This design comes from an exercise in tuning for small area and a short achievable clock period on the open sky130 flow, not from production work.
At most, simulation tests tie the RTL to the original design; equivalence was not proved.
Some runs may be left out. An edit can pass the tests and still lose a function that they never use.
Function not checked in runs 4 to 8 and 12 to 15: the RTL went through the layout flow alone.

===== flow/config.mk =====
export PLATFORM = sky130hd
export DESIGN_NAME = router_extended
export DESIGN_NICKNAME = router_extended
export VERILOG_FILES = /design/flow/design.v
export SDC_FILE = /design/flow/constraint.sdc
export NUM_CORES = 4
export LEC_CHECK = 0
export ABC_CLOCK_PERIOD_IN_PS = 1500
export CAP_MARGIN = 20
export CORE_MARGIN = 2
export CORE_UTILIZATION = 40
export SETUP_SLACK_MARGIN = 5
export SLEW_MARGIN = 20

===== flow/constraint.sdc =====
create_clock -name core_clock -period 10.0 [get_ports {clk}]
set_input_delay 2.0000 -clock core_clock [delete_from_list [all_inputs] [get_ports {clk}]]
set_output_delay 2.0000 -clock core_clock [all_outputs]
set_load 0.01 [all_outputs]

===== flow/design.v =====
module step_dp (
  input  wire [16:0] h,
  input  wire [17:0] r0,
  input  wire [17:0] r1,
  input  wire [17:0] r2,
  input  wire        ci,
  output wire [22:0] s
);
  wire t1 = h[4] ^ r0[4];
  wire t2 = h[4] & r0[4];
  wire t3 = h[5] ^ r0[5] ^ r1[3];
  wire t4 = (h[5] & r0[5]) | (h[5] & r1[3]) | (r0[5] & r1[3]);
  wire t5 = h[6] ^ r0[6] ^ r1[4];
  wire t6 = (h[6] & r0[6]) | (h[6] & r1[4]) | (r0[6] & r1[4]);
  wire t7 = h[7] ^ r0[7] ^ r1[5];
  wire t8 = (h[7] & r0[7]) | (h[7] & r1[5]) | (r0[7] & r1[5]);
  wire t9 = h[8] ^ r0[8] ^ r1[6];
  wire t10 = (h[8] & r0[8]) | (h[8] & r1[6]) | (r0[8] & r1[6]);
  wire t11 = h[9] ^ r0[9] ^ r1[7];
  wire t12 = (h[9] & r0[9]) | (h[9] & r1[7]) | (r0[9] & r1[7]);
  wire t13 = h[10] ^ r0[10] ^ r1[8];
  wire t14 = (h[10] & r0[10]) | (h[10] & r1[8]) | (r0[10] & r1[8]);
  wire t15 = h[11] ^ r0[11] ^ r1[9];
  wire t16 = (h[11] & r0[11]) | (h[11] & r1[9]) | (r0[11] & r1[9]);
  wire t17 = h[12] ^ r0[12] ^ r1[10];
  wire t18 = (h[12] & r0[12]) | (h[12] & r1[10]) | (r0[12] & r1[10]);
  wire t19 = h[13] ^ r0[13] ^ r1[11];
  wire t20 = (h[13] & r0[13]) | (h[13] & r1[11]) | (r0[13] & r1[11]);
  wire t21 = h[14] ^ r0[14] ^ r1[12];
  wire t22 = (h[14] & r0[14]) | (h[14] & r1[12]) | (r0[14] & r1[12]);
  wire t23 = h[15] ^ r0[15] ^ r1[13];
  wire t24 = (h[15] & r0[15]) | (h[15] & r1[13]) | (r0[15] & r1[13]);
  wire t25 = h[16] ^ r0[16] ^ r1[14];
  wire t26 = (h[16] & r0[16]) | (h[16] & r1[14]) | (r0[16] & r1[14]);
  wire t27 = r0[17] ^ r1[15];
  wire t28 = r0[17] & r1[15];
  wire t29 = h[0] ^ r0[0];
  wire t30 = h[0] & r0[0];
  wire t31 = h[1] ^ r0[1];
  wire t32 = h[1] & r0[1];
  wire t33 = h[2] ^ r0[2] ^ r1[0];
  wire t34 = (h[2] & r0[2]) | (h[2] & r1[0]) | (r0[2] & r1[0]);
  wire t35 = h[3] ^ r0[3] ^ r1[1];
  wire t36 = (h[3] & r0[3]) | (h[3] & r1[1]) | (r0[3] & r1[1]);
  wire t37 = r1[2] ^ r2[0] ^ t1;
  wire t38 = (r1[2] & r2[0]) | (r1[2] & t1) | (r2[0] & t1);
  wire t39 = r2[1] ^ t3 ^ t2;
  wire t40 = (r2[1] & t3) | (r2[1] & t2) | (t3 & t2);
  wire t41 = r2[2] ^ t5 ^ t4;
  wire t42 = (r2[2] & t5) | (r2[2] & t4) | (t5 & t4);
  wire t43 = r2[3] ^ t7 ^ t6;
  wire t44 = (r2[3] & t7) | (r2[3] & t6) | (t7 & t6);
  wire t45 = r2[4] ^ t9 ^ t8;
  wire t46 = (r2[4] & t9) | (r2[4] & t8) | (t9 & t8);
  wire t47 = r2[5] ^ t11 ^ t10;
  wire t48 = (r2[5] & t11) | (r2[5] & t10) | (t11 & t10);
  wire t49 = r2[6] ^ t13 ^ t12;
  wire t50 = (r2[6] & t13) | (r2[6] & t12) | (t13 & t12);
  wire t51 = r2[7] ^ t15 ^ t14;
  wire t52 = (r2[7] & t15) | (r2[7] & t14) | (t15 & t14);
  wire t53 = r2[8] ^ t17 ^ t16;
  wire t54 = (r2[8] & t17) | (r2[8] & t16) | (t17 & t16);
  wire t55 = r2[9] ^ t19 ^ t18;
  wire t56 = (r2[9] & t19) | (r2[9] & t18) | (t19 & t18);
  wire t57 = r2[10] ^ t21 ^ t20;
  wire t58 = (r2[10] & t21) | (r2[10] & t20) | (t21 & t20);
  wire t59 = r2[11] ^ t23 ^ t22;
  wire t60 = (r2[11] & t23) | (r2[11] & t22) | (t23 & t22);
  wire t61 = r2[12] ^ t25 ^ t24;
  wire t62 = (r2[12] & t25) | (r2[12] & t24) | (t25 & t24);
  wire t63 = r2[13] ^ t27 ^ t26;
  wire t64 = (r2[13] & t27) | (r2[13] & t26) | (t27 & t26);
  wire t65 = r1[16] ^ r2[14] ^ t28;
  wire t66 = (r1[16] & r2[14]) | (r1[16] & t28) | (r2[14] & t28);
  wire t67 = r1[17] ^ r2[15];
  wire t68 = r1[17] & r2[15];
  wire t69 = ci & t29;
  wire t70 = ci ^ t29;
  wire t71 = t31 & t30;
  wire t72 = t31 ^ t30;
  wire t73 = t33 & t32;
  wire t74 = t33 ^ t32;
  wire t75 = t35 & t34;
  wire t76 = t35 ^ t34;
  wire t77 = t37 & t36;
  wire t78 = t37 ^ t36;
  wire t79 = t39 & t38;
  wire t80 = t39 ^ t38;
  wire t81 = t41 & t40;
  wire t82 = t41 ^ t40;
  wire t83 = t43 & t42;
  wire t84 = t43 ^ t42;
  wire t85 = t45 & t44;
  wire t86 = t45 ^ t44;
  wire t87 = t47 & t46;
  wire t88 = t47 ^ t46;
  wire t89 = t49 & t48;
  wire t90 = t49 ^ t48;
  wire t91 = t51 & t50;
  wire t92 = t51 ^ t50;
  wire t93 = t53 & t52;
  wire t94 = t53 ^ t52;
  wire t95 = t55 & t54;
  wire t96 = t55 ^ t54;
  wire t97 = t57 & t56;
  wire t98 = t57 ^ t56;
  wire t99 = t59 & t58;
  wire t100 = t59 ^ t58;
  wire t101 = t61 & t60;
  wire t102 = t61 ^ t60;
  wire t103 = t63 & t62;
  wire t104 = t63 ^ t62;
  wire t105 = t65 & t64;
  wire t106 = t65 ^ t64;
  wire t107 = t67 & t66;
  wire t108 = t67 ^ t66;
  wire t109 = r2[16] & t68;
  wire t110 = r2[16] ^ t68;
  wire t111 = t71 | (t72 & t69);
  wire t112 = t73 | (t74 & t71);
  wire t113 = t74 & t72;
  wire t114 = t75 | (t76 & t73);
  wire t115 = t76 & t74;
  wire t116 = t77 | (t78 & t75);
  wire t117 = t78 & t76;
  wire t118 = t79 | (t80 & t77);
  wire t119 = t80 & t78;
  wire t120 = t81 | (t82 & t79);
  wire t121 = t82 & t80;
  wire t122 = t83 | (t84 & t81);
  wire t123 = t84 & t82;
  wire t124 = t85 | (t86 & t83);
  wire t125 = t86 & t84;
  wire t126 = t87 | (t88 & t85);
  wire t127 = t88 & t86;
  wire t128 = t89 | (t90 & t87);
  wire t129 = t90 & t88;
  wire t130 = t91 | (t92 & t89);
  wire t131 = t92 & t90;
  wire t132 = t93 | (t94 & t91);
  wire t133 = t94 & t92;
  wire t134 = t95 | (t96 & t93);
  wire t135 = t96 & t94;
  wire t136 = t97 | (t98 & t95);
  wire t137 = t98 & t96;
  wire t138 = t99 | (t100 & t97);
  wire t139 = t100 & t98;
  wire t140 = t101 | (t102 & t99);
  wire t141 = t102 & t100;
  wire t142 = t103 | (t104 & t101);
  wire t143 = t104 & t102;
  wire t144 = t105 | (t106 & t103);
  wire t145 = t106 & t104;
  wire t146 = t107 | (t108 & t105);
  wire t147 = t108 & t106;
  wire t148 = t109 | (t110 & t107);
  wire t149 = t110 & t108;
  wire t150 = r2[17] & t109;
  wire t151 = r2[17] & t110;
  wire t152 = t112 | (t113 & t69);
  wire t153 = t114 | (t115 & t111);
  wire t154 = t116 | (t117 & t112);
  wire t155 = t117 & t113;
  wire t156 = t118 | (t119 & t114);
  wire t157 = t119 & t115;
  wire t158 = t120 | (t121 & t116);
  wire t159 = t121 & t117;
  wire t160 = t122 | (t123 & t118);
  wire t161 = t123 & t119;
  wire t162 = t124 | (t125 & t120);
  wire t163 = t125 & t121;
  wire t164 = t126 | (t127 & t122);
  wire t165 = t127 & t123;
  wire t166 = t128 | (t129 & t124);
  wire t167 = t129 & t125;
  wire t168 = t130 | (t131 & t126);
  wire t169 = t131 & t127;
  wire t170 = t132 | (t133 & t128);
  wire t171 = t133 & t129;
  wire t172 = t134 | (t135 & t130);
  wire t173 = t135 & t131;
  wire t174 = t136 | (t137 & t132);
  wire t175 = t137 & t133;
  wire t176 = t138 | (t139 & t134);
  wire t177 = t139 & t135;
  wire t178 = t140 | (t141 & t136);
  wire t179 = t141 & t137;
  wire t180 = t142 | (t143 & t138);
  wire t181 = t143 & t139;
  wire t182 = t144 | (t145 & t140);
  wire t183 = t145 & t141;
  wire t184 = t146 | (t147 & t142);
  wire t185 = t147 & t143;
  wire t186 = t148 | (t149 & t144);
  wire t187 = t149 & t145;
  wire t188 = t150 | (t151 & t146);
  wire t189 = t151 & t147;
  wire t190 = h[16] & t148;
  wire t191 = h[16] & t149;
  wire t192 = t154 | (t155 & t69);
  wire t193 = t156 | (t157 & t111);
  wire t194 = t158 | (t159 & t152);
  wire t195 = t160 | (t161 & t153);
  wire t196 = t162 | (t163 & t154);
  wire t197 = t163 & t155;
  wire t198 = t164 | (t165 & t156);
  wire t199 = t165 & t157;
  wire t200 = t166 | (t167 & t158);
  wire t201 = t167 & t159;
  wire t202 = t168 | (t169 & t160);
  wire t203 = t169 & t161;
  wire t204 = t170 | (t171 & t162);
  wire t205 = t171 & t163;
  wire t206 = t172 | (t173 & t164);
  wire t207 = t173 & t165;
  wire t208 = t174 | (t175 & t166);
  wire t209 = t175 & t167;
  wire t210 = t176 | (t177 & t168);
  wire t211 = t177 & t169;
  wire t212 = t178 | (t179 & t170);
  wire t213 = t179 & t171;
  wire t214 = t180 | (t181 & t172);
  wire t215 = t181 & t173;
  wire t216 = t182 | (t183 & t174);
  wire t217 = t183 & t175;
  wire t218 = t184 | (t185 & t176);
  wire t219 = t185 & t177;
  wire t220 = t186 | (t187 & t178);
  wire t221 = t187 & t179;
  wire t222 = t188 | (t189 & t180);
  wire t223 = t189 & t181;
  wire t224 = t190 | (t191 & t182);
  wire t225 = t191 & t183;
  wire t226 = t196 | (t197 & t69);
  wire t227 = t198 | (t199 & t111);
  wire t228 = t200 | (t201 & t152);
  wire t229 = t202 | (t203 & t153);
  wire t230 = t204 | (t205 & t192);
  wire t231 = t206 | (t207 & t193);
  wire t232 = t208 | (t209 & t194);
  wire t233 = t210 | (t211 & t195);
  wire t234 = t212 | (t213 & t196);
  wire t235 = t213 & t197;
  wire t236 = t214 | (t215 & t198);
  wire t237 = t215 & t199;
  wire t238 = t216 | (t217 & t200);
  wire t239 = t217 & t201;
  wire t240 = t218 | (t219 & t202);
  wire t241 = t219 & t203;
  wire t242 = t220 | (t221 & t204);
  wire t243 = t221 & t205;
  wire t244 = t222 | (t223 & t206);
  wire t245 = t223 & t207;
  wire t246 = t224 | (t225 & t208);
  wire t247 = t225 & t209;
  wire t248 = t234 | (t235 & t69);
  wire t249 = t236 | (t237 & t111);
  wire t250 = t238 | (t239 & t152);
  wire t251 = t240 | (t241 & t153);
  wire t252 = t242 | (t243 & t192);
  wire t253 = t244 | (t245 & t193);
  wire t254 = t246 | (t247 & t194);
  wire t255 = t72 ^ t69;
  wire t256 = t74 ^ t111;
  wire t257 = t76 ^ t152;
  wire t258 = t78 ^ t153;
  wire t259 = t80 ^ t192;
  wire t260 = t82 ^ t193;
  wire t261 = t84 ^ t194;
  wire t262 = t86 ^ t195;
  wire t263 = t88 ^ t226;
  wire t264 = t90 ^ t227;
  wire t265 = t92 ^ t228;
  wire t266 = t94 ^ t229;
  wire t267 = t96 ^ t230;
  wire t268 = t98 ^ t231;
  wire t269 = t100 ^ t232;
  wire t270 = t102 ^ t233;
  wire t271 = t104 ^ t248;
  wire t272 = t106 ^ t249;
  wire t273 = t108 ^ t250;
  wire t274 = t110 ^ t251;
  wire t275 = r2[17] ^ t252;
  wire t276 = h[16] ^ t253;
  assign s = {t276, t275, t274, t273, t272, t271, t270, t269, t268, t267, t266, t265, t264, t263, t262, t261, t260, t259, t258, t257, t256, t255, t70};
endmodule
`timescale 1ns/1ps
module router_extended (
  input  wire        clk,
  input  wire        rst,
  input  wire        start,
  input  wire [2:0]  cond_sel,
  input  wire [3:0]  opcode,
  input  wire [15:0] op_a,
  input  wire [15:0] op_b,
  output reg         busy,
  output reg         done,
  output reg  [31:0] result
);
  wire f_bin = (opcode <= 4'd2);
  wire f_dec = (opcode >= 4'd3)   && (opcode <= 4'd5);
  wire f_duo = (opcode >= 4'd6) && (opcode <= 4'd8);
  reg [3:0] lat1;
  always @(*) begin
    case (cond_sel)
      3'd0:    lat1 = f_bin ? 4'd2 : f_dec ? 4'd9 : 4'd7;
      3'd1:    lat1 = f_dec ? 4'd2 : 4'd7;
      3'd2:    lat1 = f_duo ? 4'd2 : f_bin ? 4'd7 : 4'd9;
      3'd4:    lat1 = (f_bin | f_dec) ? 4'd2 : 4'd7;
      default: lat1 = (f_bin | f_dec | f_duo) ? 4'd2 : 4'd9;
    endcase
  end
  reg  [3:0] cnt;
  wire       last = (cnt == 4'd0);
  always @(posedge clk) begin
    if (rst) begin
      busy <= 1'b0;
      done <= 1'b0;
      cnt  <= 4'd0;
    end else begin
      done <= busy & last;
      if (!busy) begin
        busy <= start;
        if (start) cnt <= lat1;
      end else if (last) begin
        busy <= 1'b0;
      end else begin
        cnt <= cnt - 4'd1;
      end
    end
  end
  wire is_add = (opcode == 4'd0) || (opcode == 4'd3) || (opcode == 4'd6);
  wire is_sub = (opcode == 4'd1) || (opcode == 4'd4) || (opcode == 4'd7);
  wire [16:0] h_init = is_add ? {1'b0, op_b} : is_sub ? {1'b1, ~op_b} : 17'd0;
  wire [15:0] m_init = (opcode == 4'd2)   ? op_b  :
                       (opcode == 4'd5) ? 16'd10 :
                       (opcode == 4'd8)  ? 16'd3  :
                       (is_add | is_sub)         ? 16'd1  : 16'd0;
  function [8:0] dec(input [5:0] c);
    integer i;
    for (i = 0; i < 3; i = i + 1)
      dec[3*i +: 3] = {c[2*i+1] & c[2*i], c[2*i+1] & ~c[2*i], ~c[2*i+1] & c[2*i]};
  endfunction
  function [17:0] row(input [2:0] sel, input [15:0] a, input [17:0] a3);
    row = ({18{sel[0]}} & {2'b0, a}) |
          ({18{sel[1]}} & {1'b0, a, 1'b0}) |
          ({18{sel[2]}} & a3);
  endfunction
  reg  [15:0] a_r;      
  reg  [17:0] a3_r;     
  reg  [16:0] h;        
  reg  [8:0]  sel;      
  reg  [11:0] lb;       
  reg         ci;       
  wire        load = !busy | (cnt == 4'd3);
  wire        hs = h[16];
  wire [17:0] r0 = row(sel[2:0], a_r, a3_r) | {hs, 17'd0};
  wire [17:0] r1 = row(sel[5:3], a_r, a3_r) | {hs, hs, 16'd0};
  wire [17:0] r2 = row(sel[8:6], a_r, a3_r) | {hs, hs, 16'd0};
  wire [22:0] s;
  step_dp u_dp (.h(h), .r0(r0), .r1(r1), .r2(r2), .ci(ci), .s(s));
  always @(posedge clk) begin
    a_r  <= op_a;
    a3_r <= {2'b0, op_a} + {1'b0, op_a, 1'b0};
    if (load) begin
      h   <= h_init;
      sel <= dec(m_init[5:0]);
      lb  <= {2'b00, m_init[15:6]};
      ci  <= is_sub;
    end else begin
      h   <= s[22:6];
      sel <= dec(lb[5:0]);
      lb  <= {s[5:0], lb[11:6]};
      ci  <= 1'b0;
    end
  end
  always @(posedge clk) begin
    if (rst)
      result <= 32'd0;
    else if (busy & last)
      result <= {s[19:0], lb};
  end
endmodule

===== flow/run.sh =====
#!/bin/bash
# synth_recipe.tcl (not shown) runs the flow's synth.tcl, then flattens the netlist and writes it again
# the make line also repeats each setting of config.mk as NAME=value (left out here)
make -C /OpenROAD-flow-scripts/flow DESIGN_CONFIG=/design/flow/config.mk WORK_HOME=/design/flow/orfs CLKGATE_MAP_FILE= SYNTH_SCRIPT=/design/flow/synth_recipe.tcl finish

==> summary.txt, run 1 <==
area of the core 18090 sq um; post-cts sizing count 0; Adder-Cell Fraction of Synth Area 16.06%; r2r worst-path depth 11; Post-DP HPWL 15230 microns; crit-path leading delay family adder cells; Max-cap violations 0; Cell Area, Synth 7446 sq um; Root Buffer clkbuf_16; CTS tree done; worst reg-to-reg setup slack 5.69 ns; clk slew on worst S/H paths 0.08 ns; Final Hold Viols 0; Pre-antenna DRT Iters 9; Post-synth top flop dfxtp_1; status no timing/DRC/antenna violations; # setup viols final 0; final WL 20410 microns; HP Class register to register; Mapped Nets 1005; CTS buffer count 9; Clock Skew 0.01455 ns; critical path arrival 4.55 ns; R2R Path Start sel[2]; remaining antenna violation count 0; max incr delay on CP 0.92 ns; area post-placement 8323 sq um; num rows 49; H-tree depth 3; share of layout cells above drive strength 1 4.731%; Synth warnings 1; GRT Total Usage 20.90%; multi-input combinational cell area 4738 sq um; # hold bufs at CTS 0; nets@finish 1044; first-pass GRT wire length 32720 microns; FFs w/ async S/R, synth 0%
==> run 1: final cells by class <==
cell class                 count  area share [%]
clock inverter                 7          0.8411
tap                          229           3.321
multi-input combinational    642           54.92
timing repair buffer          82           9.310
sequential                   110           25.52
clock buffer                   9           2.610
inverter                      80           3.480
==> run 1: registers in the layout (all words and copies together) (netlist names) <==
register  count
sel           9
result       32
a3_r         18
a_r          15
busy          1
cnt           4
done          1
h            17
ci            1
lb           12
==> run 1: Yosys cell counts, types with 4 or more instances <==
cell type    n  area share [%]
nand2b_1     4            0.34
o21ai_1      5            0.34
inv_1       79             4.0
a31oi_1      7            0.59
dfxtp_1    110              30
fa_1        31             8.3
a222oi_1    45             6.0
ha_1        46             7.7
nand3b_1     8            0.81
a21oi_1     69             4.6
nor2b_1      5            0.42
nor2_1      50             2.5
o31ai_1     12             1.2
o21ai_0     40             2.7
xnor2_1     20             2.4
o21bai_1     6            0.60
and3_1       6            0.50
xor2_1       8            0.94
a211oi_1    21             2.1
o211ai_1     8            0.81
a41oi_1      4            0.47
nand2_1     93             4.7
or3_1        9            0.76
nand3_1     37             2.5
o21a_1      10             1.0
a21o_1      17             1.7
nor3_1      18             1.2
clkbuf_1    46             2.3
buf_2        4            0.27
==> run 1: metal layers <==
| layer | GRT usage (%) | wire, microns |
|---|---|---|
| met5 | 0 | 0 |
| met1 | 27.23 | 9165 |
| met3 | 2.701 | 946 |
| met2 | 35.19 | 9665 |
| met4 | 8.400 | 635 |
==> run 1: worst register-to-register path, delay by kind of cell, from the launching register on <==
family	cells	cell delay, ns
fa+ha+maj	3	1.48
compound gates	6	1.36
flops	1	0.92
simple gates	1	0.39
buf+inv	1	0.04
==> run 1: logic make-up (layout without fill, tap and decap cells) <==
| family | count (synthesis) | in the layout |
|---|---|---|
| flops | 110 | 110 |
| mux | 5 | 5 |
| buf+inv | 134 | 178 |
| xor+xnor | 28 | 28 |
| simple gates | 249 | 249 |
| compound gates | 283 | 283 |
| fa+ha+maj | 77 | 77 |
run_1/logic_types.png
(4 px per micron)
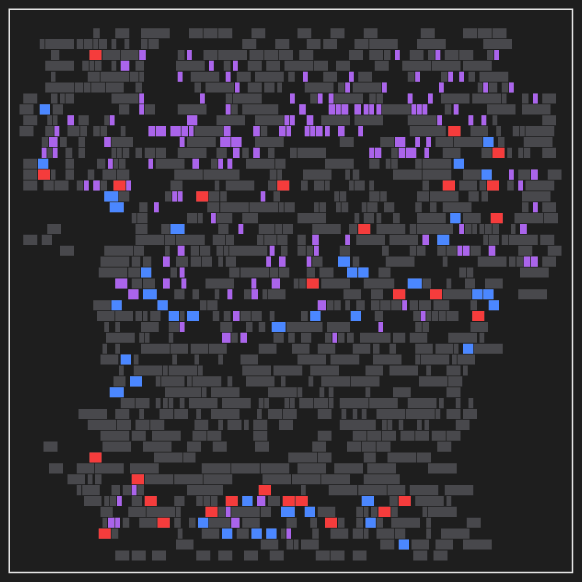
xor and xnor cells: in red, cells 28, where spread over the die. nand cells: in purple, cells 146. non-inverting ao/oa cells: in blue, cells 40, where spread over the die.
most common cell after layout, fill and taps aside: dfxtp_1
Non-Filler Instances: 1159
fraction of area in multi-input gates: 54.92%

run_1/io_placement.png
(3 px per micron) Pins as bars across the die edge, other pins in grey.
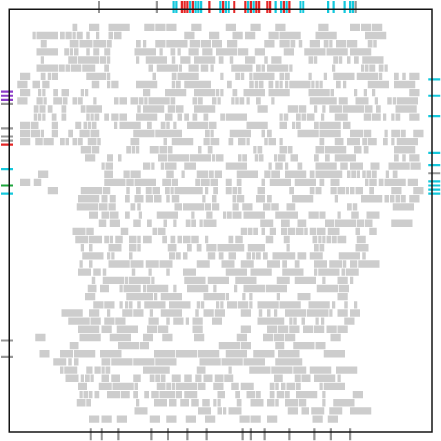
`cond_sel`: in purple, pins 3, direction input, edge west. `rst`: in green, pins 1, direction input, edge west. `result`: in cyan, pins 32, direction output, edge 21 north, 9 east, 2 west. `op_b`: in red, pins 16, direction input, edge 15 north, 1 west.
All pins by edge: 39 north, 14 south, 13 west, 10 east.
port buffer count: 75
Die H: 140.4 microns
DIE WIDTH: 140.4 microns

run_1/ir_drop.png
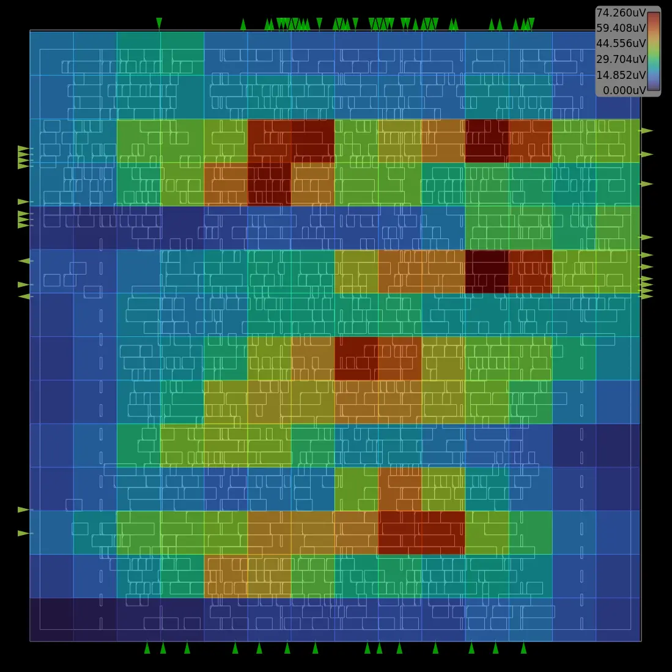

## Run 2: what changed since run 1
==> flow/flow/run.sh (new file) <==
#!/bin/bash
# The standard layout, with timing repair aimed past the 10 ns constraint.
set -euo pipefail
bash standard.sh SETUP_SLACK_MARGIN=7 finish > standard.log 2>&1
==> flow/standard.sh (new file) <==
#!/bin/bash
# synth_recipe.tcl (not shown) runs the flow's synth.tcl, then flattens the netlist and writes it again
# the make line also repeats each setting of config.mk as NAME=value (left out here)
make -C /OpenROAD-flow-scripts/flow DESIGN_CONFIG=/design/flow/config.mk WORK_HOME=/design/flow/orfs CLKGATE_MAP_FILE= SYNTH_SCRIPT=/design/flow/synth_recipe.tcl "${@:-finish}"
--- a/flow/config.mk
+++ b/flow/config.mk
@@ -10,4 +10,3 @@
 export CORE_MARGIN = 2
 export CORE_UTILIZATION = 40
-export SETUP_SLACK_MARGIN = 5
 export SLEW_MARGIN = 20
removed: flow/run.sh
run_2/ir_drop.png
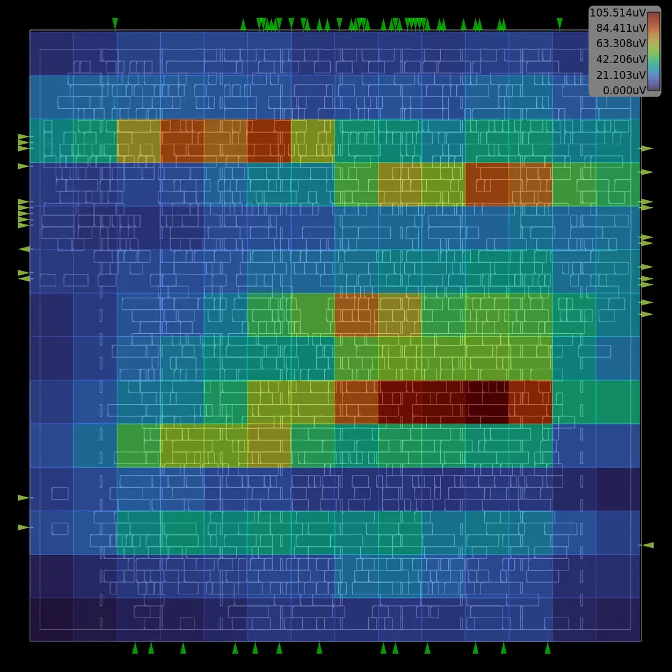

==> summary.txt, run 2 <==
status no timing/DRC/antenna violations; Max-cap violations 0; Post-synth top flop dfxtp_1; worst reg-to-reg setup slack 6.40 ns; Largest register FFs 32; share of layout cells above drive strength 1 25.83%; R2R Path Start sel[3]; CTS buffer count 9; nets@finish 1105; commonest cells in the netlist dfxtp_1, nand2_1, inv_1, a21oi_1, nor2_1; Largest Register result; ranking of synthesized cells by area dfxtp_1, fa_1, ha_1, a222oi_1, nand2_1; port buffer count 75; first-pass GRT wire length 35790 microns; Synth warnings 1; share of the synthesized area in the top cell type 29.57%; remaining antenna violation count 0; H-tree depth 3; # hold bufs at CTS 0; GRT Total Usage 22.51%; Clock Skew 0.01198 ns; most common cell after layout, fill and taps aside dfxtp_1
run_2/placement_by_type.png
(4 px per micron) Fill, decap, tap and diode cells in grey.
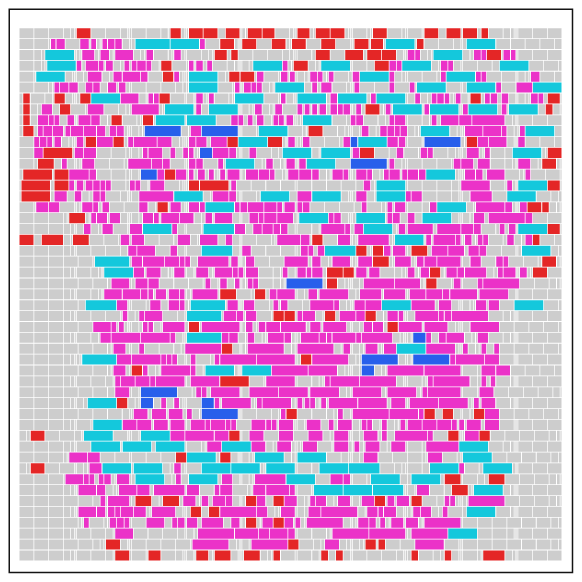
remaining buffers and delay cells: in red, cells 143, share of their area 13%. clock drivers and dummy loads: in blue, cells 16, share of their area 2.9%. sequential cells: in cyan, cells 110, share of their area 23%. combinational and other logic: in magenta, cells 722, share of their area 61%.
area of the core: 18090 sq um
num rows: 49

[run 2: cell counts after synthesis]
Identical to the previous run, type by type.
[run 2: logic make-up (layout without fill, tap and decap cells)]
kind of cell    count (synthesis)  count (layout)  share of synthesized area, %
xor+xnor                       28              28                         3.294
compound gates                283             283                         27.63
flops                         110             110                         29.57
simple gates                  249             249                         15.70
mux                             5               5                        0.7225
buf+inv                       134             239                         7.024
fa+ha+maj                      77              77                         16.06
[run 2: per-stage QoR]
stage          setup WS, ns  util [%]  instance area (sq um)  instances
6_report              6.399     55.57                  10050       1220
4_1_cts               6.443     53.86                   9742       1208
3_3_place_gp          5.368     47.58                   8605       1141
5_1_grt               6.232     55.57                  10050       1220
3_5_place_dp          5.328     47.58                   8605       1141
2_1_floorplan         6.490         -                   7885        886
[run 2: timing repair]
item / CTS / global route
endpoints found under the setup margin: 108 / 79
setup buffers: 51 / 12
resized for setup: 214 / 94
pin swaps: 64 / 32
[run 2: how the worst max path moves through the flow]
stage	end	slack, ns	cells past startpoint
final	h[11]	6.40	12
after global routing	h[12]	6.23	12
after CTS	h[16]	6.44	11
after detailed placement	h[15]	5.33	7
after global placement	h[15]	5.37	7
after floorplan	result[26]	6.49	14
[run 2: area by class of cell]
cell class	count	area, sq um
clock buffers	9	225.2
clock inverters	7	60.06
fillers	1629	8035
inverters	80	307.8
multi-input cells	642	5644
flip-flops and latches	110	2232
well taps	229	286.5
repair buffers	143	1295
[run 2: layer usage]
| metal | up-vias | track usage (%) | part of all wire (%) |
|---|---|---|---|
| met5 | - | 0 | 0 |
| met4 | 0 | 7.337 | 2.7 |
| met3 | 35 | 3.419 | 4.1 |
| met2 | 206 | 37.56 | 48 |
| met1 | 3412 | 29.99 | 45 |
| li1 | 3434 | - | - |
[run 2: critical path: stages (launching register included)]
cell and delay (ns):
dfxtp_4 0.39, buf_6 0.16, a222oi_1 0.34, inv_1 0.10, fa_1 0.51, fa_1 0.45
ha_4 0.33, nand2_1 0.09, o21ai_4 0.18, o21a_1 0.18, o31a_1 0.35, a211oi_2 0.13
o31ai_2 0.29
## Run 3: what changed since run 2
==> flow/flow/run.sh (replaced) <==
#!/bin/bash
# The standard layout, with timing repair aimed past the 10 ns constraint.
set -euo pipefail
bash standard.sh SETUP_SLACK_MARGIN=6 finish > standard.log 2>&1
run_3/placement_by_type.png
(4 px per micron) Fill, decap, tap and diode cells in grey.
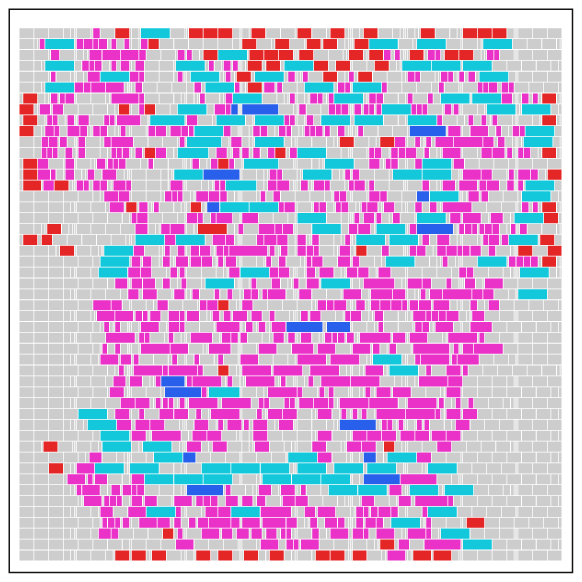
remaining buffers and delay cells: in red, cells 90, share of their area 10%. sequential cells: in cyan, cells 110, share of their area 26%. combinational and other logic: in magenta, cells 722, share of their area 60%. clock drivers and dummy loads: in blue, cells 16, share of their area 3.5%.
design area: 8861 sq um
fraction of area in registers: 25.02%

==> summary.txt, run 3 <==
most common cell after layout, fill and taps aside dfxtp_1; share of layout cells above drive strength 1 8.635%; area taken by flip-flops and latches 2217 sq um; Synth Area in XOR/XNOR 3.294%; multi-input combinational cell area 4870 sq um; Compound-Gate Fraction of Synth Area 27.63%; Largest register FFs 32; Post-synth top flop dfxtp_1; FFs w/ async S/R, synth 0%; main combinational cell family by area after synthesis compound AO/OA/AOI/OAI gates; status no timing/DRC/antenna violations; GRT Total Usage 20.94%; Post-Route Utilization 48.99%; num rows 49; R2R Path Start sel[2]; # hold bufs at CTS 0; Cell Area, Synth 7446 sq um; share of the synthesized area in the top cell type 29.57%; area of the core 18090 sq um; port buffer count 75; Most Crowded Layer GR met2; HP Class register to register; commonest cells in the netlist dfxtp_1, nand2_1, inv_1, a21oi_1, nor2_1; fillers 1744; Root Buffer clkbuf_16; Regs by FF count result: 32 flops, a3_r: 18 flops, h: 17 flops; remaining antenna violation count 0
run_3/io_placement.png
(3 px per micron) Pins as bars across the die edge, other pins in grey.
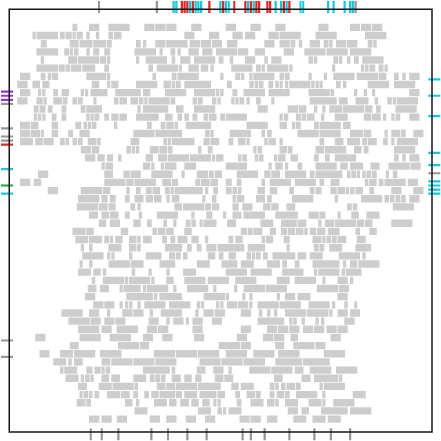
`rst`: in green, pins 1, direction input, edge west. `result`: in cyan, pins 32, direction output, edge 21 north, 9 east, 2 west. `cond_sel`: in purple, pins 3, direction input, edge west. `op_b`: in red, pins 16, direction input, edge 15 north, 1 west.
All pins by edge: 39 north, 14 south, 13 west, 10 east.

==> run 3: cell types whose count changed in the layout (fill, tap and decap cells not counted), sizes merged, moves of 2 or more <==
cell and change:
clkbuf -12, inv -3, clkdlybuf4s50 +51, clkinv +2, clkdlybuf4s15 -24, dlygate4sd2 -9, buf -62, dlymetal6s2s +3
==> run 3: what timing repair did <==
| action | CTS | global route |
|---|---|---|
| gates resized for setup | 10 | 35 |
| buffers inserted | 2 | 7 |
| endpoints found under the setup margin | 24 | 23 |
| cloned | 0 | 0 |
| pin swaps | 4 | 16 |
| hold endpoints to repair | 0 | 0 |
==> run 3: cell type report <==
cell class / instances / area share, %
clock buffer: 9 / 2.542
sequential: 110 / 25.02
multi-input combinational: 642 / 54.96
inverter: 80 / 3.431
clock inverter: 7 / 0.8190
timing repair buffer: 90 / 9.997
tap: 229 / 3.234
==> run 3: kinds of logic after synthesis <==
kind of cell    after synthesis
mux                           5
xor+xnor                     28
flops                       110
buf+inv                     134
compound gates              283
fa+ha+maj                    77
simple gates                249
==> run 3: worst max path at each step <==
stage,endpoint,depth (start not counted),startpoint
global placement,h[15],7,opcode[2]
finish,a3_r[15],8,op_a[3]
global route,a3_r[15],8,op_a[3]
detailed placement,h[15],7,opcode[2]
CTS,h[16],11,sel[0]
floorplan,result[26],14,sel[1]
==> run 3: per-stage QoR <==
stage	cell area (sq um)	setup WS [ns]	hold slack [ns]	std cells
floorplan	7446	6.183	0.4154	886
global placement	8323	5.516	0.4452	1142
detailed placement	8323	5.465	0.4436	1142
CTS	8673	5.941	0.4600	1160
global route	8861	5.979	0.4844	1167
finish	8861	6.101	0.4561	1167
==> run 3: routing by layer <==
metal	part of all wire [%]	vias to the layer above
li1	-	3330
met1	44	3229
met2	48	214
met3	4.9	37
met4	2.8	0
met5	0	-
==> run 3: worst min-delay path: cells and delay by family, from the launching register on <==
kind             cells  cell delay [ns]
AO/OA/AOI/OAI        1             0.05
flip-flops           1             0.31
AND/OR/NAND/NOR      1             0.05
## Run 4: what changed since run 3
--- a/flow/design.v
+++ b/flow/design.v
@@ -337,25 +337,21 @@
                        (opcode == 4'd8)  ? 16'd3  :
                        (is_add | is_sub)         ? 16'd1  : 16'd0;
-  function [8:0] dec(input [5:0] c);
-    integer i;
-    for (i = 0; i < 3; i = i + 1)
-      dec[3*i +: 3] = {c[2*i+1] & c[2*i], c[2*i+1] & ~c[2*i], ~c[2*i+1] & c[2*i]};
-  endfunction
-  function [17:0] row(input [2:0] sel, input [15:0] a, input [17:0] a3);
-    row = ({18{sel[0]}} & {2'b0, a}) |
-          ({18{sel[1]}} & {1'b0, a, 1'b0}) |
-          ({18{sel[2]}} & a3);
-  endfunction
   reg  [15:0] a_r;      
   reg  [17:0] a3_r;     
   reg  [16:0] h;        
-  reg  [8:0]  sel;      
-  reg  [11:0] lb;       
+  reg  [15:0] lb;       
   reg         ci;       
   wire        load = !busy | (cnt == 4'd3);
+  wire [5:0]  c  = {lb[5:4] & {2{~last}}, lb[3:0]};
   wire        hs = h[16];
-  wire [17:0] r0 = row(sel[2:0], a_r, a3_r) | {hs, 17'd0};
-  wire [17:0] r1 = row(sel[5:3], a_r, a3_r) | {hs, hs, 16'd0};
-  wire [17:0] r2 = row(sel[8:6], a_r, a3_r) | {hs, hs, 16'd0};
+  wire [17:0] r0, r1, r2;
+  assign r0 = row(c[1:0], a_r, a3_r) | {hs, 17'd0};
+  assign r1 = row(c[3:2], a_r, a3_r) | {hs, hs, 16'd0};
+  assign r2 = row(c[5:4], a_r, a3_r) | {hs, hs, 16'd0};
+  function [17:0] row(input [1:0] d, input [15:0] a, input [17:0] a3);
+    row = ({18{~d[1] &  d[0]}} & {2'b0, a}) |
+          ({18{ d[1] & ~d[0]}} & {1'b0, a, 1'b0}) |
+          ({18{ d[1] &  d[0]}} & a3);
+  endfunction
   wire [22:0] s;
   step_dp u_dp (.h(h), .r0(r0), .r1(r1), .r2(r2), .ci(ci), .s(s));
@@ -364,13 +360,11 @@
     a3_r <= {2'b0, op_a} + {1'b0, op_a, 1'b0};
     if (load) begin
-      h   <= h_init;
-      sel <= dec(m_init[5:0]);
-      lb  <= {2'b00, m_init[15:6]};
-      ci  <= is_sub;
+      h  <= h_init;
+      lb <= m_init;
+      ci <= is_sub;
     end else begin
-      h   <= s[22:6];
-      sel <= dec(lb[5:0]);
-      lb  <= {s[5:0], lb[11:6]};
-      ci  <= 1'b0;
+      h  <= s[22:6];
+      lb <= {s[5:0], lb[15:6]};
+      ci <= 1'b0;
     end
   end
@@ -379,5 +373,5 @@
       result <= 32'd0;
     else if (busy & last)
-      result <= {s[19:0], lb};
+      result <= {s[19:0], lb[15:4]};
   end
 endmodule
==> flow/flow/run.sh (replaced) <==
#!/bin/bash
# The standard layout, with timing repair aimed past the 10 ns constraint.
set -euo pipefail
bash standard.sh SETUP_SLACK_MARGIN=7 finish > standard.log 2>&1
--- a/flow/config.mk
+++ b/flow/config.mk
@@ -6,5 +6,5 @@
 export NUM_CORES = 4
 export LEC_CHECK = 0
-export ABC_CLOCK_PERIOD_IN_PS = 1500
+export ABC_CLOCK_PERIOD_IN_PS = 3000
 export CAP_MARGIN = 20
 export CORE_MARGIN = 2
run_4/io_placement.png
(3 px per micron) Pins as bars across the die edge, other pins in grey.
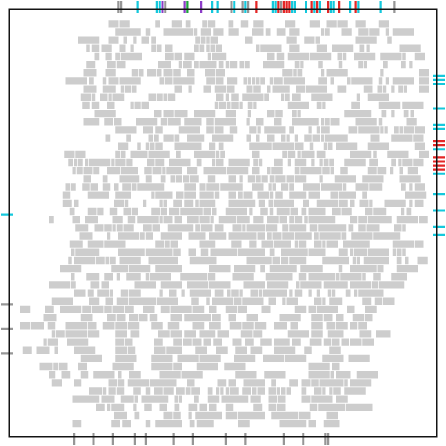
`result`: in cyan, pins 32, direction output, edge 19 north, 12 east, 1 west. `op_b`: in red, pins 16, direction input, edge 10 north, 6 east. `rst`: in green, pins 1, direction input, edge north. `cond_sel`: in purple, pins 3, direction input, edge north.
DIE WIDTH: 142.0 microns
Die H: 142.0 microns

==> summary.txt, run 4 <==
FFs w/ async S/R, synth 0%; first-pass GRT wire length 36270 microns; R2R Path Start lb[0]; Post-synth top flop dfxtp_1; remaining antenna violation count 0; Root Buffer clkbuf_16; final WL 22360 microns; crit-path cells buf_4 > mux2_4 > a22o_1 > fa_1 > fa_1 > ha_4 > and3_4 > and4_4 > a21boi_4 > o31ai_4 > or4_1 > a31oi_1; clk slew on worst S/H paths 0.08 ns; Worst path most repeated cell fa_1; status no timing/DRC/antenna violations; critical path arrival 4.11 ns; H-tree depth 3; count leader, synth dfxtp_1; CP max-delay cell fa_1; commonest cells in the netlist dfxtp_1, nand2_1, a21oi_1, nor2_1, mux2_2; Regs by FF count result: 32 flops, a3_r: 18 flops, h: 17 flops; Buffers & Inverters on Critical Path 1; max incr delay on CP 0.50 ns; share of the synthesized area in the top cell type 27.61%; CTS tree done; nets@finish 1097; HP Class register to register; Synth warnings 1; Cell Area, Synth 7614 sq um; Max-cap violations 0; cell taking the most area after synthesis dfxtp_1
run_4/ir_drop.png
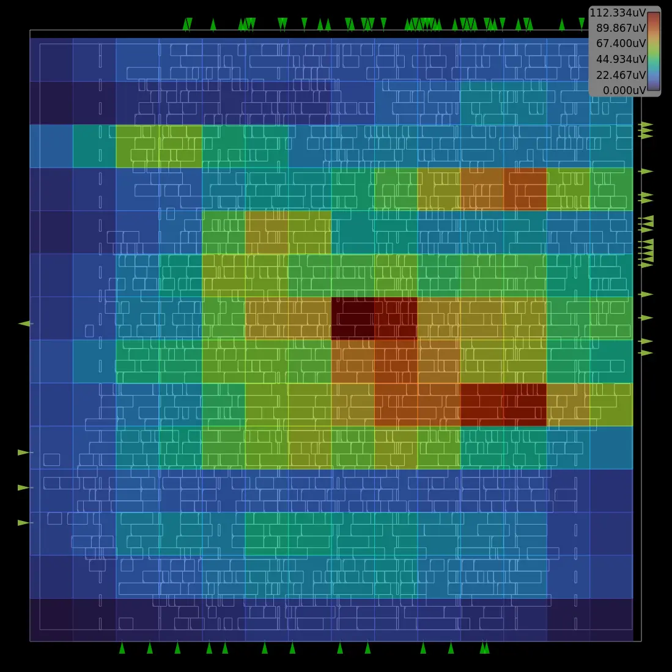

run 4: worst max path at each step:
stage          startpoint          to  cells past startpoint
2_1_floorplan       lb[0]       h[15]                     14
3_3_place_gp    opcode[1]       h[14]                      7
3_5_place_dp    opcode[1]       h[14]                      7
4_1_cts             lb[0]  result[31]                     13
5_1_grt             lb[0]  result[31]                     13
6_report            lb[0]  result[31]                     12
run 4: routing by layer:
metal	global-route usage [%]	vias to the layer above	wire, microns
li1	-	3399	-
met1	29.78	3374	9866
met2	40.29	166	11310
met3	3.129	34	760
met4	4.105	0	419
met5	0	-	0
run 4: tightest hold or removal path: stages, from the launching register on:
cell	delay (ns)
dfxtp_1	0.31
nand2_1	0.05
a21oi_1	0.05
run 4: area by class of cell:
class	count	area share, %
Multi-Input combinational cell	671	58.73
Inverter	33	1.234
Timing Repair Buffer	159	13.63
Clock buffer	9	2.177
Sequential cell	105	20.54
Tap cell	234	2.830
Clock inverter	7	0.8587
run 4: logic make-up after synthesis:
family,Yosys count,share of synthesized area (%)
XOR/XNOR,24,2.761
flip-flops,105,27.61
buffers and inverters,89,5.045
adder cells (fa/ha/maj),76,15.55
multiplexers,55,8.003
AND/OR/NAND/NOR,246,15.81
AO/OA/AOI/OAI,270,25.23
run 4: through the flow:
stage	utilization (%)	setup WS [ns]	cells	hold slack, ns	area, sq um
detailed placement	46.54	5.170	1124	0.4456	8705
floorplan	-	6.178	865	0.4249	7990
CTS	53.28	6.212	1197	0.4553	9966
global route	55.30	6.052	1218	0.4793	10340
global placement	46.50	5.152	1123	0.4399	8697
finish	55.30	6.171	1218	0.4527	10340
run 4: what timing repair did:
item / 4_1_cts / 5_1_grt
endpoints found under the setup margin: 107 / 79
gates resized for setup: 241 / 97
endpoints found under the hold margin: 0 / 0
setup buffers: 57 / 21
pin swaps: 85 / 45
## Run 5: what changed since run 4
==> flow/run.sh (new file) <==
#!/bin/bash
# synth_recipe.tcl (not shown) runs the flow's synth.tcl, then flattens the netlist and writes it again
# the make line also repeats each setting of config.mk as NAME=value (left out here)
make -C /OpenROAD-flow-scripts/flow DESIGN_CONFIG=/design/flow/config.mk WORK_HOME=/design/flow/orfs CLKGATE_MAP_FILE= SYNTH_SCRIPT=/design/flow/synth_recipe.tcl finish
--- a/flow/config.mk
+++ b/flow/config.mk
@@ -10,3 +10,4 @@
 export CORE_MARGIN = 2
 export CORE_UTILIZATION = 40
+export SETUP_SLACK_MARGIN = 5
 export SLEW_MARGIN = 20
removed: flow/flow/run.sh
removed: flow/standard.sh
run_5/io_placement.png
(3 px per micron) Pins as bars across the die edge, other pins in grey.
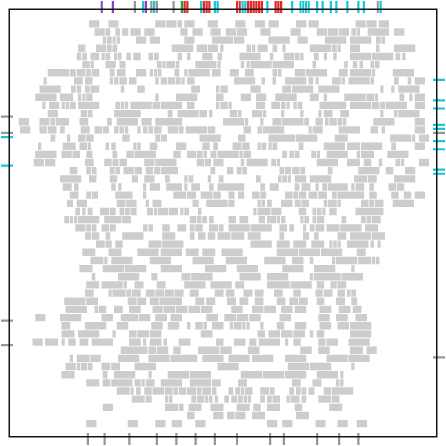
`cond_sel`: in purple, pins 3, direction input, edge north. `op_b`: in red, pins 16, direction input, edge north. `rst`: in green, pins 1, direction input, edge north. `result`: in cyan, pins 32, direction output, edge 21 north, 9 east, 2 west.
All pins by edge: 46 north, 13 south, 11 east, 6 west.

==> summary.txt, run 5 <==
Synth warnings 1; share of the synthesized area in the top cell type 27.61%; post-CTS repair timing setup buffer count 0; FFs w/ async S/R, synth 0%; H-tree depth 3; HP Class register to register; Die H 142.0 microns; port buffer count 75; post-cts sizing count 2; Final Hold Viols 0; commonest cells in the netlist dfxtp_1, nand2_1, a21oi_1, nor2_1, mux2_2; GRT Total Usage 20.62%; CTS buffer count 9; Largest register FFs 32; Mapped Nets 983; Largest Register result; clk slew on worst S/H paths 0.08 ns; count leader, synth dfxtp_1; CP max-delay cell nor2b_2; most common cell after layout, fill and taps aside dfxtp_1; # setup viols final 0; status no timing/DRC/antenna violations; Pre-antenna DRT Iters 6; Root Buffer clkbuf_16; Post-DP HPWL 15360 microns; Post-synth top flop dfxtp_1; cell taking the most area after synthesis dfxtp_1; CTS tree done
run_5/placement_by_type.png
(4 px per micron) Fill, decap, tap and diode cells in grey.
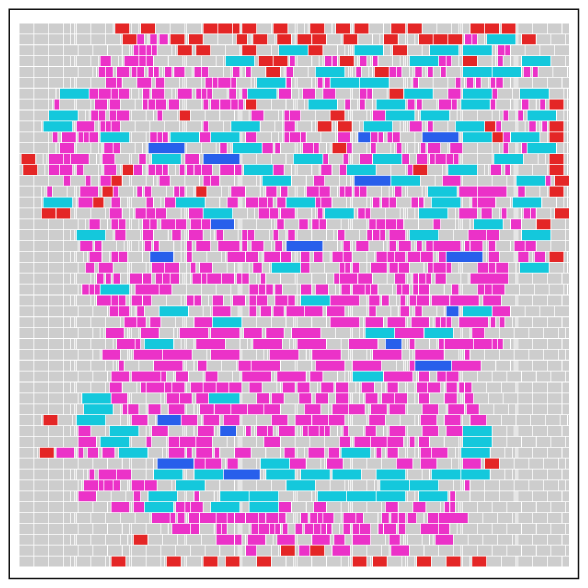
remaining buffers and delay cells: in red, cells 85, share of their area 9.7%. sequential cells: in cyan, cells 105, share of their area 25%. combinational and other logic: in magenta, cells 704, share of their area 62%. clock drivers and dummy loads: in blue, cells 16, share of their area 3.7%.
area of the core: 18710 sq um
num rows: 50
fraction of area in registers: 23.93%
design area: 8796 sq um
Post-Route Utilization: 47.02%

[run 5: path summary, 6_finish.rpt]
kind | start | to | slack [ns] | depth (start not counted)
max | lb[0] | h[16] | 5.34 | 11
min | result[12] | result[12] | 0.46 | 2
max reg2reg | lb[0] | h[16] | 5.34 | 11
min reg2reg | result[12] | result[12] | 0.46 | 2
[run 5: kinds of logic after synthesis]
| kind of cell | after synthesis | share of synthesized area [%] |
|---|---|---|
| AO/OA/AOI/OAI | 270 | 25.23 |
| AND/OR/NAND/NOR | 246 | 15.81 |
| multiplexers | 55 | 8.003 |
| adder cells (fa/ha/maj) | 76 | 15.55 |
| buffers and inverters | 89 | 5.045 |
| flip-flops | 105 | 27.61 |
| XOR/XNOR | 24 | 2.761 |
[run 5: per-stage QoR]
step / utilization [%] / instances / area (sq um) / setup slack [ns]
2_1_floorplan: - / 865 / 7614 / 5.569
4_1_cts: 47.00 / 1144 / 8791 / 5.149
5_1_grt: 47.02 / 1144 / 8796 / 5.002
6_report: 47.02 / 1144 / 8796 / 5.337
3_5_place_dp: 45.29 / 1128 / 8472 / 4.928
3_3_place_gp: 45.29 / 1128 / 8472 / 4.982
[run 5: critical path: cells and delay by family (launching register included)]
family / cells / cell delay, ns
AO/OA/AOI/OAI: 5 / 1.42
adder cells (fa/ha/maj): 3 / 1.32
flip-flops: 1 / 0.60
AND/OR/NAND/NOR: 3 / 1.25
[run 5: per-layer routing]
metal / global-route usage (%) / wire, microns / vias to the layer above
met2: 35.08 / 9979 / 132
li1: - / - / 3247
met1: 27.59 / 9233 / 3147
met5: 0 / 0 / -
met3: 2.221 / 544 / 24
met4: 6.579 / 395 / 0
[run 5: cell type report]
| cell class | count | area, sq um |
|---|---|---|
| timing repair buffer | 85 | 820.8 |
| inverter | 33 | 123.9 |
| clock inverter | 7 | 88.84 |
| fill | 1818 | 9910 |
| tap | 234 | 292.8 |
| multi-input combinational | 671 | 5140 |
| clock buffer | 9 | 225.2 |
| sequential | 105 | 2105 |
## Run 6: what changed since run 5
--- a/flow/config.mk
+++ b/flow/config.mk
@@ -6,8 +6,8 @@
 export NUM_CORES = 4
 export LEC_CHECK = 0
-export ABC_CLOCK_PERIOD_IN_PS = 3000
+export ABC_CLOCK_PERIOD_IN_PS = 1500
 export CAP_MARGIN = 20
 export CORE_MARGIN = 2
-export CORE_UTILIZATION = 40
+export CORE_UTILIZATION = 60
 export SETUP_SLACK_MARGIN = 5
 export SLEW_MARGIN = 20
run_6/io_placement.png
(4 px per micron) Pins as bars across the die edge, other pins in grey.
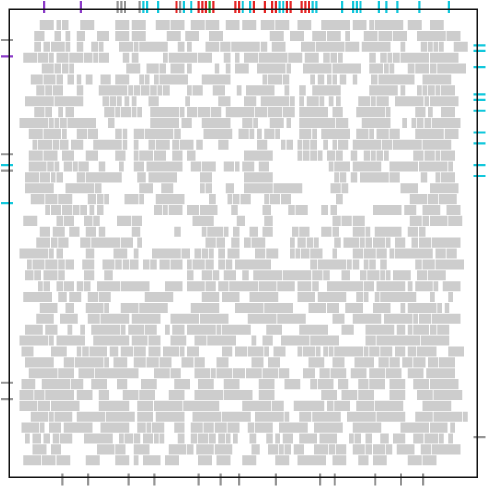
`result`: in cyan, pins 32, direction output, edge 20 north, 10 east, 2 west. `rst`: in green, pins 1, direction input, edge north. `op_b`: in red, pins 16, direction input, edge north. `cond_sel`: in purple, pins 3, direction input, edge 2 north, 1 west.
DIE WIDTH: 116.6 microns
Die H: 116.6 microns

==> summary.txt, run 6 <==
status no timing/DRC/antenna violations; Adder-Cell Fraction of Synth Area 15.55%; max incr delay on CP 0.86 ns; Synth Area in XOR/XNOR 2.761%; most common cell after layout, fill and taps aside dfxtp_1; FFs w/ async S/R, synth 0%; area of the core 12520 sq um; Post-synth top flop dfxtp_1; Largest Register result; port buffer count 75; first-pass GRT wire length 32290 microns; critical path arrival 4.92 ns; final WL 20060 microns; GRT Total Usage 30.50%; Clock Skew 0.01090 ns; WHS 0.4564 ns; Cell Area, Synth 7614 sq um; Synth warnings 1; remaining antenna violation count 0; HP Class register to register; commonest cells in the netlist dfxtp_1, nand2_1, a21oi_1, nor2_1, mux2_2; CP max-delay cell dfxtp_1; Pre-antenna DRT Iters 5; count leader, synth dfxtp_1; # setup viols final 0; Root Buffer clkbuf_16; Max-cap violations 0; clk slew on worst S/H paths 0.07 ns; Post-DP HPWL 15350 microns; nets@finish 1022; Final Hold Viols 0; Synth Area in Simple Gates 15.81%
run_6/sizes.png
(4 px per micron)
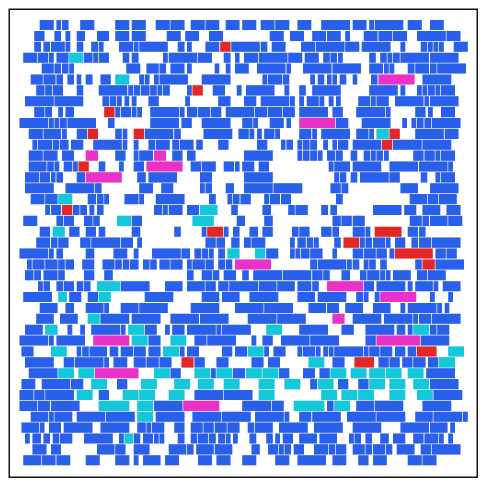
_2 cells: in cyan, cells 65. _0 and _1 cells: in blue, cells 813. _6 and larger: in magenta, cells 14. _3 and _4 cells: in red, cells 17.
slack of the critical path: 5.369 ns
bufs w/o clock: 84
area delta synth->final: 14.68%
design area: 8731 sq um

run 6: final timing paths:
check                           startpoint         to  slack, ns  depth (start not counted)
worst max-delay path                 lb[1]      h[16]       5.37                         11
worst min-delay path             result[8]  result[8]       0.46                          2
worst max register to register       lb[1]      h[16]       5.37                         11
worst min register to register   result[8]  result[8]       0.46                          2
run 6: area by class of cell:
class	instances	area, sq um
multi-input cells	671	5145
fillers	1059	3786
flip-flops and latches	105	2105
repair buffers	84	818.3
clock buffers	10	229.0
well taps	172	215.2
inverters	33	123.9
clock inverters	6	95.09
run 6: kinds of logic (layout without fill, tap and decap cells):
logic type / after synthesis / in the layout
flip-flops: 105 / 105
XOR/XNOR: 24 / 24
adder cells (fa/ha/maj): 76 / 76
AO/OA/AOI/OAI: 270 / 270
buffers and inverters: 89 / 133
AND/OR/NAND/NOR: 246 / 246
multiplexers: 55 / 55
run 6: through the flow:
stage               area, sq um  setup WS (ns)  utilization (%)  std cells
finish                     8731          5.369            69.75       1081
global route               8731          5.146            69.75       1081
CTS                        8718          5.067            69.65       1081
detailed placement         8389          4.828            67.02       1065
global placement           8387          5.025            67.00       1065
floorplan                  7614          5.569                -        865
run 6: metal layers:
layer	global-route usage [%]	share of wire, %	wire length, microns
met4	10.43	2.6	526
met2	50.89	48	9644
met5	0	0	0
met1	40.03	44	8890
met3	5.449	5.0	995
run 6: critical path: cells and delay by family (launching register included):
family | cells | cell delay, ns
flip-flops | 1 | 0.86
adder cells (fa/ha/maj) | 3 | 1.36
AND/OR/NAND/NOR | 3 | 0.85
AO/OA/AOI/OAI | 5 | 1.47
run 6: repair_timing:
item | 4_1_cts | 5_1_grt
cloned | 0 | 0
gates resized for setup | 2 | 4
buffers inserted | 0 | 0
hold buffers | 0 | 0
setup endpoints to repair | 15 | 17
pin swaps | 0 | 0
## Run 7: what changed since run 6
--- a/flow/design.v
+++ b/flow/design.v
@@ -286,4 +286,33 @@
 endmodule
 `timescale 1ns/1ps
+module ks_add #(
+  parameter W = 18
+)(
+  input  wire [W-1:0] x,
+  input  wire [W-1:0] y,
+  output wire [W-1:0] s
+);
+  localparam N = $clog2(W);
+  wire [W-1:0] g [0:N];
+  wire [W-1:0] p [0:N];
+  assign g[0] = x & y;
+  assign p[0] = x ^ y;
+  genvar l, i;
+  generate
+    for (l = 0; l < N; l = l + 1) begin : lvl
+      for (i = 0; i < W; i = i + 1) begin : bit_
+        if (i >= (1 << l)) begin : comb
+          assign g[l+1][i] = g[l][i] | (p[l][i] & g[l][i-(1<<l)]);
+          assign p[l+1][i] = p[l][i] & p[l][i-(1<<l)];
+        end else begin : pass
+          assign g[l+1][i] = g[l][i];
+          assign p[l+1][i] = p[l][i];
+        end
+      end
+    end
+  endgenerate
+  assign s = p[0] ^ {g[N][W-2:0], 1'b0};
+endmodule
+`timescale 1ns/1ps
 module router_extended (
   input  wire        clk,
@@ -301,30 +330,38 @@
   wire f_dec = (opcode >= 4'd3)   && (opcode <= 4'd5);
   wire f_duo = (opcode >= 4'd6) && (opcode <= 4'd8);
-  reg [3:0] lat1;
+  reg [1:0] cls_in;
   always @(*) begin
     case (cond_sel)
-      3'd0:    lat1 = f_bin ? 4'd2 : f_dec ? 4'd9 : 4'd7;
-      3'd1:    lat1 = f_dec ? 4'd2 : 4'd7;
-      3'd2:    lat1 = f_duo ? 4'd2 : f_bin ? 4'd7 : 4'd9;
-      3'd4:    lat1 = (f_bin | f_dec) ? 4'd2 : 4'd7;
-      default: lat1 = (f_bin | f_dec | f_duo) ? 4'd2 : 4'd9;
+      3'd0:    cls_in = f_bin ? 2'd0 : f_dec ? 2'd2 : 2'd1;
+      3'd1:    cls_in = f_dec ? 2'd0 : 2'd1;
+      3'd2:    cls_in = f_duo ? 2'd0 : f_bin ? 2'd1 : 2'd2;
+      3'd4:    cls_in = (f_bin | f_dec) ? 2'd0 : 2'd1;
+      default: cls_in = (f_bin | f_dec | f_duo) ? 2'd0 : 2'd2;
     endcase
   end
+  reg  [1:0] cls;
   reg  [3:0] cnt;
-  wire       last = (cnt == 4'd0);
+  reg        idle;
+  wire       last  = (cls == 2'd0) ? (cnt == 4'd2) :
+                     (cls == 2'd1) ? (cnt == 4'd7) : (cnt == 4'd9);
+  wire       load  = idle | ((cls == 2'd1) ? (cnt == 4'd4) : (cnt == 4'd6));
   always @(posedge clk) begin
+    cls <= cls_in;
     if (rst) begin
       busy <= 1'b0;
+      idle <= 1'b1;
       done <= 1'b0;
       cnt  <= 4'd0;
     end else begin
-      done <= busy & last;
-      if (!busy) begin
+      done <= ~idle & last;
+      if (idle) begin
         busy <= start;
-        if (start) cnt <= lat1;
+        idle <= ~start;
+        cnt  <= 4'd0;
       end else if (last) begin
         busy <= 1'b0;
+        idle <= 1'b1;
       end else begin
-        cnt <= cnt - 4'd1;
+        cnt <= cnt + 4'd1;
       end
     end
@@ -337,34 +374,41 @@
                        (opcode == 4'd8)  ? 16'd3  :
                        (is_add | is_sub)         ? 16'd1  : 16'd0;
+  function [8:0] dec(input [5:0] c);
+    integer i;
+    for (i = 0; i < 3; i = i + 1)
+      dec[3*i +: 3] = {c[2*i+1] & c[2*i], c[2*i+1] & ~c[2*i], ~c[2*i+1] & c[2*i]};
+  endfunction
+  function [17:0] row(input [2:0] sel, input [15:0] a, input [17:0] a3);
+    row = ({18{sel[0]}} & {2'b0, a}) |
+          ({18{sel[1]}} & {1'b0, a, 1'b0}) |
+          ({18{sel[2]}} & a3);
+  endfunction
   reg  [15:0] a_r;      
   reg  [17:0] a3_r;     
   reg  [16:0] h;        
-  reg  [15:0] lb;       
+  reg  [8:0]  sel;      
+  reg  [11:0] lb;       
   reg         ci;       
-  wire        load = !busy | (cnt == 4'd3);
-  wire [5:0]  c  = {lb[5:4] & {2{~last}}, lb[3:0]};
   wire        hs = h[16];
-  wire [17:0] r0, r1, r2;
-  assign r0 = row(c[1:0], a_r, a3_r) | {hs, 17'd0};
-  assign r1 = row(c[3:2], a_r, a3_r) | {hs, hs, 16'd0};
-  assign r2 = row(c[5:4], a_r, a3_r) | {hs, hs, 16'd0};
-  function [17:0] row(input [1:0] d, input [15:0] a, input [17:0] a3);
-    row = ({18{~d[1] &  d[0]}} & {2'b0, a}) |
-          ({18{ d[1] & ~d[0]}} & {1'b0, a, 1'b0}) |
-          ({18{ d[1] &  d[0]}} & a3);
-  endfunction
+  wire [17:0] r0 = row(sel[2:0], a_r, a3_r) | {hs, 17'd0};
+  wire [17:0] r1 = row(sel[5:3], a_r, a3_r) | {hs, hs, 16'd0};
+  wire [17:0] r2 = row(sel[8:6], a_r, a3_r) | {hs, hs, 16'd0};
+  wire [17:0] a3;
+  ks_add #(.W(18)) u_a3 (.x({2'b0, op_a}), .y({1'b0, op_a, 1'b0}), .s(a3));
   wire [22:0] s;
   step_dp u_dp (.h(h), .r0(r0), .r1(r1), .r2(r2), .ci(ci), .s(s));
   always @(posedge clk) begin
     a_r  <= op_a;
-    a3_r <= {2'b0, op_a} + {1'b0, op_a, 1'b0};
+    a3_r <= a3;
     if (load) begin
-      h  <= h_init;
-      lb <= m_init;
-      ci <= is_sub;
+      h   <= h_init;
+      sel <= dec(m_init[5:0]);
+      lb  <= {2'b00, m_init[15:6]};
+      ci  <= is_sub;
     end else begin
-      h  <= s[22:6];
-      lb <= {s[5:0], lb[15:6]};
-      ci <= 1'b0;
+      h   <= s[22:6];
+      sel <= dec(lb[5:0]);
+      lb  <= {s[5:0], lb[11:6]};
+      ci  <= 1'b0;
     end
   end
@@ -372,6 +416,6 @@
     if (rst)
       result <= 32'd0;
-    else if (busy & last)
-      result <= {s[19:0], lb[15:4]};
+    else if (~idle & last)
+      result <= {s[19:0], lb};
   end
 endmodule
--- a/flow/config.mk
+++ b/flow/config.mk
@@ -6,8 +6,8 @@
 export NUM_CORES = 4
 export LEC_CHECK = 0
-export ABC_CLOCK_PERIOD_IN_PS = 1500
+export ABC_CLOCK_PERIOD_IN_PS = 1000
 export CAP_MARGIN = 20
 export CORE_MARGIN = 2
-export CORE_UTILIZATION = 60
+export CORE_UTILIZATION = 40
 export SETUP_SLACK_MARGIN = 5
 export SLEW_MARGIN = 20
run_7/routing.png
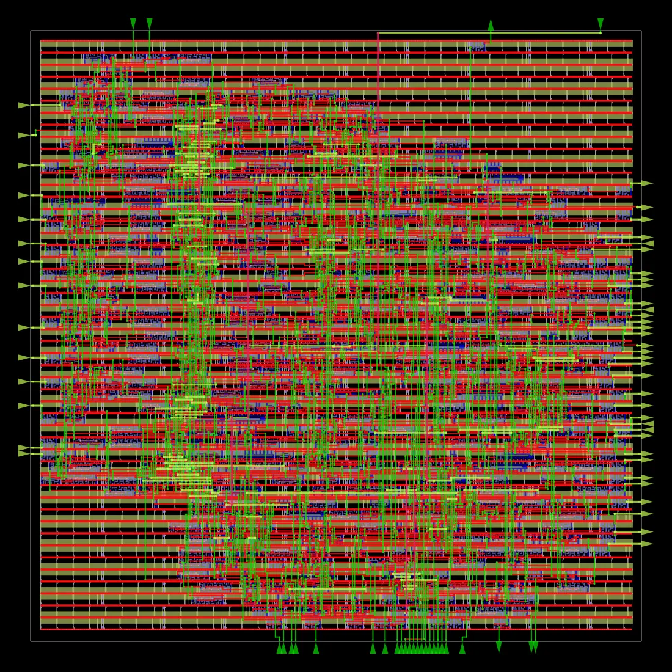
GRT Total Usage: 19.32%
Avg WL per Cell: 16.15 microns

==> summary.txt, run 7 <==
final WL 18230 microns; status no timing/DRC/antenna violations; Cell Area, Synth 7214 sq um; H-tree depth 4; CP max-delay cell dfxtp_1; Hold Crit Depth 2; count leader, synth dfxtp_1; max incr delay on CP 0.80 ns; Met1 Wirelength 9120 microns; commonest cells in the netlist dfxtp_1, nand2_1, a21oi_1, inv_1, nor2_1; clk slew on worst S/H paths 0.06 ns; r2r worst-path depth 12; multi-input combinational cell area 4502 sq um; first-pass GRT wire length 30020 microns; Synth warnings 2; Root Buffer clkbuf_16; Worst path most repeated cell fa_1; # hold bufs at CTS 0; cell taking the most area after synthesis dfxtp_1; routed wl met3 996 microns; CTS buffer count 17; critical path arrival 4.47 ns; Non-Filler Instances 1129; nets@finish 1004; num rows 49; post-cts sizing count 0; ranking of synthesized cells by area dfxtp_1, fa_1, ha_1, a222oi_1, a21oi_1; share of the synthesized area in the top cell type 31.36%; Mapped Nets 953; share of layout cells above drive strength 1 6.667%; CTS tree done; crit-path cells a222oi_1 > fa_1 > fa_1 > inv_1 > ha_1 > and3_4 > a2111oi_4 > o21ai_2 > a21boi_2 > o21ai_1 > xnor2_1 > a21oi_1; Pre-antenna DRT Iters 7; top routing layer used met4; port buffer count 75; placed cell count 1096; met2 WL 7823 microns; area of the core 17840 sq um; Clock Skew 0.007704 ns; HP Class register to register; area delta synth->final 20.52%
run_7/io_placement.png
(3 px per micron) Pins as bars across the die edge, other pins in grey.
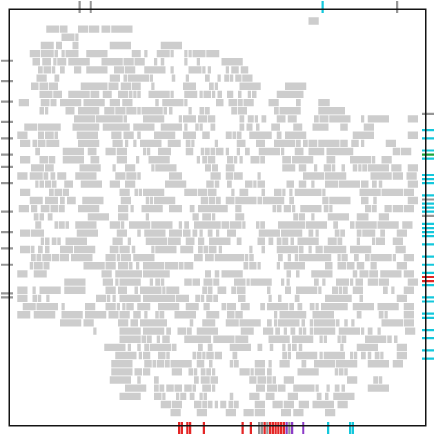
`op_b`: in red, pins 16, direction input, edge 14 south, 2 east. `result`: in cyan, pins 32, direction output, edge 28 east, 3 south, 1 north. `rst`: in green, pins 1, direction input, edge east. `cond_sel`: in purple, pins 3, direction input, edge south.
All pins by edge: 34 east, 24 south, 14 west, 4 north.
Die H: 138.3 microns
DIE WIDTH: 138.3 microns

run 7: cell types whose count changed after synthesis, moves of 17 or more:
cell,change
inv_1,+38
a22oi_1,-17
mux2_2,-47
a22o_1,-38
a222oi_1,+44
nand2_1,+20
run 7: metal layers:
layer	vias up	track usage [%]
met1	2897	28.39
met5	-	0
met3	20	3.464
li1	3113	-
met2	231	29.00
met4	0	5.747
run 7: path summary, 6_finish.rpt:
path         startpoint  endpoint
max              sel[5]      h[8]
min              lb[11]     lb[5]
max reg2reg      sel[5]      h[8]
min reg2reg      lb[11]     lb[5]
run 7: kinds of logic (layout without fill, tap and decap cells):
group                    after synthesis  count (layout)  synth area share [%]
XOR/XNOR                              34              34                 4.128
buffers and inverters                118             182                 6.555
AO/OA/AOI/OAI                        247             247                 24.84
multiplexers                           2               2                0.2775
AND/OR/NAND/NOR                      246             246                 16.48
flip-flops                           113             113                 31.36
adder cells (fa/ha/maj)               76              76                 16.37
run 7: cell type report:
class                           instances  share of cell area (%)
Inverter                               71                   3.065
Multi-Input combinational cell        605                   51.78
Clock buffer                           17                   4.893
Sequential cell                       113                   26.02
Tap cell                              229                   3.295
Clock inverter                         15                   1.972
Timing Repair Buffer                   79                   8.980
run 7: worst max-delay path: cells and delay by family (launching register included):
family          cells  cell delay [ns]
fa+ha+maj           3             1.37
compound gates      6             1.32
flops               1             0.80
xor+xnor            1             0.31
simple gates        1             0.21
buf+inv             1             0.04
run 7: through the flow:
stage / instance area (sq um) / utilization [%] / hold slack [ns]
after floorplan: 7214 / - / 0.4154
after global placement: 8085 / 45.32 / 0.4312
after detailed placement: 8085 / 45.32 / 0.4333
after CTS: 8682 / 48.66 / 0.4425
after global routing: 8695 / 48.73 / 0.4578
final: 8695 / 48.73 / 0.4410
## Run 8: what changed since run 7
==> flow/flow/run.sh (new file) <==
#!/bin/bash
# The standard layout, with buf_4 cells as the port buffers and timing
# repair aimed past the 10 ns constraint.
set -euo pipefail
bash standard.sh SETUP_SLACK_MARGIN=6 "BUFFER_PORTS_ARGS=-buffer_cell sky130_fd_sc_hd__buf_4" finish > standard.log 2>&1
==> flow/standard.sh (new file) <==
#!/bin/bash
# synth_recipe.tcl (not shown) runs the flow's synth.tcl, then flattens the netlist and writes it again
# the make line also repeats each setting of config.mk as NAME=value (left out here)
make -C /OpenROAD-flow-scripts/flow DESIGN_CONFIG=/design/flow/config.mk WORK_HOME=/design/flow/orfs CLKGATE_MAP_FILE= SYNTH_SCRIPT=/design/flow/synth_recipe.tcl "${@:-finish}"
--- a/flow/config.mk
+++ b/flow/config.mk
@@ -10,4 +10,3 @@
 export CORE_MARGIN = 2
 export CORE_UTILIZATION = 40
-export SETUP_SLACK_MARGIN = 5
 export SLEW_MARGIN = 20
removed: flow/run.sh
run_8/routing.png
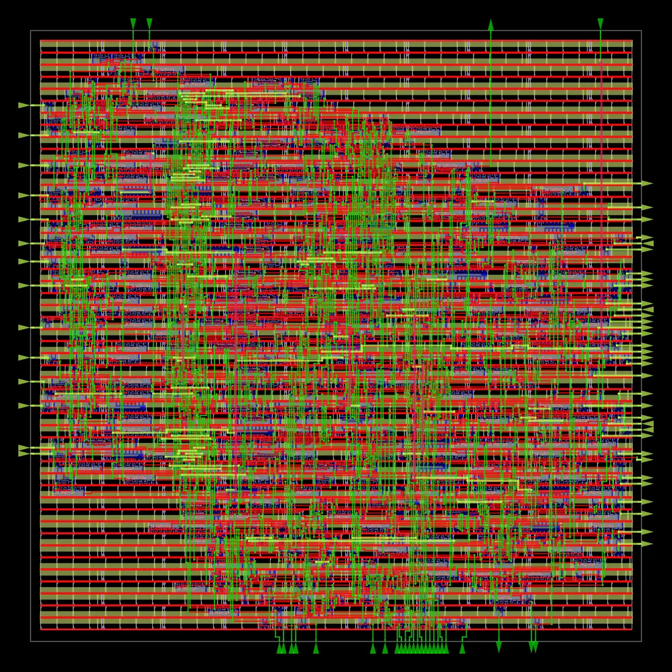
final WL: 18860 microns
Met1 Wirelength: 9522 microns
Via Count: 6221
GRT Total Usage: 19.95%
met2 WL: 8235 microns

==> summary.txt, run 8 <==
# setup viols final 0; HP Class register to register; Worst path most repeated cell fa_1; CP max-delay cell fa_1; num rows 49; commonest cells in the netlist dfxtp_1, nand2_1, a21oi_1, inv_1, nor2_1; area post-placement 7905 sq um; CTS tree done; H-tree depth 4; share of the synthesized area in the top cell type 31.36%; nets@finish 1009; Largest Register result; status no timing/DRC/antenna violations; Cell Area, Synth 7214 sq um; Clock Skew 0.008822 ns; Die H 138.3 microns; crit-path cells clkbuf_4 > a222oi_1 > inv_1 > fa_1 > fa_1 > ha_1 > and3_1 > o21ai_1 > o21ai_4 > o41ai_4 > xor2_1 > a211oi_1; ranking of synthesized cells by area dfxtp_1, fa_1, ha_1, a222oi_1, a21oi_1; fillers 1759; CTS buffer count 17; Synth warnings 2; DIE WIDTH 138.3 microns; count leader, synth dfxtp_1; first-pass GRT wire length 30790 microns; Buffers & Inverters on Critical Path 2; remaining antenna violation count 0; FFs w/ async S/R, synth 0%; Largest register FFs 32; max incr delay on CP 0.54 ns
run_8/sizes.png
(4 px per micron)
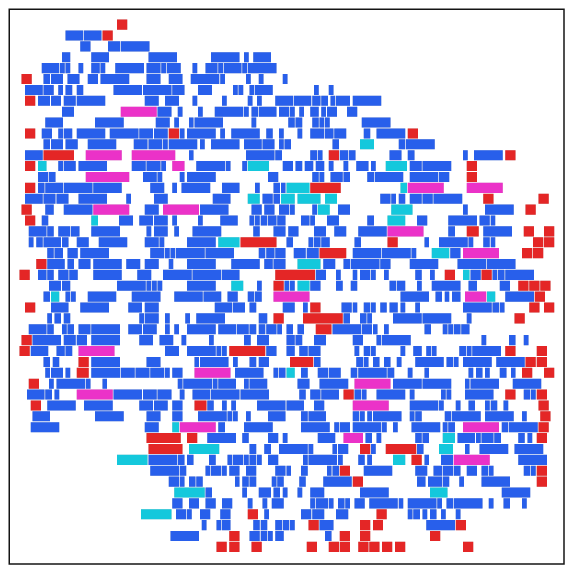
_3 and _4 cells: in red, cells 101. _6 and larger: in magenta, cells 22. _0 and _1 cells: in blue, cells 750. _2 cells: in cyan, cells 32.
area delta synth->final: 19.51%
slack of the critical path: 6.101 ns
design area: 8622 sq um

-- run 8: cell families after synthesis --
family          Yosys count  synth area share [%]
fa+ha+maj                76                 16.37
simple gates            246                 16.48
xor+xnor                 34                 4.128
flops                   113                 31.36
buf+inv                 118                 6.555
compound gates          247                 24.84
mux                       2                0.2775
-- run 8: stage by stage --
stage	setup WS, ns	std cells	utilization, %	hold WS, ns
finish	6.101	1134	48.33	0.4383
detailed placement	5.782	1096	44.31	0.4329
CTS	5.984	1129	47.69	0.4432
global placement	5.899	1095	44.22	0.4261
global route	5.977	1134	48.33	0.4665
floorplan	6.094	836	-	0.4154
-- run 8: layout make-up --
cell class	instances	area, sq um	share of cell area, %
multi-input combinational	605	4576	53.07
sequential	113	2275	26.38
timing repair buffer	84	638.1	7.401
clock buffer	19	442.9	5.137
tap	229	286.5	3.323
inverter	71	266.5	3.091
clock inverter	13	137.6	1.596
-- run 8: worst paths after layout --
check | to | start | cells after the start | slack, ns
worst max-delay path | result[23] | sel[1] | 12 | 6.10
worst min-delay path | lb[0] | lb[6] | 2 | 0.44
worst max register to register | result[23] | sel[1] | 12 | 6.10
worst min register to register | lb[0] | lb[6] | 2 | 0.44
-- run 8: what timing repair did --
| item | in CTS | in global routing |
|---|---|---|
| gates resized for setup | 7 | 16 |
| hold endpoints to repair | 0 | 0 |
| endpoints found under the setup margin | 16 | 25 |
| setup buffers | 1 | 5 |
| pin swaps | 3 | 10 |
-- run 8: routing by layer --
layer | global-route usage (%) | share of wire, % | vias to the layer above
met5 | 0 | 0 | -
met4 | 5.639 | 1.1 | 0
met3 | 4.260 | 4.7 | 16
met2 | 29.57 | 44 | 193
met1 | 29.29 | 51 | 2886
li1 | - | - | 3126
-- run 8: worst reg2reg max path: stages (launching register included) --
cell and delay (ns):
dfxtp_4 0.38, clkbuf_4 0.20, a222oi_1 0.32, inv_1 0.10
fa_1 0.54, fa_1 0.42, ha_1 0.38, and3_1 0.25
o21ai_1 0.15, o21ai_4 0.13, o41ai_4 0.42, xor2_1 0.37
a211oi_1 0.12
## Run 9: what changed since run 8
--- a/flow/design.v
+++ b/flow/design.v
@@ -293,5 +293,5 @@
   output wire [W-1:0] s
 );
-  localparam N = $clog2(W);
+  localparam N = (W > 16) ? 5 : (W > 8) ? 4 : (W > 4) ? 3 : (W > 2) ? 2 : 1;
   wire [W-1:0] g [0:N];
   wire [W-1:0] p [0:N];
run_9/ir_drop.png
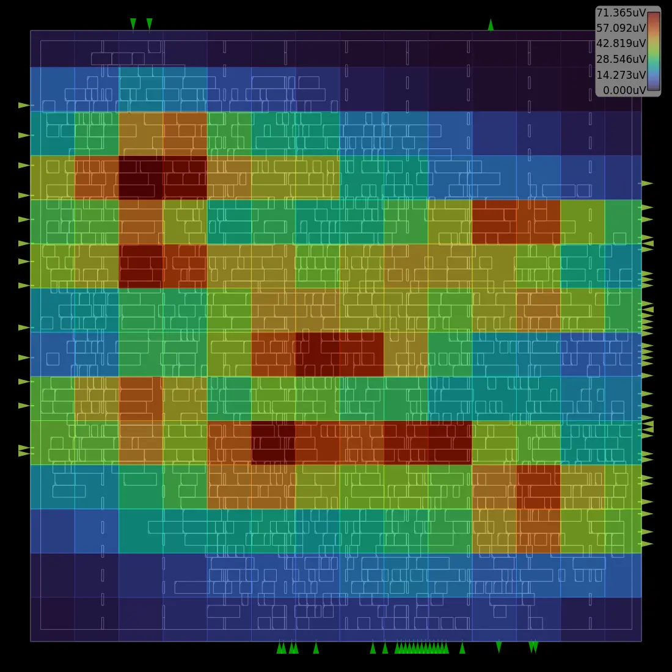

==> summary.txt, run 9 <==
status no timing/DRC/antenna violations; Mapped Nets 953; area of the core 17840 sq um; Max-cap violations 0; nets@finish 1009; cell taking the most area after synthesis dfxtp_1; worst-margin pin slew 1.048 ns; r2r worst-path depth 12; pre-CTS WS 5.782 ns; ranking of synthesized cells by area dfxtp_1, fa_1, ha_1, a222oi_1, a21oi_1; placed cell count 1096; # setup viols final 0; share of layout cells above drive strength 1 17.13%; Root Buffer clkbuf_16; num rows 49; remaining antenna violation count 0; Clock Skew 0.008822 ns; Regs by FF count result: 32 flops, a3_r: 18 flops, h: 17 flops; # hold bufs at CTS 0; most common cell after layout, fill and taps aside dfxtp_1; share of the synthesized area in the top cell type 31.36%; crit-path cells clkbuf_4 > a222oi_1 > inv_1 > fa_1 > fa_1 > ha_1 > and3_1 > o21ai_1 > o21ai_4 > o41ai_4 > xor2_1 > a211oi_1; Final Hold Viols 0; Post-DP HPWL 14260 microns; Die H 138.3 microns; first-pass GRT wire length 30790 microns; design area 8622 sq um; HP Class register to register; CP max-delay cell fa_1; DIE WIDTH 138.3 microns; fillers 1759; area post-placement 7905 sq um; port buffer count 75; area delta synth->final 19.51%; commonest cells in the netlist dfxtp_1, nand2_1, a21oi_1, inv_1, nor2_1; Hold Crit Depth 2; CTS tree done; slack of the critical path 6.101 ns; Largest Register result; GRT Total Usage 19.95%; clk slew on worst S/H paths 0.05 ns; Via Count 6221; WHS 0.4383 ns; Largest register FFs 32; Worst path most repeated cell fa_1; Cell Area, Synth 7214 sq um; Avg WL per Cell 16.63 microns; Post-synth top flop dfxtp_1; CTS buffer count 17; Synth warnings 2; Avg Cell Area, Syn 8.630 sq um; final WL 18860 microns
run_9/io_placement.png
(3 px per micron) Pins as bars across the die edge, other pins in grey.
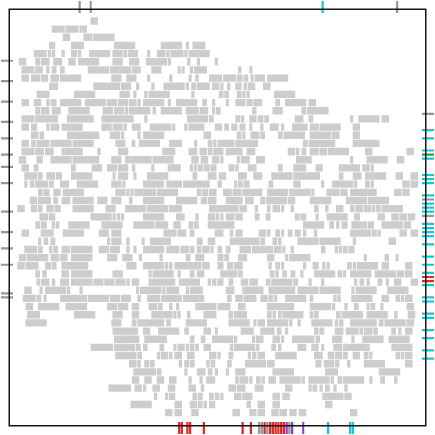
`cond_sel`: in purple, pins 3, direction input, edge south. `op_b`: in red, pins 16, direction input, edge 14 south, 2 east. `result`: in cyan, pins 32, direction output, edge 28 east, 3 south, 1 north. `rst`: in green, pins 1, direction input, edge east.
All pins by edge: 34 east, 24 south, 14 west, 4 north.

-- run 9: metal layers --
metal / GRT usage [%] / vias to the layer above / part of all wire, %
met5: 0 / - / 0
met4: 5.639 / 0 / 1.1
met3: 4.260 / 16 / 4.7
met2: 29.57 / 193 / 44
met1: 29.29 / 2886 / 51
li1: - / 3126 / -
-- run 9: repair_timing --
item | CTS | global route
endpoints found under the hold margin | 0 | 0
buffers inserted | 1 | 5
gates resized for setup | 7 | 16
setup endpoints to repair | 16 | 25
pin swaps | 3 | 10
-- run 9: area by class of cell --
type,instances,area (sq um),area share [%]
clock inverters,13,137.6,1.596
flip-flops and latches,113,2275,26.38
multi-input cells,605,4576,53.07
clock buffers,19,442.9,5.137
repair buffers,84,638.1,7.401
inverters,71,266.5,3.091
well taps,229,286.5,3.323
-- run 9: logic make-up after synthesis --
| family | after synthesis | share of synthesized area [%] |
|---|---|---|
| flip-flops | 113 | 31.36 |
| AND/OR/NAND/NOR | 246 | 16.48 |
| XOR/XNOR | 34 | 4.128 |
| buffers and inverters | 118 | 6.555 |
| AO/OA/AOI/OAI | 247 | 24.84 |
| adder cells (fa/ha/maj) | 76 | 16.37 |
| multiplexers | 2 | 0.2775 |
-- run 9: worst max-delay path, delay by kind of cell (launching register included) --
kind / cells / cell delay, ns
compound gates: 5 / 1.13
xor+xnor: 1 / 0.37
fa+ha+maj: 3 / 1.34
buf+inv: 2 / 0.30
flops: 1 / 0.38
simple gates: 1 / 0.25
-- run 9: final timing paths --
check                           startpoint  slack [ns]         end
worst max register to register      sel[1]        6.10  result[23]
worst max-delay path                sel[1]        6.10  result[23]
worst min-delay path                 lb[6]        0.44       lb[0]
worst min register to register       lb[6]        0.44       lb[0]
## Run 10: what changed since run 9
--- a/flow/config.mk
+++ b/flow/config.mk
@@ -10,3 +10,4 @@
 export CORE_MARGIN = 2
 export CORE_UTILIZATION = 40
+export CTS_BUF_LIST = sky130_fd_sc_hd__clkbuf_4 sky130_fd_sc_hd__clkbuf_8
 export SLEW_MARGIN = 20
run_10/io_placement.png
(3 px per micron) Pins as bars across the die edge, other pins in grey.
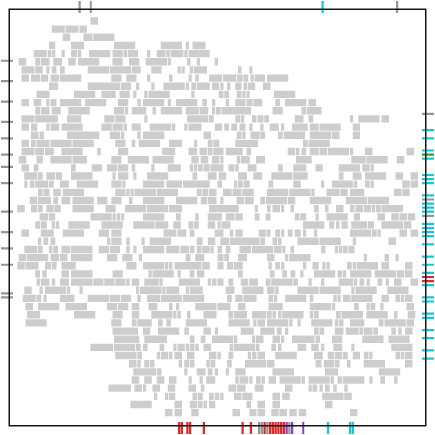
`cond_sel`: in purple, pins 3, direction input, edge south. `rst`: in green, pins 1, direction input, edge east. `result`: in cyan, pins 32, direction output, edge 28 east, 3 south, 1 north. `op_b`: in red, pins 16, direction input, edge 14 south, 2 east.

==> summary.txt, run 10 <==
status no timing/DRC/antenna violations; H-tree depth 4; Largest Register result; port buffer count 75; fillers 1773; CTS tree done; final WL 18760 microns; RSZ-0062 raised after global routing true; Non-Filler Instances 1132; Slew Viols, Final 0; Post-DP HPWL 14260 microns; # setup viols final 0; Avg Cell Area, Syn 8.630 sq um; worst reg-to-reg setup slack 6.15 ns; Final Critical Period 3.846 ns; CTS buffer count 17; Largest register FFs 32; Synth warnings 2; Mapped Nets 953; worst-margin pin slew 1.041 ns; HP Class register to register; register area share after synthesis 31.36%; most common cell after layout, fill and taps aside dfxtp_1; Max-cap violations 0; crit-path leading delay family adder cells; count leader, synth dfxtp_1; Worst path most repeated cell fa_1; Via Count 6267; CP max-delay cell fa_1; area delta synth->final 16.53%; Buffers & Inverters on Critical Path 2; cell taking the most area after synthesis dfxtp_1; Clock Skew 0.01867 ns; commonest cells in the netlist dfxtp_1, nand2_1, a21oi_1, inv_1, nor2_1; Root Buffer clkbuf_8; share of layout cells above drive strength 1 16.83%; GRT Total Usage 19.92%; crit-path cells a222oi_1 > fa_1 > fa_1 > inv_1 > ha_4 > and3_4 > a2111oi_4 > buf_4 > o21bai_1 > a21oi_1 > xor2_1 > o21ai_0 > nor2b_1; ranking of synthesized cells by area dfxtp_1, fa_1, ha_1, a222oi_1, a21oi_1; DIE WIDTH 138.3 microns; Die H 138.3 microns; first-pass GRT wire length 30750 microns; FFs w/ async S/R, synth 0%; Avg WL per Cell 16.58 microns; max incr delay on CP 0.53 ns; placed cell count 1096; remaining antenna violation count 0; Final Hold Viols 0; Regs by FF count result: 32 flops, a3_r: 18 flops, h: 17 flops; # hold bufs at CTS 0; critical path arrival 4.17 ns; WHS 0.4404 ns; Pre-antenna DRT Iters 7; clk slew on worst S/H paths 0.07 ns; Post-synth top flop dfxtp_1; Die ar. 19130 sq um
run_10/placement_by_type.png
(4 px per micron) Fill, decap, tap and diode cells in grey.
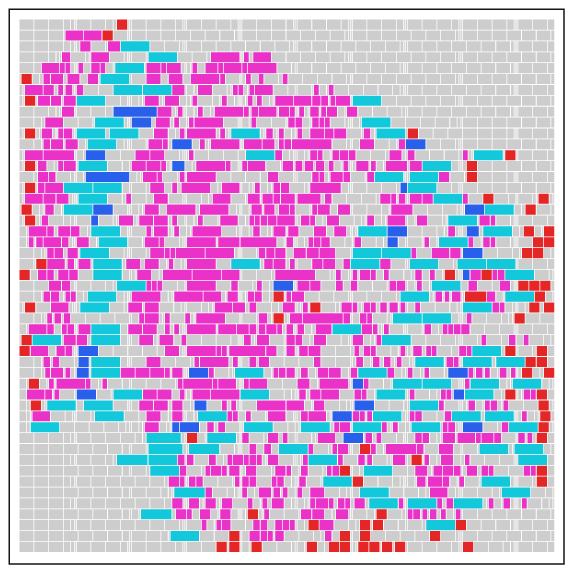
combinational and other logic: in magenta, cells 676, share of their area 59%. remaining buffers and delay cells: in red, cells 82, share of their area 7.7%. sequential cells: in cyan, cells 113, share of their area 28%. clock drivers and dummy loads: in blue, cells 32, share of their area 4.8%.
area of the core: 17840 sq um
num rows: 49

run 10: cell type report:
| cell class | count | area (sq um) | share of cell area (%) |
|---|---|---|---|
| Inverter | 71 | 266.5 | 3.170 |
| Timing Repair Buffer | 82 | 623.1 | 7.412 |
| Multi-Input combinational cell | 605 | 4563 | 54.28 |
| Clock buffer | 19 | 255.2 | 3.036 |
| Tap cell | 229 | 286.5 | 3.408 |
| Sequential cell | 113 | 2275 | 27.06 |
| Clock inverter | 13 | 137.6 | 1.637 |
run 10: cells by family (layout without fill, tap and decap cells):
logic type	after synthesis	count (layout)	share of synthesized area (%)
adders and majority gates	76	76	16.37
AOI/OAI and AO/OA	247	247	24.84
and+or+nand+nor	246	246	16.48
xor gates and xnor gates	34	34	4.128
DFF	113	113	31.36
buffers and inverters	118	185	6.555
muxes	2	2	0.2775
run 10: path summary, 6_finish.rpt:
kind | startpoint | endpoint | depth (start not counted)
worst min register to register | lb[6] | lb[0] | 2
worst max register to register | sel[3] | result[20] | 13
worst min-delay path | lb[6] | lb[0] | 2
worst max-delay path | sel[3] | result[20] | 13
run 10: layer usage:
metal  up-vias  global-route usage (%)  share of wire, %
met5         -                       0                 0
met4         0                   6.821               2.0
met3        29                   3.983               5.2
met2       207                   29.34                43
met1      2912                   29.11                50
li1       3119                       -                 -
run 10: per-stage QoR:
step                      setup slack (ns)  instance area [sq um]  util, %
after floorplan                      6.094                   7214        -
after global placement               5.899                   7890    44.22
after detailed placement             5.782                   7905    44.31
after CTS                            5.994                   8320    46.64
after global routing                 5.928                   8407    47.12
final                                6.154                   8407    47.12
run 10: timing repair:
action                                  CTS  global route
cloned                                    0             0
endpoints found under the setup margin   16            25
endpoints found under the hold margin     0             0
resized for setup                         7            12
buffers inserted                          1             3
pin swaps                                 5             8
run 10: worst register-to-register path: cells and delay by family (launching register included):
| kind | cells | cell delay (ns) |
|---|---|---|
| adders and majority gates | 3 | 1.30 |
| buffers and inverters | 2 | 0.25 |
| xor gates and xnor gates | 1 | 0.28 |
| AOI/OAI and AO/OA | 5 | 1.16 |
| and+or+nand+nor | 2 | 0.31 |
| DFF | 1 | 0.42 |
## Run 11: what changed since run 10
==> flow/flow/run.sh (replaced) <==
#!/bin/bash
# The standard layout, with buf_2 cells as the port buffers and timing
# repair aimed past the 10 ns constraint.
set -euo pipefail
bash standard.sh SETUP_SLACK_MARGIN=6 "BUFFER_PORTS_ARGS=-buffer_cell sky130_fd_sc_hd__buf_2" finish > standard.log 2>&1
run_11/io_placement.png
(3 px per micron) Pins as bars across the die edge, other pins in grey.
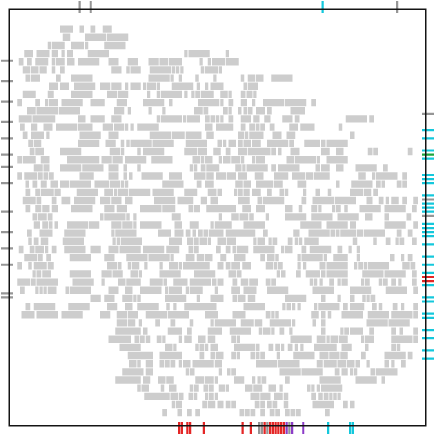
`op_b`: in red, pins 16, direction input, edge 14 south, 2 east. `result`: in cyan, pins 32, direction output, edge 28 east, 3 south, 1 north. `rst`: in green, pins 1, direction input, edge east. `cond_sel`: in purple, pins 3, direction input, edge south.

==> summary.txt, run 11 <==
nets@finish 1013; H-tree depth 4; share of the synthesized area in the top cell type 31.36%; DIE WIDTH 138.3 microns; remaining antenna violation count 0; Regs by FF count result: 32 flops, a3_r: 18 flops, h: 17 flops; slack of the critical path 6.164 ns; Post-synth top flop dfxtp_1; Synth warnings 2; Clock Skew 0.01086 ns; Largest Register result; Max-cap violations 0; Pre-antenna DRT Iters 8; Die H 138.3 microns; Largest register FFs 32; Mapped Nets 953; area post-placement 7717 sq um; port buffer count 75; status no timing/DRC/antenna violations; Avg Cell Area, Syn 8.630 sq um; Die ar. 19130 sq um; critical path arrival 4.12 ns; commonest cells in the netlist dfxtp_1, nand2_1, a21oi_1, inv_1, nor2_1; final WL 18570 microns; cell taking the most area after synthesis dfxtp_1; max incr delay on CP 0.54 ns; Non-Filler Instances 1137
run_11/placement_by_type.png
(4 px per micron) Fill, decap, tap and diode cells in grey.
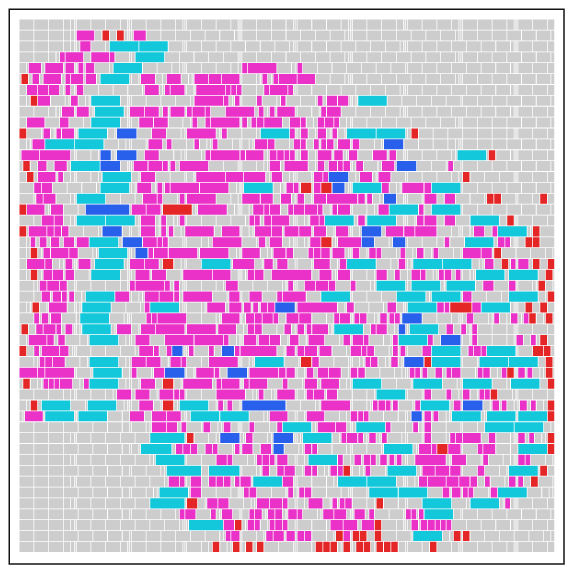
sequential cells: in cyan, cells 113, share of their area 28%. clock drivers and dummy loads: in blue, cells 31, share of their area 4.9%. combinational and other logic: in magenta, cells 676, share of their area 60%. remaining buffers and delay cells: in red, cells 88, share of their area 6.1%.
design area: 8285 sq um
fraction of area in registers: 27.51%
Post-Route Utilization: 46.44%

## run 11: cell types whose count changed in the layout (fill, tap and decap cells not counted), sizes merged
| cell | previous run | this run |
|---|---|---|
| clkbuf | 20 | 22 |
| clkinvlp | 3 | 2 |
| clkinv | 7 | 5 |
| buf | 81 | 86 |
| inv | 72 | 73 |
## run 11: logic make-up after synthesis
kind of cell	synth area share [%]
mux	0.2775
compound gates	24.84
fa+ha+maj	16.37
xor+xnor	4.128
flops	31.36
buf+inv	6.555
simple gates	16.48
## run 11: how the worst max path moves through the flow
stage,end,depth (start not counted)
floorplan,result[26],14
global placement,h[8],12
detailed placement,result[26],12
CTS,result[24],12
global route,result[29],13
finish,result[29],13
## run 11: per-stage QoR
stage | utilization (%) | hold WS (ns)
floorplan | - | 0.4154
global placement | 43.17 | 0.4287
detailed placement | 43.26 | 0.4350
CTS | 45.64 | 0.4418
global route | 46.44 | 0.4534
finish | 46.44 | 0.4413
## run 11: area by class of cell
cell class                 instances  area (sq um)  area share, %
inverter                          71         266.5          3.217
clock buffer                      20         262.8          3.171
clock inverter                    11         132.6          1.601
multi-input combinational        605          4567          55.12
tap                              229         286.5          3.458
timing repair buffer              88         490.5          5.920
sequential                       113          2280          27.51
## run 11: metal layers
layer / part of all wire, % / track usage (%)
met1: 50 / 29.23
met2: 42 / 26.99
met3: 5.5 / 4.018
met4: 2.3 / 7.304
met5: 0 / 0
## run 11: what timing repair did
action | in CTS | in global routing
pin swaps | 3 | 13
setup endpoints to repair | 11 | 26
gates cloned | 0 | 0
resized for setup | 7 | 19
setup buffers | 2 | 8
## run 11: worst register-to-register path: cells and delay by family, from the launching register on
| family | cells | cell delay, ns |
|---|---|---|
| DFF | 1 | 0.38 |
| AOI/OAI and AO/OA | 4 | 0.98 |
| buffers and inverters | 2 | 0.27 |
| and+or+nand+nor | 3 | 0.57 |
| xor gates and xnor gates | 1 | 0.23 |
| adders and majority gates | 3 | 1.25 |
## Run 12: what changed since run 11
--- a/flow/design.v
+++ b/flow/design.v
@@ -293,5 +293,5 @@
   output wire [W-1:0] s
 );
-  localparam N = (W > 16) ? 5 : (W > 8) ? 4 : (W > 4) ? 3 : (W > 2) ? 2 : 1;
+  localparam N = $clog2(W);
   wire [W-1:0] g [0:N];
   wire [W-1:0] p [0:N];
==> flow/flow/run.sh (replaced) <==
#!/bin/bash
# The standard layout, with buf_4 cells as the port buffers and timing
# repair aimed past the 10 ns constraint.
set -euo pipefail
bash standard.sh SETUP_SLACK_MARGIN=7 "BUFFER_PORTS_ARGS=-buffer_cell sky130_fd_sc_hd__buf_4" finish > standard.log 2>&1
--- a/flow/config.mk
+++ b/flow/config.mk
@@ -10,4 +10,3 @@
 export CORE_MARGIN = 2
 export CORE_UTILIZATION = 40
-export CTS_BUF_LIST = sky130_fd_sc_hd__clkbuf_4 sky130_fd_sc_hd__clkbuf_8
 export SLEW_MARGIN = 20
run_12/placement_by_type.png
(4 px per micron) Fill, decap, tap and diode cells in grey.
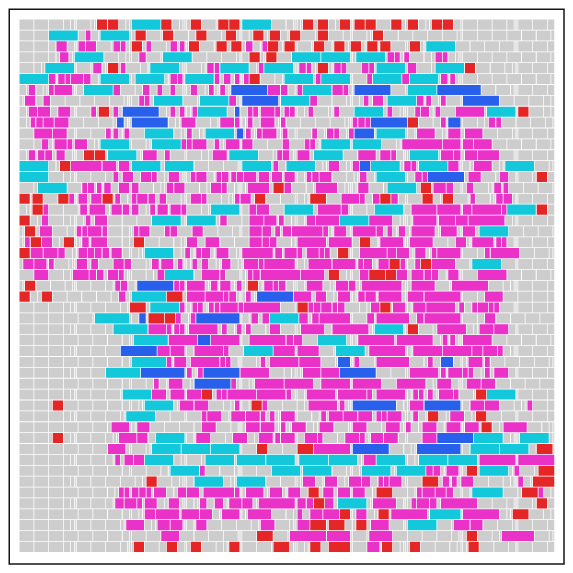
sequential cells: in cyan, cells 113, share of their area 24%. remaining buffers and delay cells: in red, cells 125, share of their area 11%. combinational and other logic: in magenta, cells 676, share of their area 58%. clock drivers and dummy loads: in blue, cells 32, share of their area 6.9%.
design area: 9757 sq um
fraction of area in registers: 23.44%
Post-Route Utilization: 54.69%

==> summary.txt, run 12 <==
status no timing/DRC/antenna violations; Cell Area, Synth 7214 sq um; num rows 49; FFs w/ async S/R, synth 0%; worst-margin pin slew 0.7765 ns; Avg WL per Cell 17.16 microns; register area share after synthesis 31.36%; # setup viols final 0; # hold bufs at CTS 0; area of the core 17840 sq um; count leader, synth dfxtp_1; RR Endpoint h[14]; port buffer count 75; cell taking the most area after synthesis dfxtp_1; commonest cells in the netlist dfxtp_1, nand2_1, a21oi_1, inv_1, nor2_1; Mapped Nets 953; clk slew on worst S/H paths 0.06 ns; CTS buffer count 17; r2r worst-path depth 12; GRT Total Usage 21.59%; Largest Register result; slack of the critical path 6.285 ns; DIE WIDTH 138.3 microns; H-tree depth 4; Post-DP HPWL 14150 microns
run_12/logic_types.png
(4 px per micron)
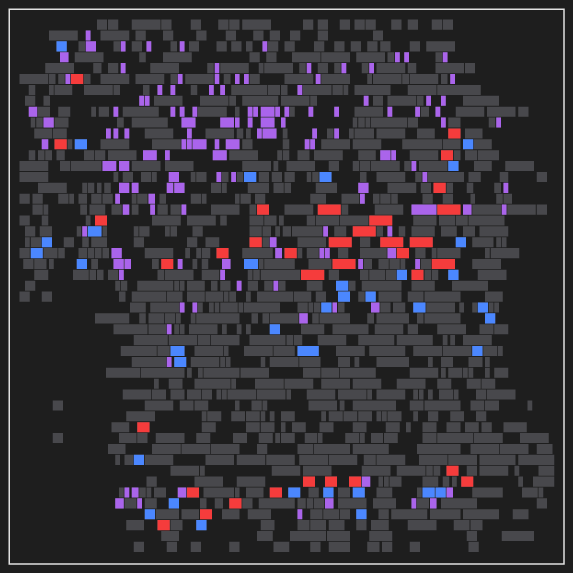
nand cells: in purple, cells 136. non-inverting ao/oa cells: in blue, cells 36. xor and xnor cells: in red, cells 34.
most common cell after layout, fill and taps aside: buf_4
Non-Filler Instances: 1175
fraction of area in multi-input gates: 53.81%

run 12: kinds of logic after synthesis:
group	synth area share [%]
mux	0.2775
fa+ha+maj	16.37
xor+xnor	4.128
buf+inv	6.555
compound gates	24.84
flops	31.36
simple gates	16.48
run 12: how the worst max path moves through the flow:
| stage | from | end | slack, ns | cells after the start |
|---|---|---|---|---|
| 3_3_place_gp | op_a[1] | a3_r[17] | 5.97 | 11 |
| 4_1_cts | sel[3] | h[14] | 6.33 | 15 |
| 3_5_place_dp | op_a[1] | a3_r[15] | 5.92 | 11 |
| 6_report | sel[1] | h[14] | 6.28 | 12 |
| 5_1_grt | sel[1] | h[14] | 6.11 | 15 |
| 2_1_floorplan | op_a[0] | a3_r[17] | 6.26 | 10 |
run 12: what timing repair did:
item / CTS / global route
pin swaps: 64 / 26
setup buffers: 39 / 8
gates resized for setup: 93 / 25
endpoints found under the setup margin: 44 / 43
run 12: layout make-up:
class	count	area, sq um
well taps	229	286.5
fillers	1591	8084
multi-input cells	605	5250
clock buffers	19	442.9
repair buffers	125	1013
flip-flops and latches	113	2287
clock inverters	13	207.7
inverters	71	269.0
run 12: per-layer routing:
| layer | part of all wire [%] | GRT usage, % | vias to the layer above | wire length, microns |
|---|---|---|---|---|
| met5 | 0 | 0 | - | 0 |
| met4 | 2.2 | 7.411 | 0 | 448 |
| met3 | 5.6 | 4.988 | 37 | 1139 |
| met2 | 50 | 37.15 | 187 | 10100 |
| met1 | 42 | 26.67 | 3189 | 8478 |
| li1 | - | - | 3198 | - |
run 12: critical path: cells and delay by family (launching register included):
| family | cells | cell delay (ns) |
|---|---|---|
| XOR/XNOR | 1 | 0.13 |
| AO/OA/AOI/OAI | 4 | 0.95 |
| adder cells (fa/ha/maj) | 3 | 1.42 |
| flip-flops | 1 | 0.39 |
| AND/OR/NAND/NOR | 2 | 0.42 |
| buffers and inverters | 2 | 0.28 |
## Run 13: what changed since run 12
==> flow/design.v (replaced) <==
`timescale 1ns/1ps
module router_extended (
  input  wire        clk,
  input  wire        rst,
  input  wire        start,
  input  wire [2:0]  cond_sel,
  input  wire [3:0]  opcode,
  input  wire [15:0] op_a,
  input  wire [15:0] op_b,
  output reg         busy,
  output reg         done,
  output reg  [31:0] result
);
  wire f_bin = (opcode <= 4'd2);
  wire f_dec = (opcode >= 4'd3)   && (opcode <= 4'd5);
  wire f_duo = (opcode >= 4'd6) && (opcode <= 4'd8);
  reg [3:0] lat1;
  always @(*) begin
    case (cond_sel)
      3'd0:    lat1 = f_bin ? 4'd2 : f_dec ? 4'd9 : 4'd7;
      3'd1:    lat1 = f_dec ? 4'd2 : 4'd7;
      3'd2:    lat1 = f_duo ? 4'd2 : f_bin ? 4'd7 : 4'd9;
      3'd4:    lat1 = (f_bin | f_dec) ? 4'd2 : 4'd7;
      default: lat1 = (f_bin | f_dec | f_duo) ? 4'd2 : 4'd9;
    endcase
  end
  reg  [3:0] cnt;
  wire       last = (cnt == 4'd0);
  always @(posedge clk) begin
    if (rst) begin
      busy <= 1'b0;
      done <= 1'b0;
      cnt  <= 4'd0;
    end else begin
      done <= busy & last;
      if (!busy) begin
        busy <= start;
        if (start) cnt <= lat1;
      end else if (last) begin
        busy <= 1'b0;
      end else begin
        cnt <= cnt - 4'd1;
      end
    end
  end
  wire is_add = (opcode == 4'd0) || (opcode == 4'd3) || (opcode == 4'd6);
  wire is_sub = (opcode == 4'd1) || (opcode == 4'd4) || (opcode == 4'd7);
  wire [16:0] h_init = is_add ? {1'b0, op_b} : is_sub ? {1'b1, ~op_b} : 17'd0;
  wire [15:0] m_init = (opcode == 4'd2)   ? op_b  :
                       (opcode == 4'd5) ? 16'd10 :
                       (opcode == 4'd8)  ? 16'd3  :
                       (is_add | is_sub)         ? 16'd1  : 16'd0;
  reg  [15:0] a_r;      
  reg  [16:0] h;        
  reg  [15:0] lb;       
  reg         ci;       
  wire        load  = !busy | (cnt == 4'd3);
  wire [5:0]  chunk = {lb[5:4] & {2{~last}}, lb[3:0]};
  wire [22:0] s     = {{6{h[16]}}, h} + a_r * chunk + {22'd0, ci};
  always @(posedge clk) begin
    a_r <= op_a;
    if (load) begin
      h  <= h_init;
      lb <= m_init;
      ci <= is_sub;
    end else begin
      h  <= s[22:6];
      lb <= {s[5:0], lb[15:6]};
      ci <= 1'b0;
    end
  end
  always @(posedge clk) begin
    if (rst)
      result <= 32'd0;
    else if (busy & last)
      result <= {s[19:0], lb[15:4]};
  end
endmodule
==> flow/run.sh (new file) <==
#!/bin/bash
# synth_recipe.tcl (not shown) runs the flow's synth.tcl, then flattens the netlist and writes it again
# the make line also repeats each setting of config.mk as NAME=value (left out here)
make -C /OpenROAD-flow-scripts/flow DESIGN_CONFIG=/design/flow/config.mk WORK_HOME=/design/flow/orfs CLKGATE_MAP_FILE= SYNTH_SCRIPT=/design/flow/synth_recipe.tcl finish
--- a/flow/config.mk
+++ b/flow/config.mk
@@ -6,5 +6,4 @@
 export NUM_CORES = 4
 export LEC_CHECK = 0
-export ABC_CLOCK_PERIOD_IN_PS = 1000
 export CAP_MARGIN = 20
 export CORE_MARGIN = 2
removed: flow/flow/run.sh
removed: flow/standard.sh
run_13/routing.png
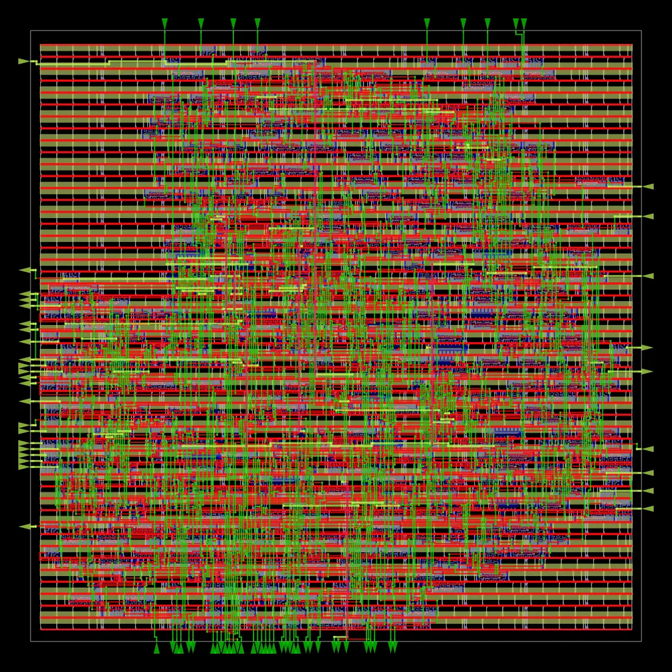
GRT Total Usage: 19.62%
top routing layer used: met4

==> summary.txt, run 13 <==
Synth warnings 1; share of layout cells above drive strength 1 3.878%; Root Buffer clkbuf_16; Regs by FF count result: 32 flops, h: 17 flops; first-pass GRT wire length 30640 microns; Avg Cell Area, Syn 8.195 sq um; WHS 0.4582 ns; nets@finish 1109; Crit. path cell count 19; Pre-antenna DRT Iters 5; Die ar. 19390 sq um; CP endpoint h[11]; share of the synthesized area in the top cell type 24.07%; status no timing/DRC/antenna violations; worst-margin pin slew 0.7866 ns; FFs w/ async S/R, synth 0%; clk slew on worst S/H paths 0.08 ns; Clock Skew 0.008492 ns; Largest Register result; ranking of synthesized cells by area dfxtp_1, fa_1, inv_1, ha_1, nand2_1; r2r worst-path depth 19; Mapped Nets 1053; Die H 139.3 microns; HP Class register to register; Slew Viols, Final 0; RR Endpoint h[11]; CTS tree done; H-tree depth 3; area post-placement 8269 sq um; Final Critical Period 5.524 ns; final WL 18450 microns; register area share after synthesis 24.07%
run_13/placement_by_type.png
(4 px per micron) Fill, decap, tap and diode cells in grey.
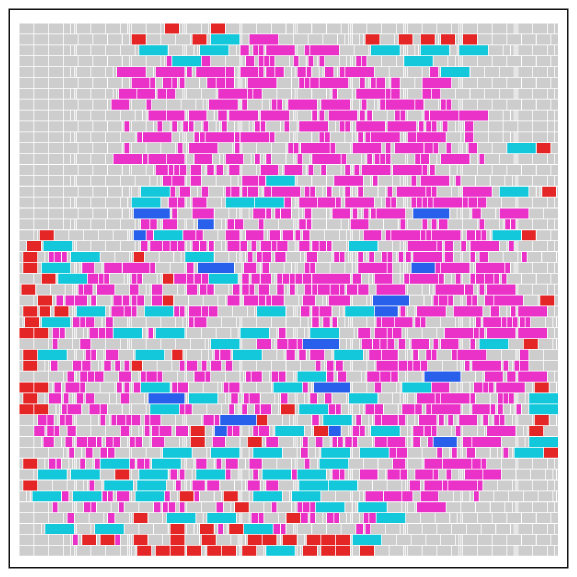
combinational and other logic: in magenta, cells 768, share of their area 65%. clock drivers and dummy loads: in blue, cells 16, share of their area 3.8%. remaining buffers and delay cells: in red, cells 82, share of their area 9.7%. sequential cells: in cyan, cells 88, share of their area 21%.
area of the core: 17960 sq um
Post-Route Utilization: 47.77%
design area: 8581 sq um

==> run 13: logic make-up after synthesis <==
| group | share of synthesized area [%] |
|---|---|
| AND/OR/NAND/NOR | 18.82 |
| buffers and inverters | 10.62 |
| AO/OA/AOI/OAI | 16.72 |
| adder cells (fa/ha/maj) | 28.07 |
| flip-flops | 24.07 |
| XOR/XNOR | 1.556 |
| multiplexers | 0.1368 |
==> run 13: worst min-delay path: stages, from the launching register on <==
cell,delay [ns]
dfxtp_1,0.31
nand2_1,0.05
a21oi_1,0.05
==> run 13: routing by layer <==
metal | track usage, % | vias to the layer above | wire, microns
met1 | 28.89 | 2899 | 8909
li1 | - | 2999 | -
met2 | 30.50 | 132 | 8581
met5 | 0 | - | 0
met4 | 5.051 | 0 | 272
met3 | 2.615 | 17 | 682
==> run 13: worst min path at each step <==
stage / from / to / slack [ns] / cells after the start
6_report: result[12] / result[12] / 0.46 / 2
5_1_grt: lb[14] / result[10] / 0.48 / 2
4_1_cts: result[12] / result[12] / 0.46 / 2
3_5_place_dp: result[12] / result[12] / 0.45 / 2
3_3_place_gp: result[11] / result[11] / 0.45 / 2
2_1_floorplan: lb[9] / lb[3] / 0.42 / 2
==> run 13: cell type report <==
| cell class | instances | area (sq um) |
|---|---|---|
| fillers | 1790 | 9383 |
| inverters | 167 | 626.9 |
| repair buffers | 82 | 803.3 |
| clock buffers | 9 | 225.2 |
| clock inverters | 7 | 86.33 |
| multi-input cells | 601 | 4791 |
| flip-flops and latches | 88 | 1762 |
| well taps | 229 | 286.5 |
==> run 13: stage by stage <==
step                setup WS, ns
floorplan                  4.874
global placement           4.556
detailed placement         4.491
CTS                        4.475
global route               4.109
finish                     4.476
## Run 14: what changed since run 13
--- a/flow/config.mk
+++ b/flow/config.mk
@@ -6,6 +6,8 @@
 export NUM_CORES = 4
 export LEC_CHECK = 0
+export ABC_CLOCK_PERIOD_IN_PS = 3000
 export CAP_MARGIN = 20
 export CORE_MARGIN = 2
 export CORE_UTILIZATION = 40
+export SETUP_SLACK_MARGIN = 5
 export SLEW_MARGIN = 20
run_14/routing.png
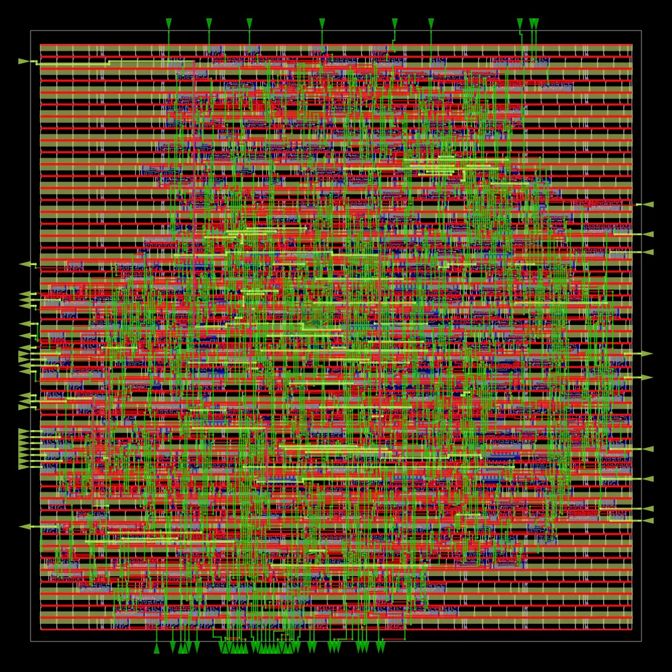
met2 WL: 9750 microns
routed wl met3: 966 microns
Via Count: 6412

==> summary.txt, run 14 <==
Die H 139.3 microns; area taken by flip-flops and latches 1775 sq um; Avg WL per Cell 16.64 microns; DIE WIDTH 139.3 microns; remaining antenna violation count 0; cell taking the most area after synthesis dfxtp_1; GRT met1 Usage 29.35%; area post-placement 8283 sq um; worst-margin pin slew 0.7237 ns; Die ar. 19390 sq um; CTS buffer count 9; Synth warnings 1; RSZ-0062 raised after global routing true; Largest Register result; comb_multi_in 602; Worst setup startpoint cnt[2]; clk slew on worst S/H paths 0.09 ns; Regs by FF count result: 32 flops, h: 17 flops; Largest register FFs 32; bufs w/o clock 117; Top class by area multi-input gates; Most Crowded Layer GR met2; multi-input combinational cell area 5185 sq um; register area share after synthesis 24.07%; RR Endpoint h[11]; worst reg-to-reg setup slack 5.08 ns; critical path arrival 5.20 ns; area delta synth->final 27.12%; M2 GR Usage 32.48%; status no timing/DRC/antenna violations; most common cell after layout, fill and taps aside inv_1; Max-cap violations 0; HP Class register to register; clk_buf instances 9; share of the synthesized area in the top cell type 24.07%; Cell Area, Synth 7318 sq um; fraction of area in multi-input gates 55.74%; Mapped Nets 1053; num rows 49; count leader, synth inv_1; first-pass GRT wire length 31680 microns; nets@finish 1145; fillers 1709; commonest cells in the netlist inv_1, nand2_1, dfxtp_1, fa_1, a21oi_1
run_14/placement_by_type.png
(4 px per micron) Fill, decap, tap and diode cells in grey.
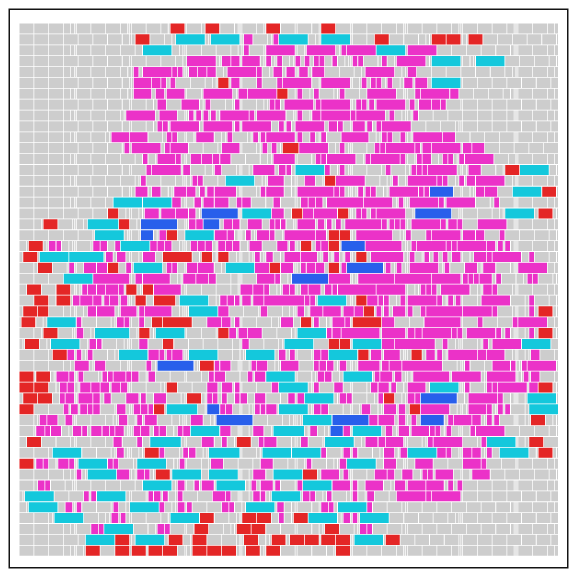
remaining buffers and delay cells: in red, cells 117, share of their area 12%. clock drivers and dummy loads: in blue, cells 16, share of their area 3.5%. sequential cells: in cyan, cells 88, share of their area 20%. combinational and other logic: in magenta, cells 769, share of their area 64%.
fraction of area in registers: 19.09%
design area: 9303 sq um
Post-Route Utilization: 51.79%

## run 14: cell counts after synthesis
Identical to the previous run, type by type.
## run 14: how the worst min path moves through the flow
stage	startpoint	to	slack [ns]	depth (start not counted)
after detailed placement	result[9]	result[9]	0.45	2
after CTS	result[19]	result[19]	0.46	2
after global placement	result[17]	result[17]	0.44	2
after global routing	lb[14]	result[10]	0.48	2
after floorplan	lb[9]	lb[3]	0.42	2
final	result[19]	result[19]	0.45	2
## run 14: routing by layer
layer | vias up | part of all wire (%)
li1 | 3075 | -
met1 | 3172 | 46
met2 | 150 | 48
met3 | 15 | 4.8
met4 | 0 | 0.96
met5 | - | 0
## run 14: repair_timing
item / CTS / global route
setup buffers: 9 / 26
setup endpoints to repair: 23 / 22
hold buffers: 0 / 0
gates cloned: 1 / 1
resized for setup: 35 / 74
pin swaps: 11 / 63
## run 14: logic make-up after synthesis
group / share of synthesized area [%]
adders and majority gates: 28.07
xor gates and xnor gates: 1.556
DFF: 24.07
buffers and inverters: 10.62
muxes: 0.1368
AOI/OAI and AO/OA: 16.72
and+or+nand+nor: 18.82
## run 14: worst max-delay path: stages (launching register included)
cell and delay (ns):
dfxtp_4 0.36, nor2_4 0.22, buf_12 0.15, a21boi_4 0.09, and2_4 0.18, fa_1 0.53, inv_2 0.05, fa_1 0.53
inv_1 0.05, fa_1 0.53, inv_1 0.05, fa_1 0.50, inv_1 0.06, ha_4 0.19, a41oi_4 0.22, o21ai_4 0.11
a221oi_4 0.27, buf_12 0.16, a31oi_4 0.11, buf_4 0.16, o211a_1 0.19, nor3_1 0.12
## run 14: per-stage QoR
step	setup WS, ns	cells	utilization (%)	hold slack [ns]
4_1_cts	5.006	1192	49.41	0.4567
5_1_grt	4.933	1219	51.79	0.4796
2_1_floorplan	4.996	893	-	0.4249
6_report	5.078	1219	51.79	0.4549
3_3_place_gp	4.287	1166	46.09	0.4439
3_5_place_dp	4.531	1166	46.11	0.4459
## Run 15: what changed since run 14
--- a/flow/design.v
+++ b/flow/design.v
@@ -52,12 +52,23 @@
                        (is_add | is_sub)         ? 16'd1  : 16'd0;
   reg  [15:0] a_r;      
+  reg  [17:0] a3_r;     
   reg  [16:0] h;        
   reg  [15:0] lb;       
   reg         ci;       
-  wire        load  = !busy | (cnt == 4'd3);
-  wire [5:0]  chunk = {lb[5:4] & {2{~last}}, lb[3:0]};
-  wire [22:0] s     = {{6{h[16]}}, h} + a_r * chunk + {22'd0, ci};
+  wire        load = !busy | (cnt == 4'd3);
+  wire [5:0]  c = {lb[5:4] & {2{~last}}, lb[3:0]};
+  wire [17:0] r0 = ({18{~c[1] &  c[0]}} & {2'b0, a_r}) |
+                   ({18{ c[1] & ~c[0]}} & {1'b0, a_r, 1'b0}) |
+                   ({18{ c[1] &  c[0]}} & a3_r);
+  wire [17:0] r1 = ({18{~c[3] &  c[2]}} & {2'b0, a_r}) |
+                   ({18{ c[3] & ~c[2]}} & {1'b0, a_r, 1'b0}) |
+                   ({18{ c[3] &  c[2]}} & a3_r);
+  wire [17:0] r2 = ({18{~c[5] &  c[4]}} & {2'b0, a_r}) |
+                   ({18{ c[5] & ~c[4]}} & {1'b0, a_r, 1'b0}) |
+                   ({18{ c[5] &  c[4]}} & a3_r);
+  wire [22:0] s = {{6{h[16]}}, h} + {5'b0, r0} + {3'b0, r1, 2'b0} + {1'b0, r2, 4'b0} + {22'd0, ci};
   always @(posedge clk) begin
-    a_r <= op_a;
+    a_r  <= op_a;
+    a3_r <= {2'b0, op_a} + {1'b0, op_a, 1'b0};
     if (load) begin
       h  <= h_init;
run_15/routing.png
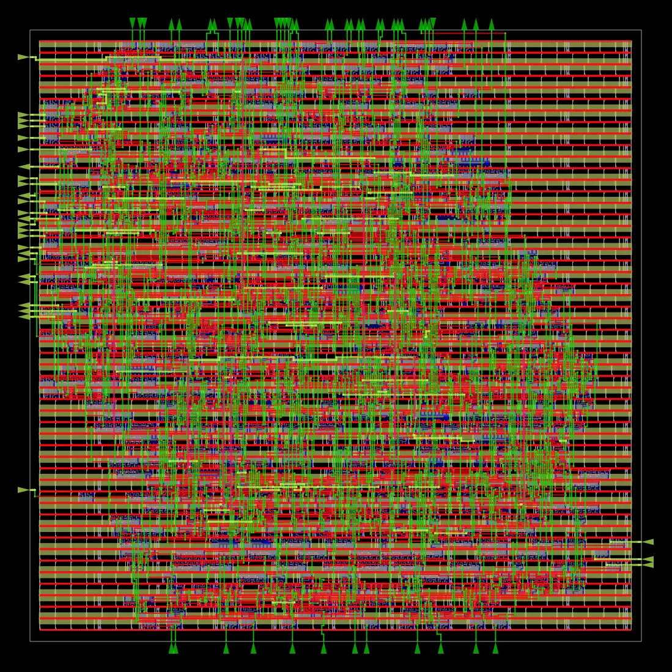
Met1 Wirelength: 9991 microns
met2 WL: 9996 microns

==> summary.txt, run 15 <==
Via Count 7029; register area share after synthesis 26.78%; GRT met1 Usage 28.17%; Pre-antenna DRT Iters 7; nets@finish 1140; Global Route met3 Usage 3.444%; Slew Viols, Final 0; Final Critical Period 4.819 ns; commonest cells in the netlist dfxtp_1, nand2_1, nor2_1, a21oi_1, inv_1; RSZ-0062 raised after global routing true; r2r worst-path depth 18; GRT Total Usage 20.94%; DIE WIDTH 144.1 microns; RR Endpoint result[28]; # hold bufs at CTS 0; status no timing/DRC/antenna violations; Mapped Nets 1091; CTS tree done; H-tree depth 3; Worst setup startpoint lb[0]; ranking of synthesized cells by area dfxtp_1, ha_1, mux2_2, a21oi_1, fa_1; Post-Route Utilization 48.20%; Die ar. 20760 sq um; fillers 1927; R2R Path Start lb[0]; Cell Area, Synth 7850 sq um; final WL 21110 microns; Regs by FF count result: 32 flops, a3_r: 18 flops, h: 17 flops; M2 GR Usage 34.99%; Synth warnings 1; area delta synth->final 18.71%; Largest register FFs 32; CTS buffer count 9; remaining antenna violation count 0; Avg WL per Cell 16.40 microns; count leader, synth dfxtp_1; num rows 51
run_15/sizes.png
(4 px per micron)
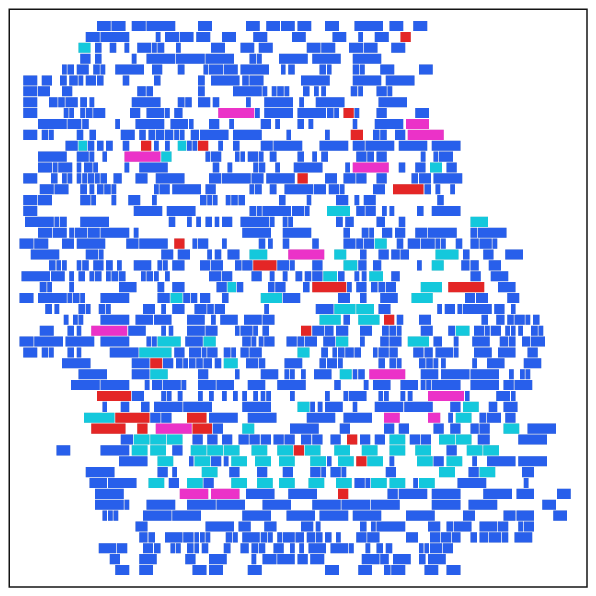
_0 and _1 cells: in blue, cells 901. _6 and larger: in magenta, cells 14. _2 cells: in cyan, cells 83. _3 and _4 cells: in red, cells 24.
bufs w/o clock: 89
design area: 9319 sq um

run 15: changes by cell type after synthesis, moves of 43 or more:
cell | before | now
a22oi_1 | 0 | 44
fa_1 | 77 | 18
mux2_2 | 0 | 46
inv_1 | 167 | 64
and2_1 | 52 | 6
nor2_1 | 46 | 89
run 15: final cells by class:
class                      instances  area (sq um)  area share [%]
clock inverter                     6         61.31          0.6579
tap                              265         331.6           3.558
multi-input combinational        748          5461           58.61
sequential                       105          2115           22.69
inverter                          64         240.2           2.578
clock buffer                      10         229.0           2.457
timing repair buffer              89         880.8           9.452
run 15: through the flow:
step | cell area (sq um) | cells | worst slack [ns]
after floorplan | 7856 | 968 | 4.998
after global placement | 8777 | 1261 | 4.334
after detailed placement | 8777 | 1261 | 4.285
after CTS | 9150 | 1282 | 4.992
after global routing | 9319 | 1287 | 4.928
final | 9319 | 1287 | 5.181
run 15: logic make-up (layout without fill, tap and decap cells):
| family | Yosys count | count (layout) | synth area share, % |
|---|---|---|---|
| flip-flops | 105 | 105 | 26.78 |
| AND/OR/NAND/NOR | 279 | 280 | 16.59 |
| AO/OA/AOI/OAI | 293 | 293 | 24.31 |
| XOR/XNOR | 46 | 46 | 5.228 |
| adder cells (fa/ha/maj) | 81 | 81 | 14.63 |
| multiplexers | 48 | 48 | 6.854 |
| buffers and inverters | 116 | 169 | 5.610 |
run 15: repair_timing:
| item | CTS | global route |
|---|---|---|
| endpoints found under the hold margin | 0 | 0 |
| pin swaps | 1 | 4 |
| setup buffers | 5 | 4 |
| gates resized for setup | 12 | 32 |
| gates cloned | 0 | 1 |
| endpoints found under the setup margin | 23 | 16 |
run 15: critical path, stage by stage, from the launching register on:
cell and delay (ns):
dfxtp_4 0.41, mux2_2 0.34, a22o_1 0.20, fa_1 0.53, inv_1 0.07, fa_2 0.41
or2b_1 0.27, a21oi_2 0.21, o21ai_1 0.14, nand2b_1 0.11, a21oi_1 0.08, xnor2_1 0.14
ha_2 0.45, nand2_1 0.13, o21ai_0 0.25, o21ba_2 0.23, o21ba_2 0.23, or4_1 0.47
nand3_1 0.10

afterwards: timing with drivers on the ports:
No port has a modelled driver above. Below, the same layouts with a new extraction and two added sets of constraints.
Step 1, drivers: a clkbuf_16 drives clk and a buf_2 each remaining input, both assumed.
Step 2 also shifts input and output timing later by t, the mid clock arrival at the registers, as if the neighbouring blocks saw the same clock.
Slacks: no drivers / after step 1 / after step 2; pairs: no drivers / after step 1.
run | shift t [ns] | setup WS [ns] | latest minus earliest clock arrival (ns) | worst data-port slew with drivers (ns)
run 1 | 0.408 | 5.692 / 5.692 / 5.491 | 0.017 / 0.017 | 0.05
run 2 | 0.401 | 6.399 / 6.399 / 6.191 | 0.012 / 0.012 | 0.06
run 3 | 0.407 | 6.101 / 6.121 / 5.714 | 0.016 / 0.016 | 0.05
run 4 | 0.406 | 6.171 / 6.171 / 6.088 | 0.010 / 0.010 | 0.08
run 5 | 0.406 | 5.337 / 5.337 / 5.251 | 0.012 / 0.011 | 0.05
run 6 | 0.401 | 5.369 / 5.369 / 5.212 | 0.011 / 0.011 | 0.04
run 7 | 0.458 | 5.806 / 5.806 / 5.531 | 0.009 / 0.009 | 0.05
run 8 | 0.459 | 6.101 / 6.101 / 5.873 | 0.010 / 0.010 | 0.05
run 9 | 0.459 | 6.101 / 6.101 / 5.873 | 0.010 / 0.010 | 0.05
run 10 | 0.491 | 6.154 / 6.154 / 5.871 | 0.020 / 0.020 | 0.05
run 11 | 0.473 | 6.164 / 6.164 / 5.880 | 0.012 / 0.012 | 0.05
run 12 | 0.464 | 6.285 / 6.285 / 5.943 | 0.013 / 0.013 | 0.05
run 13 | 0.401 | 4.476 / 4.476 / 4.476 | 0.010 / 0.010 | 0.05
run 14 | 0.402 | 5.078 / 5.078 / 5.078 | 0.016 / 0.015 | 0.06
run 15 | 0.404 | 5.181 / 5.181 / 5.074 | 0.010 / 0.010 | 0.04
After both steps every run listed still meets setup and hold. For run 3, which loses most, drivers alone change the setup slack by +0.020 ns; drivers and shift together by -0.387 ns.
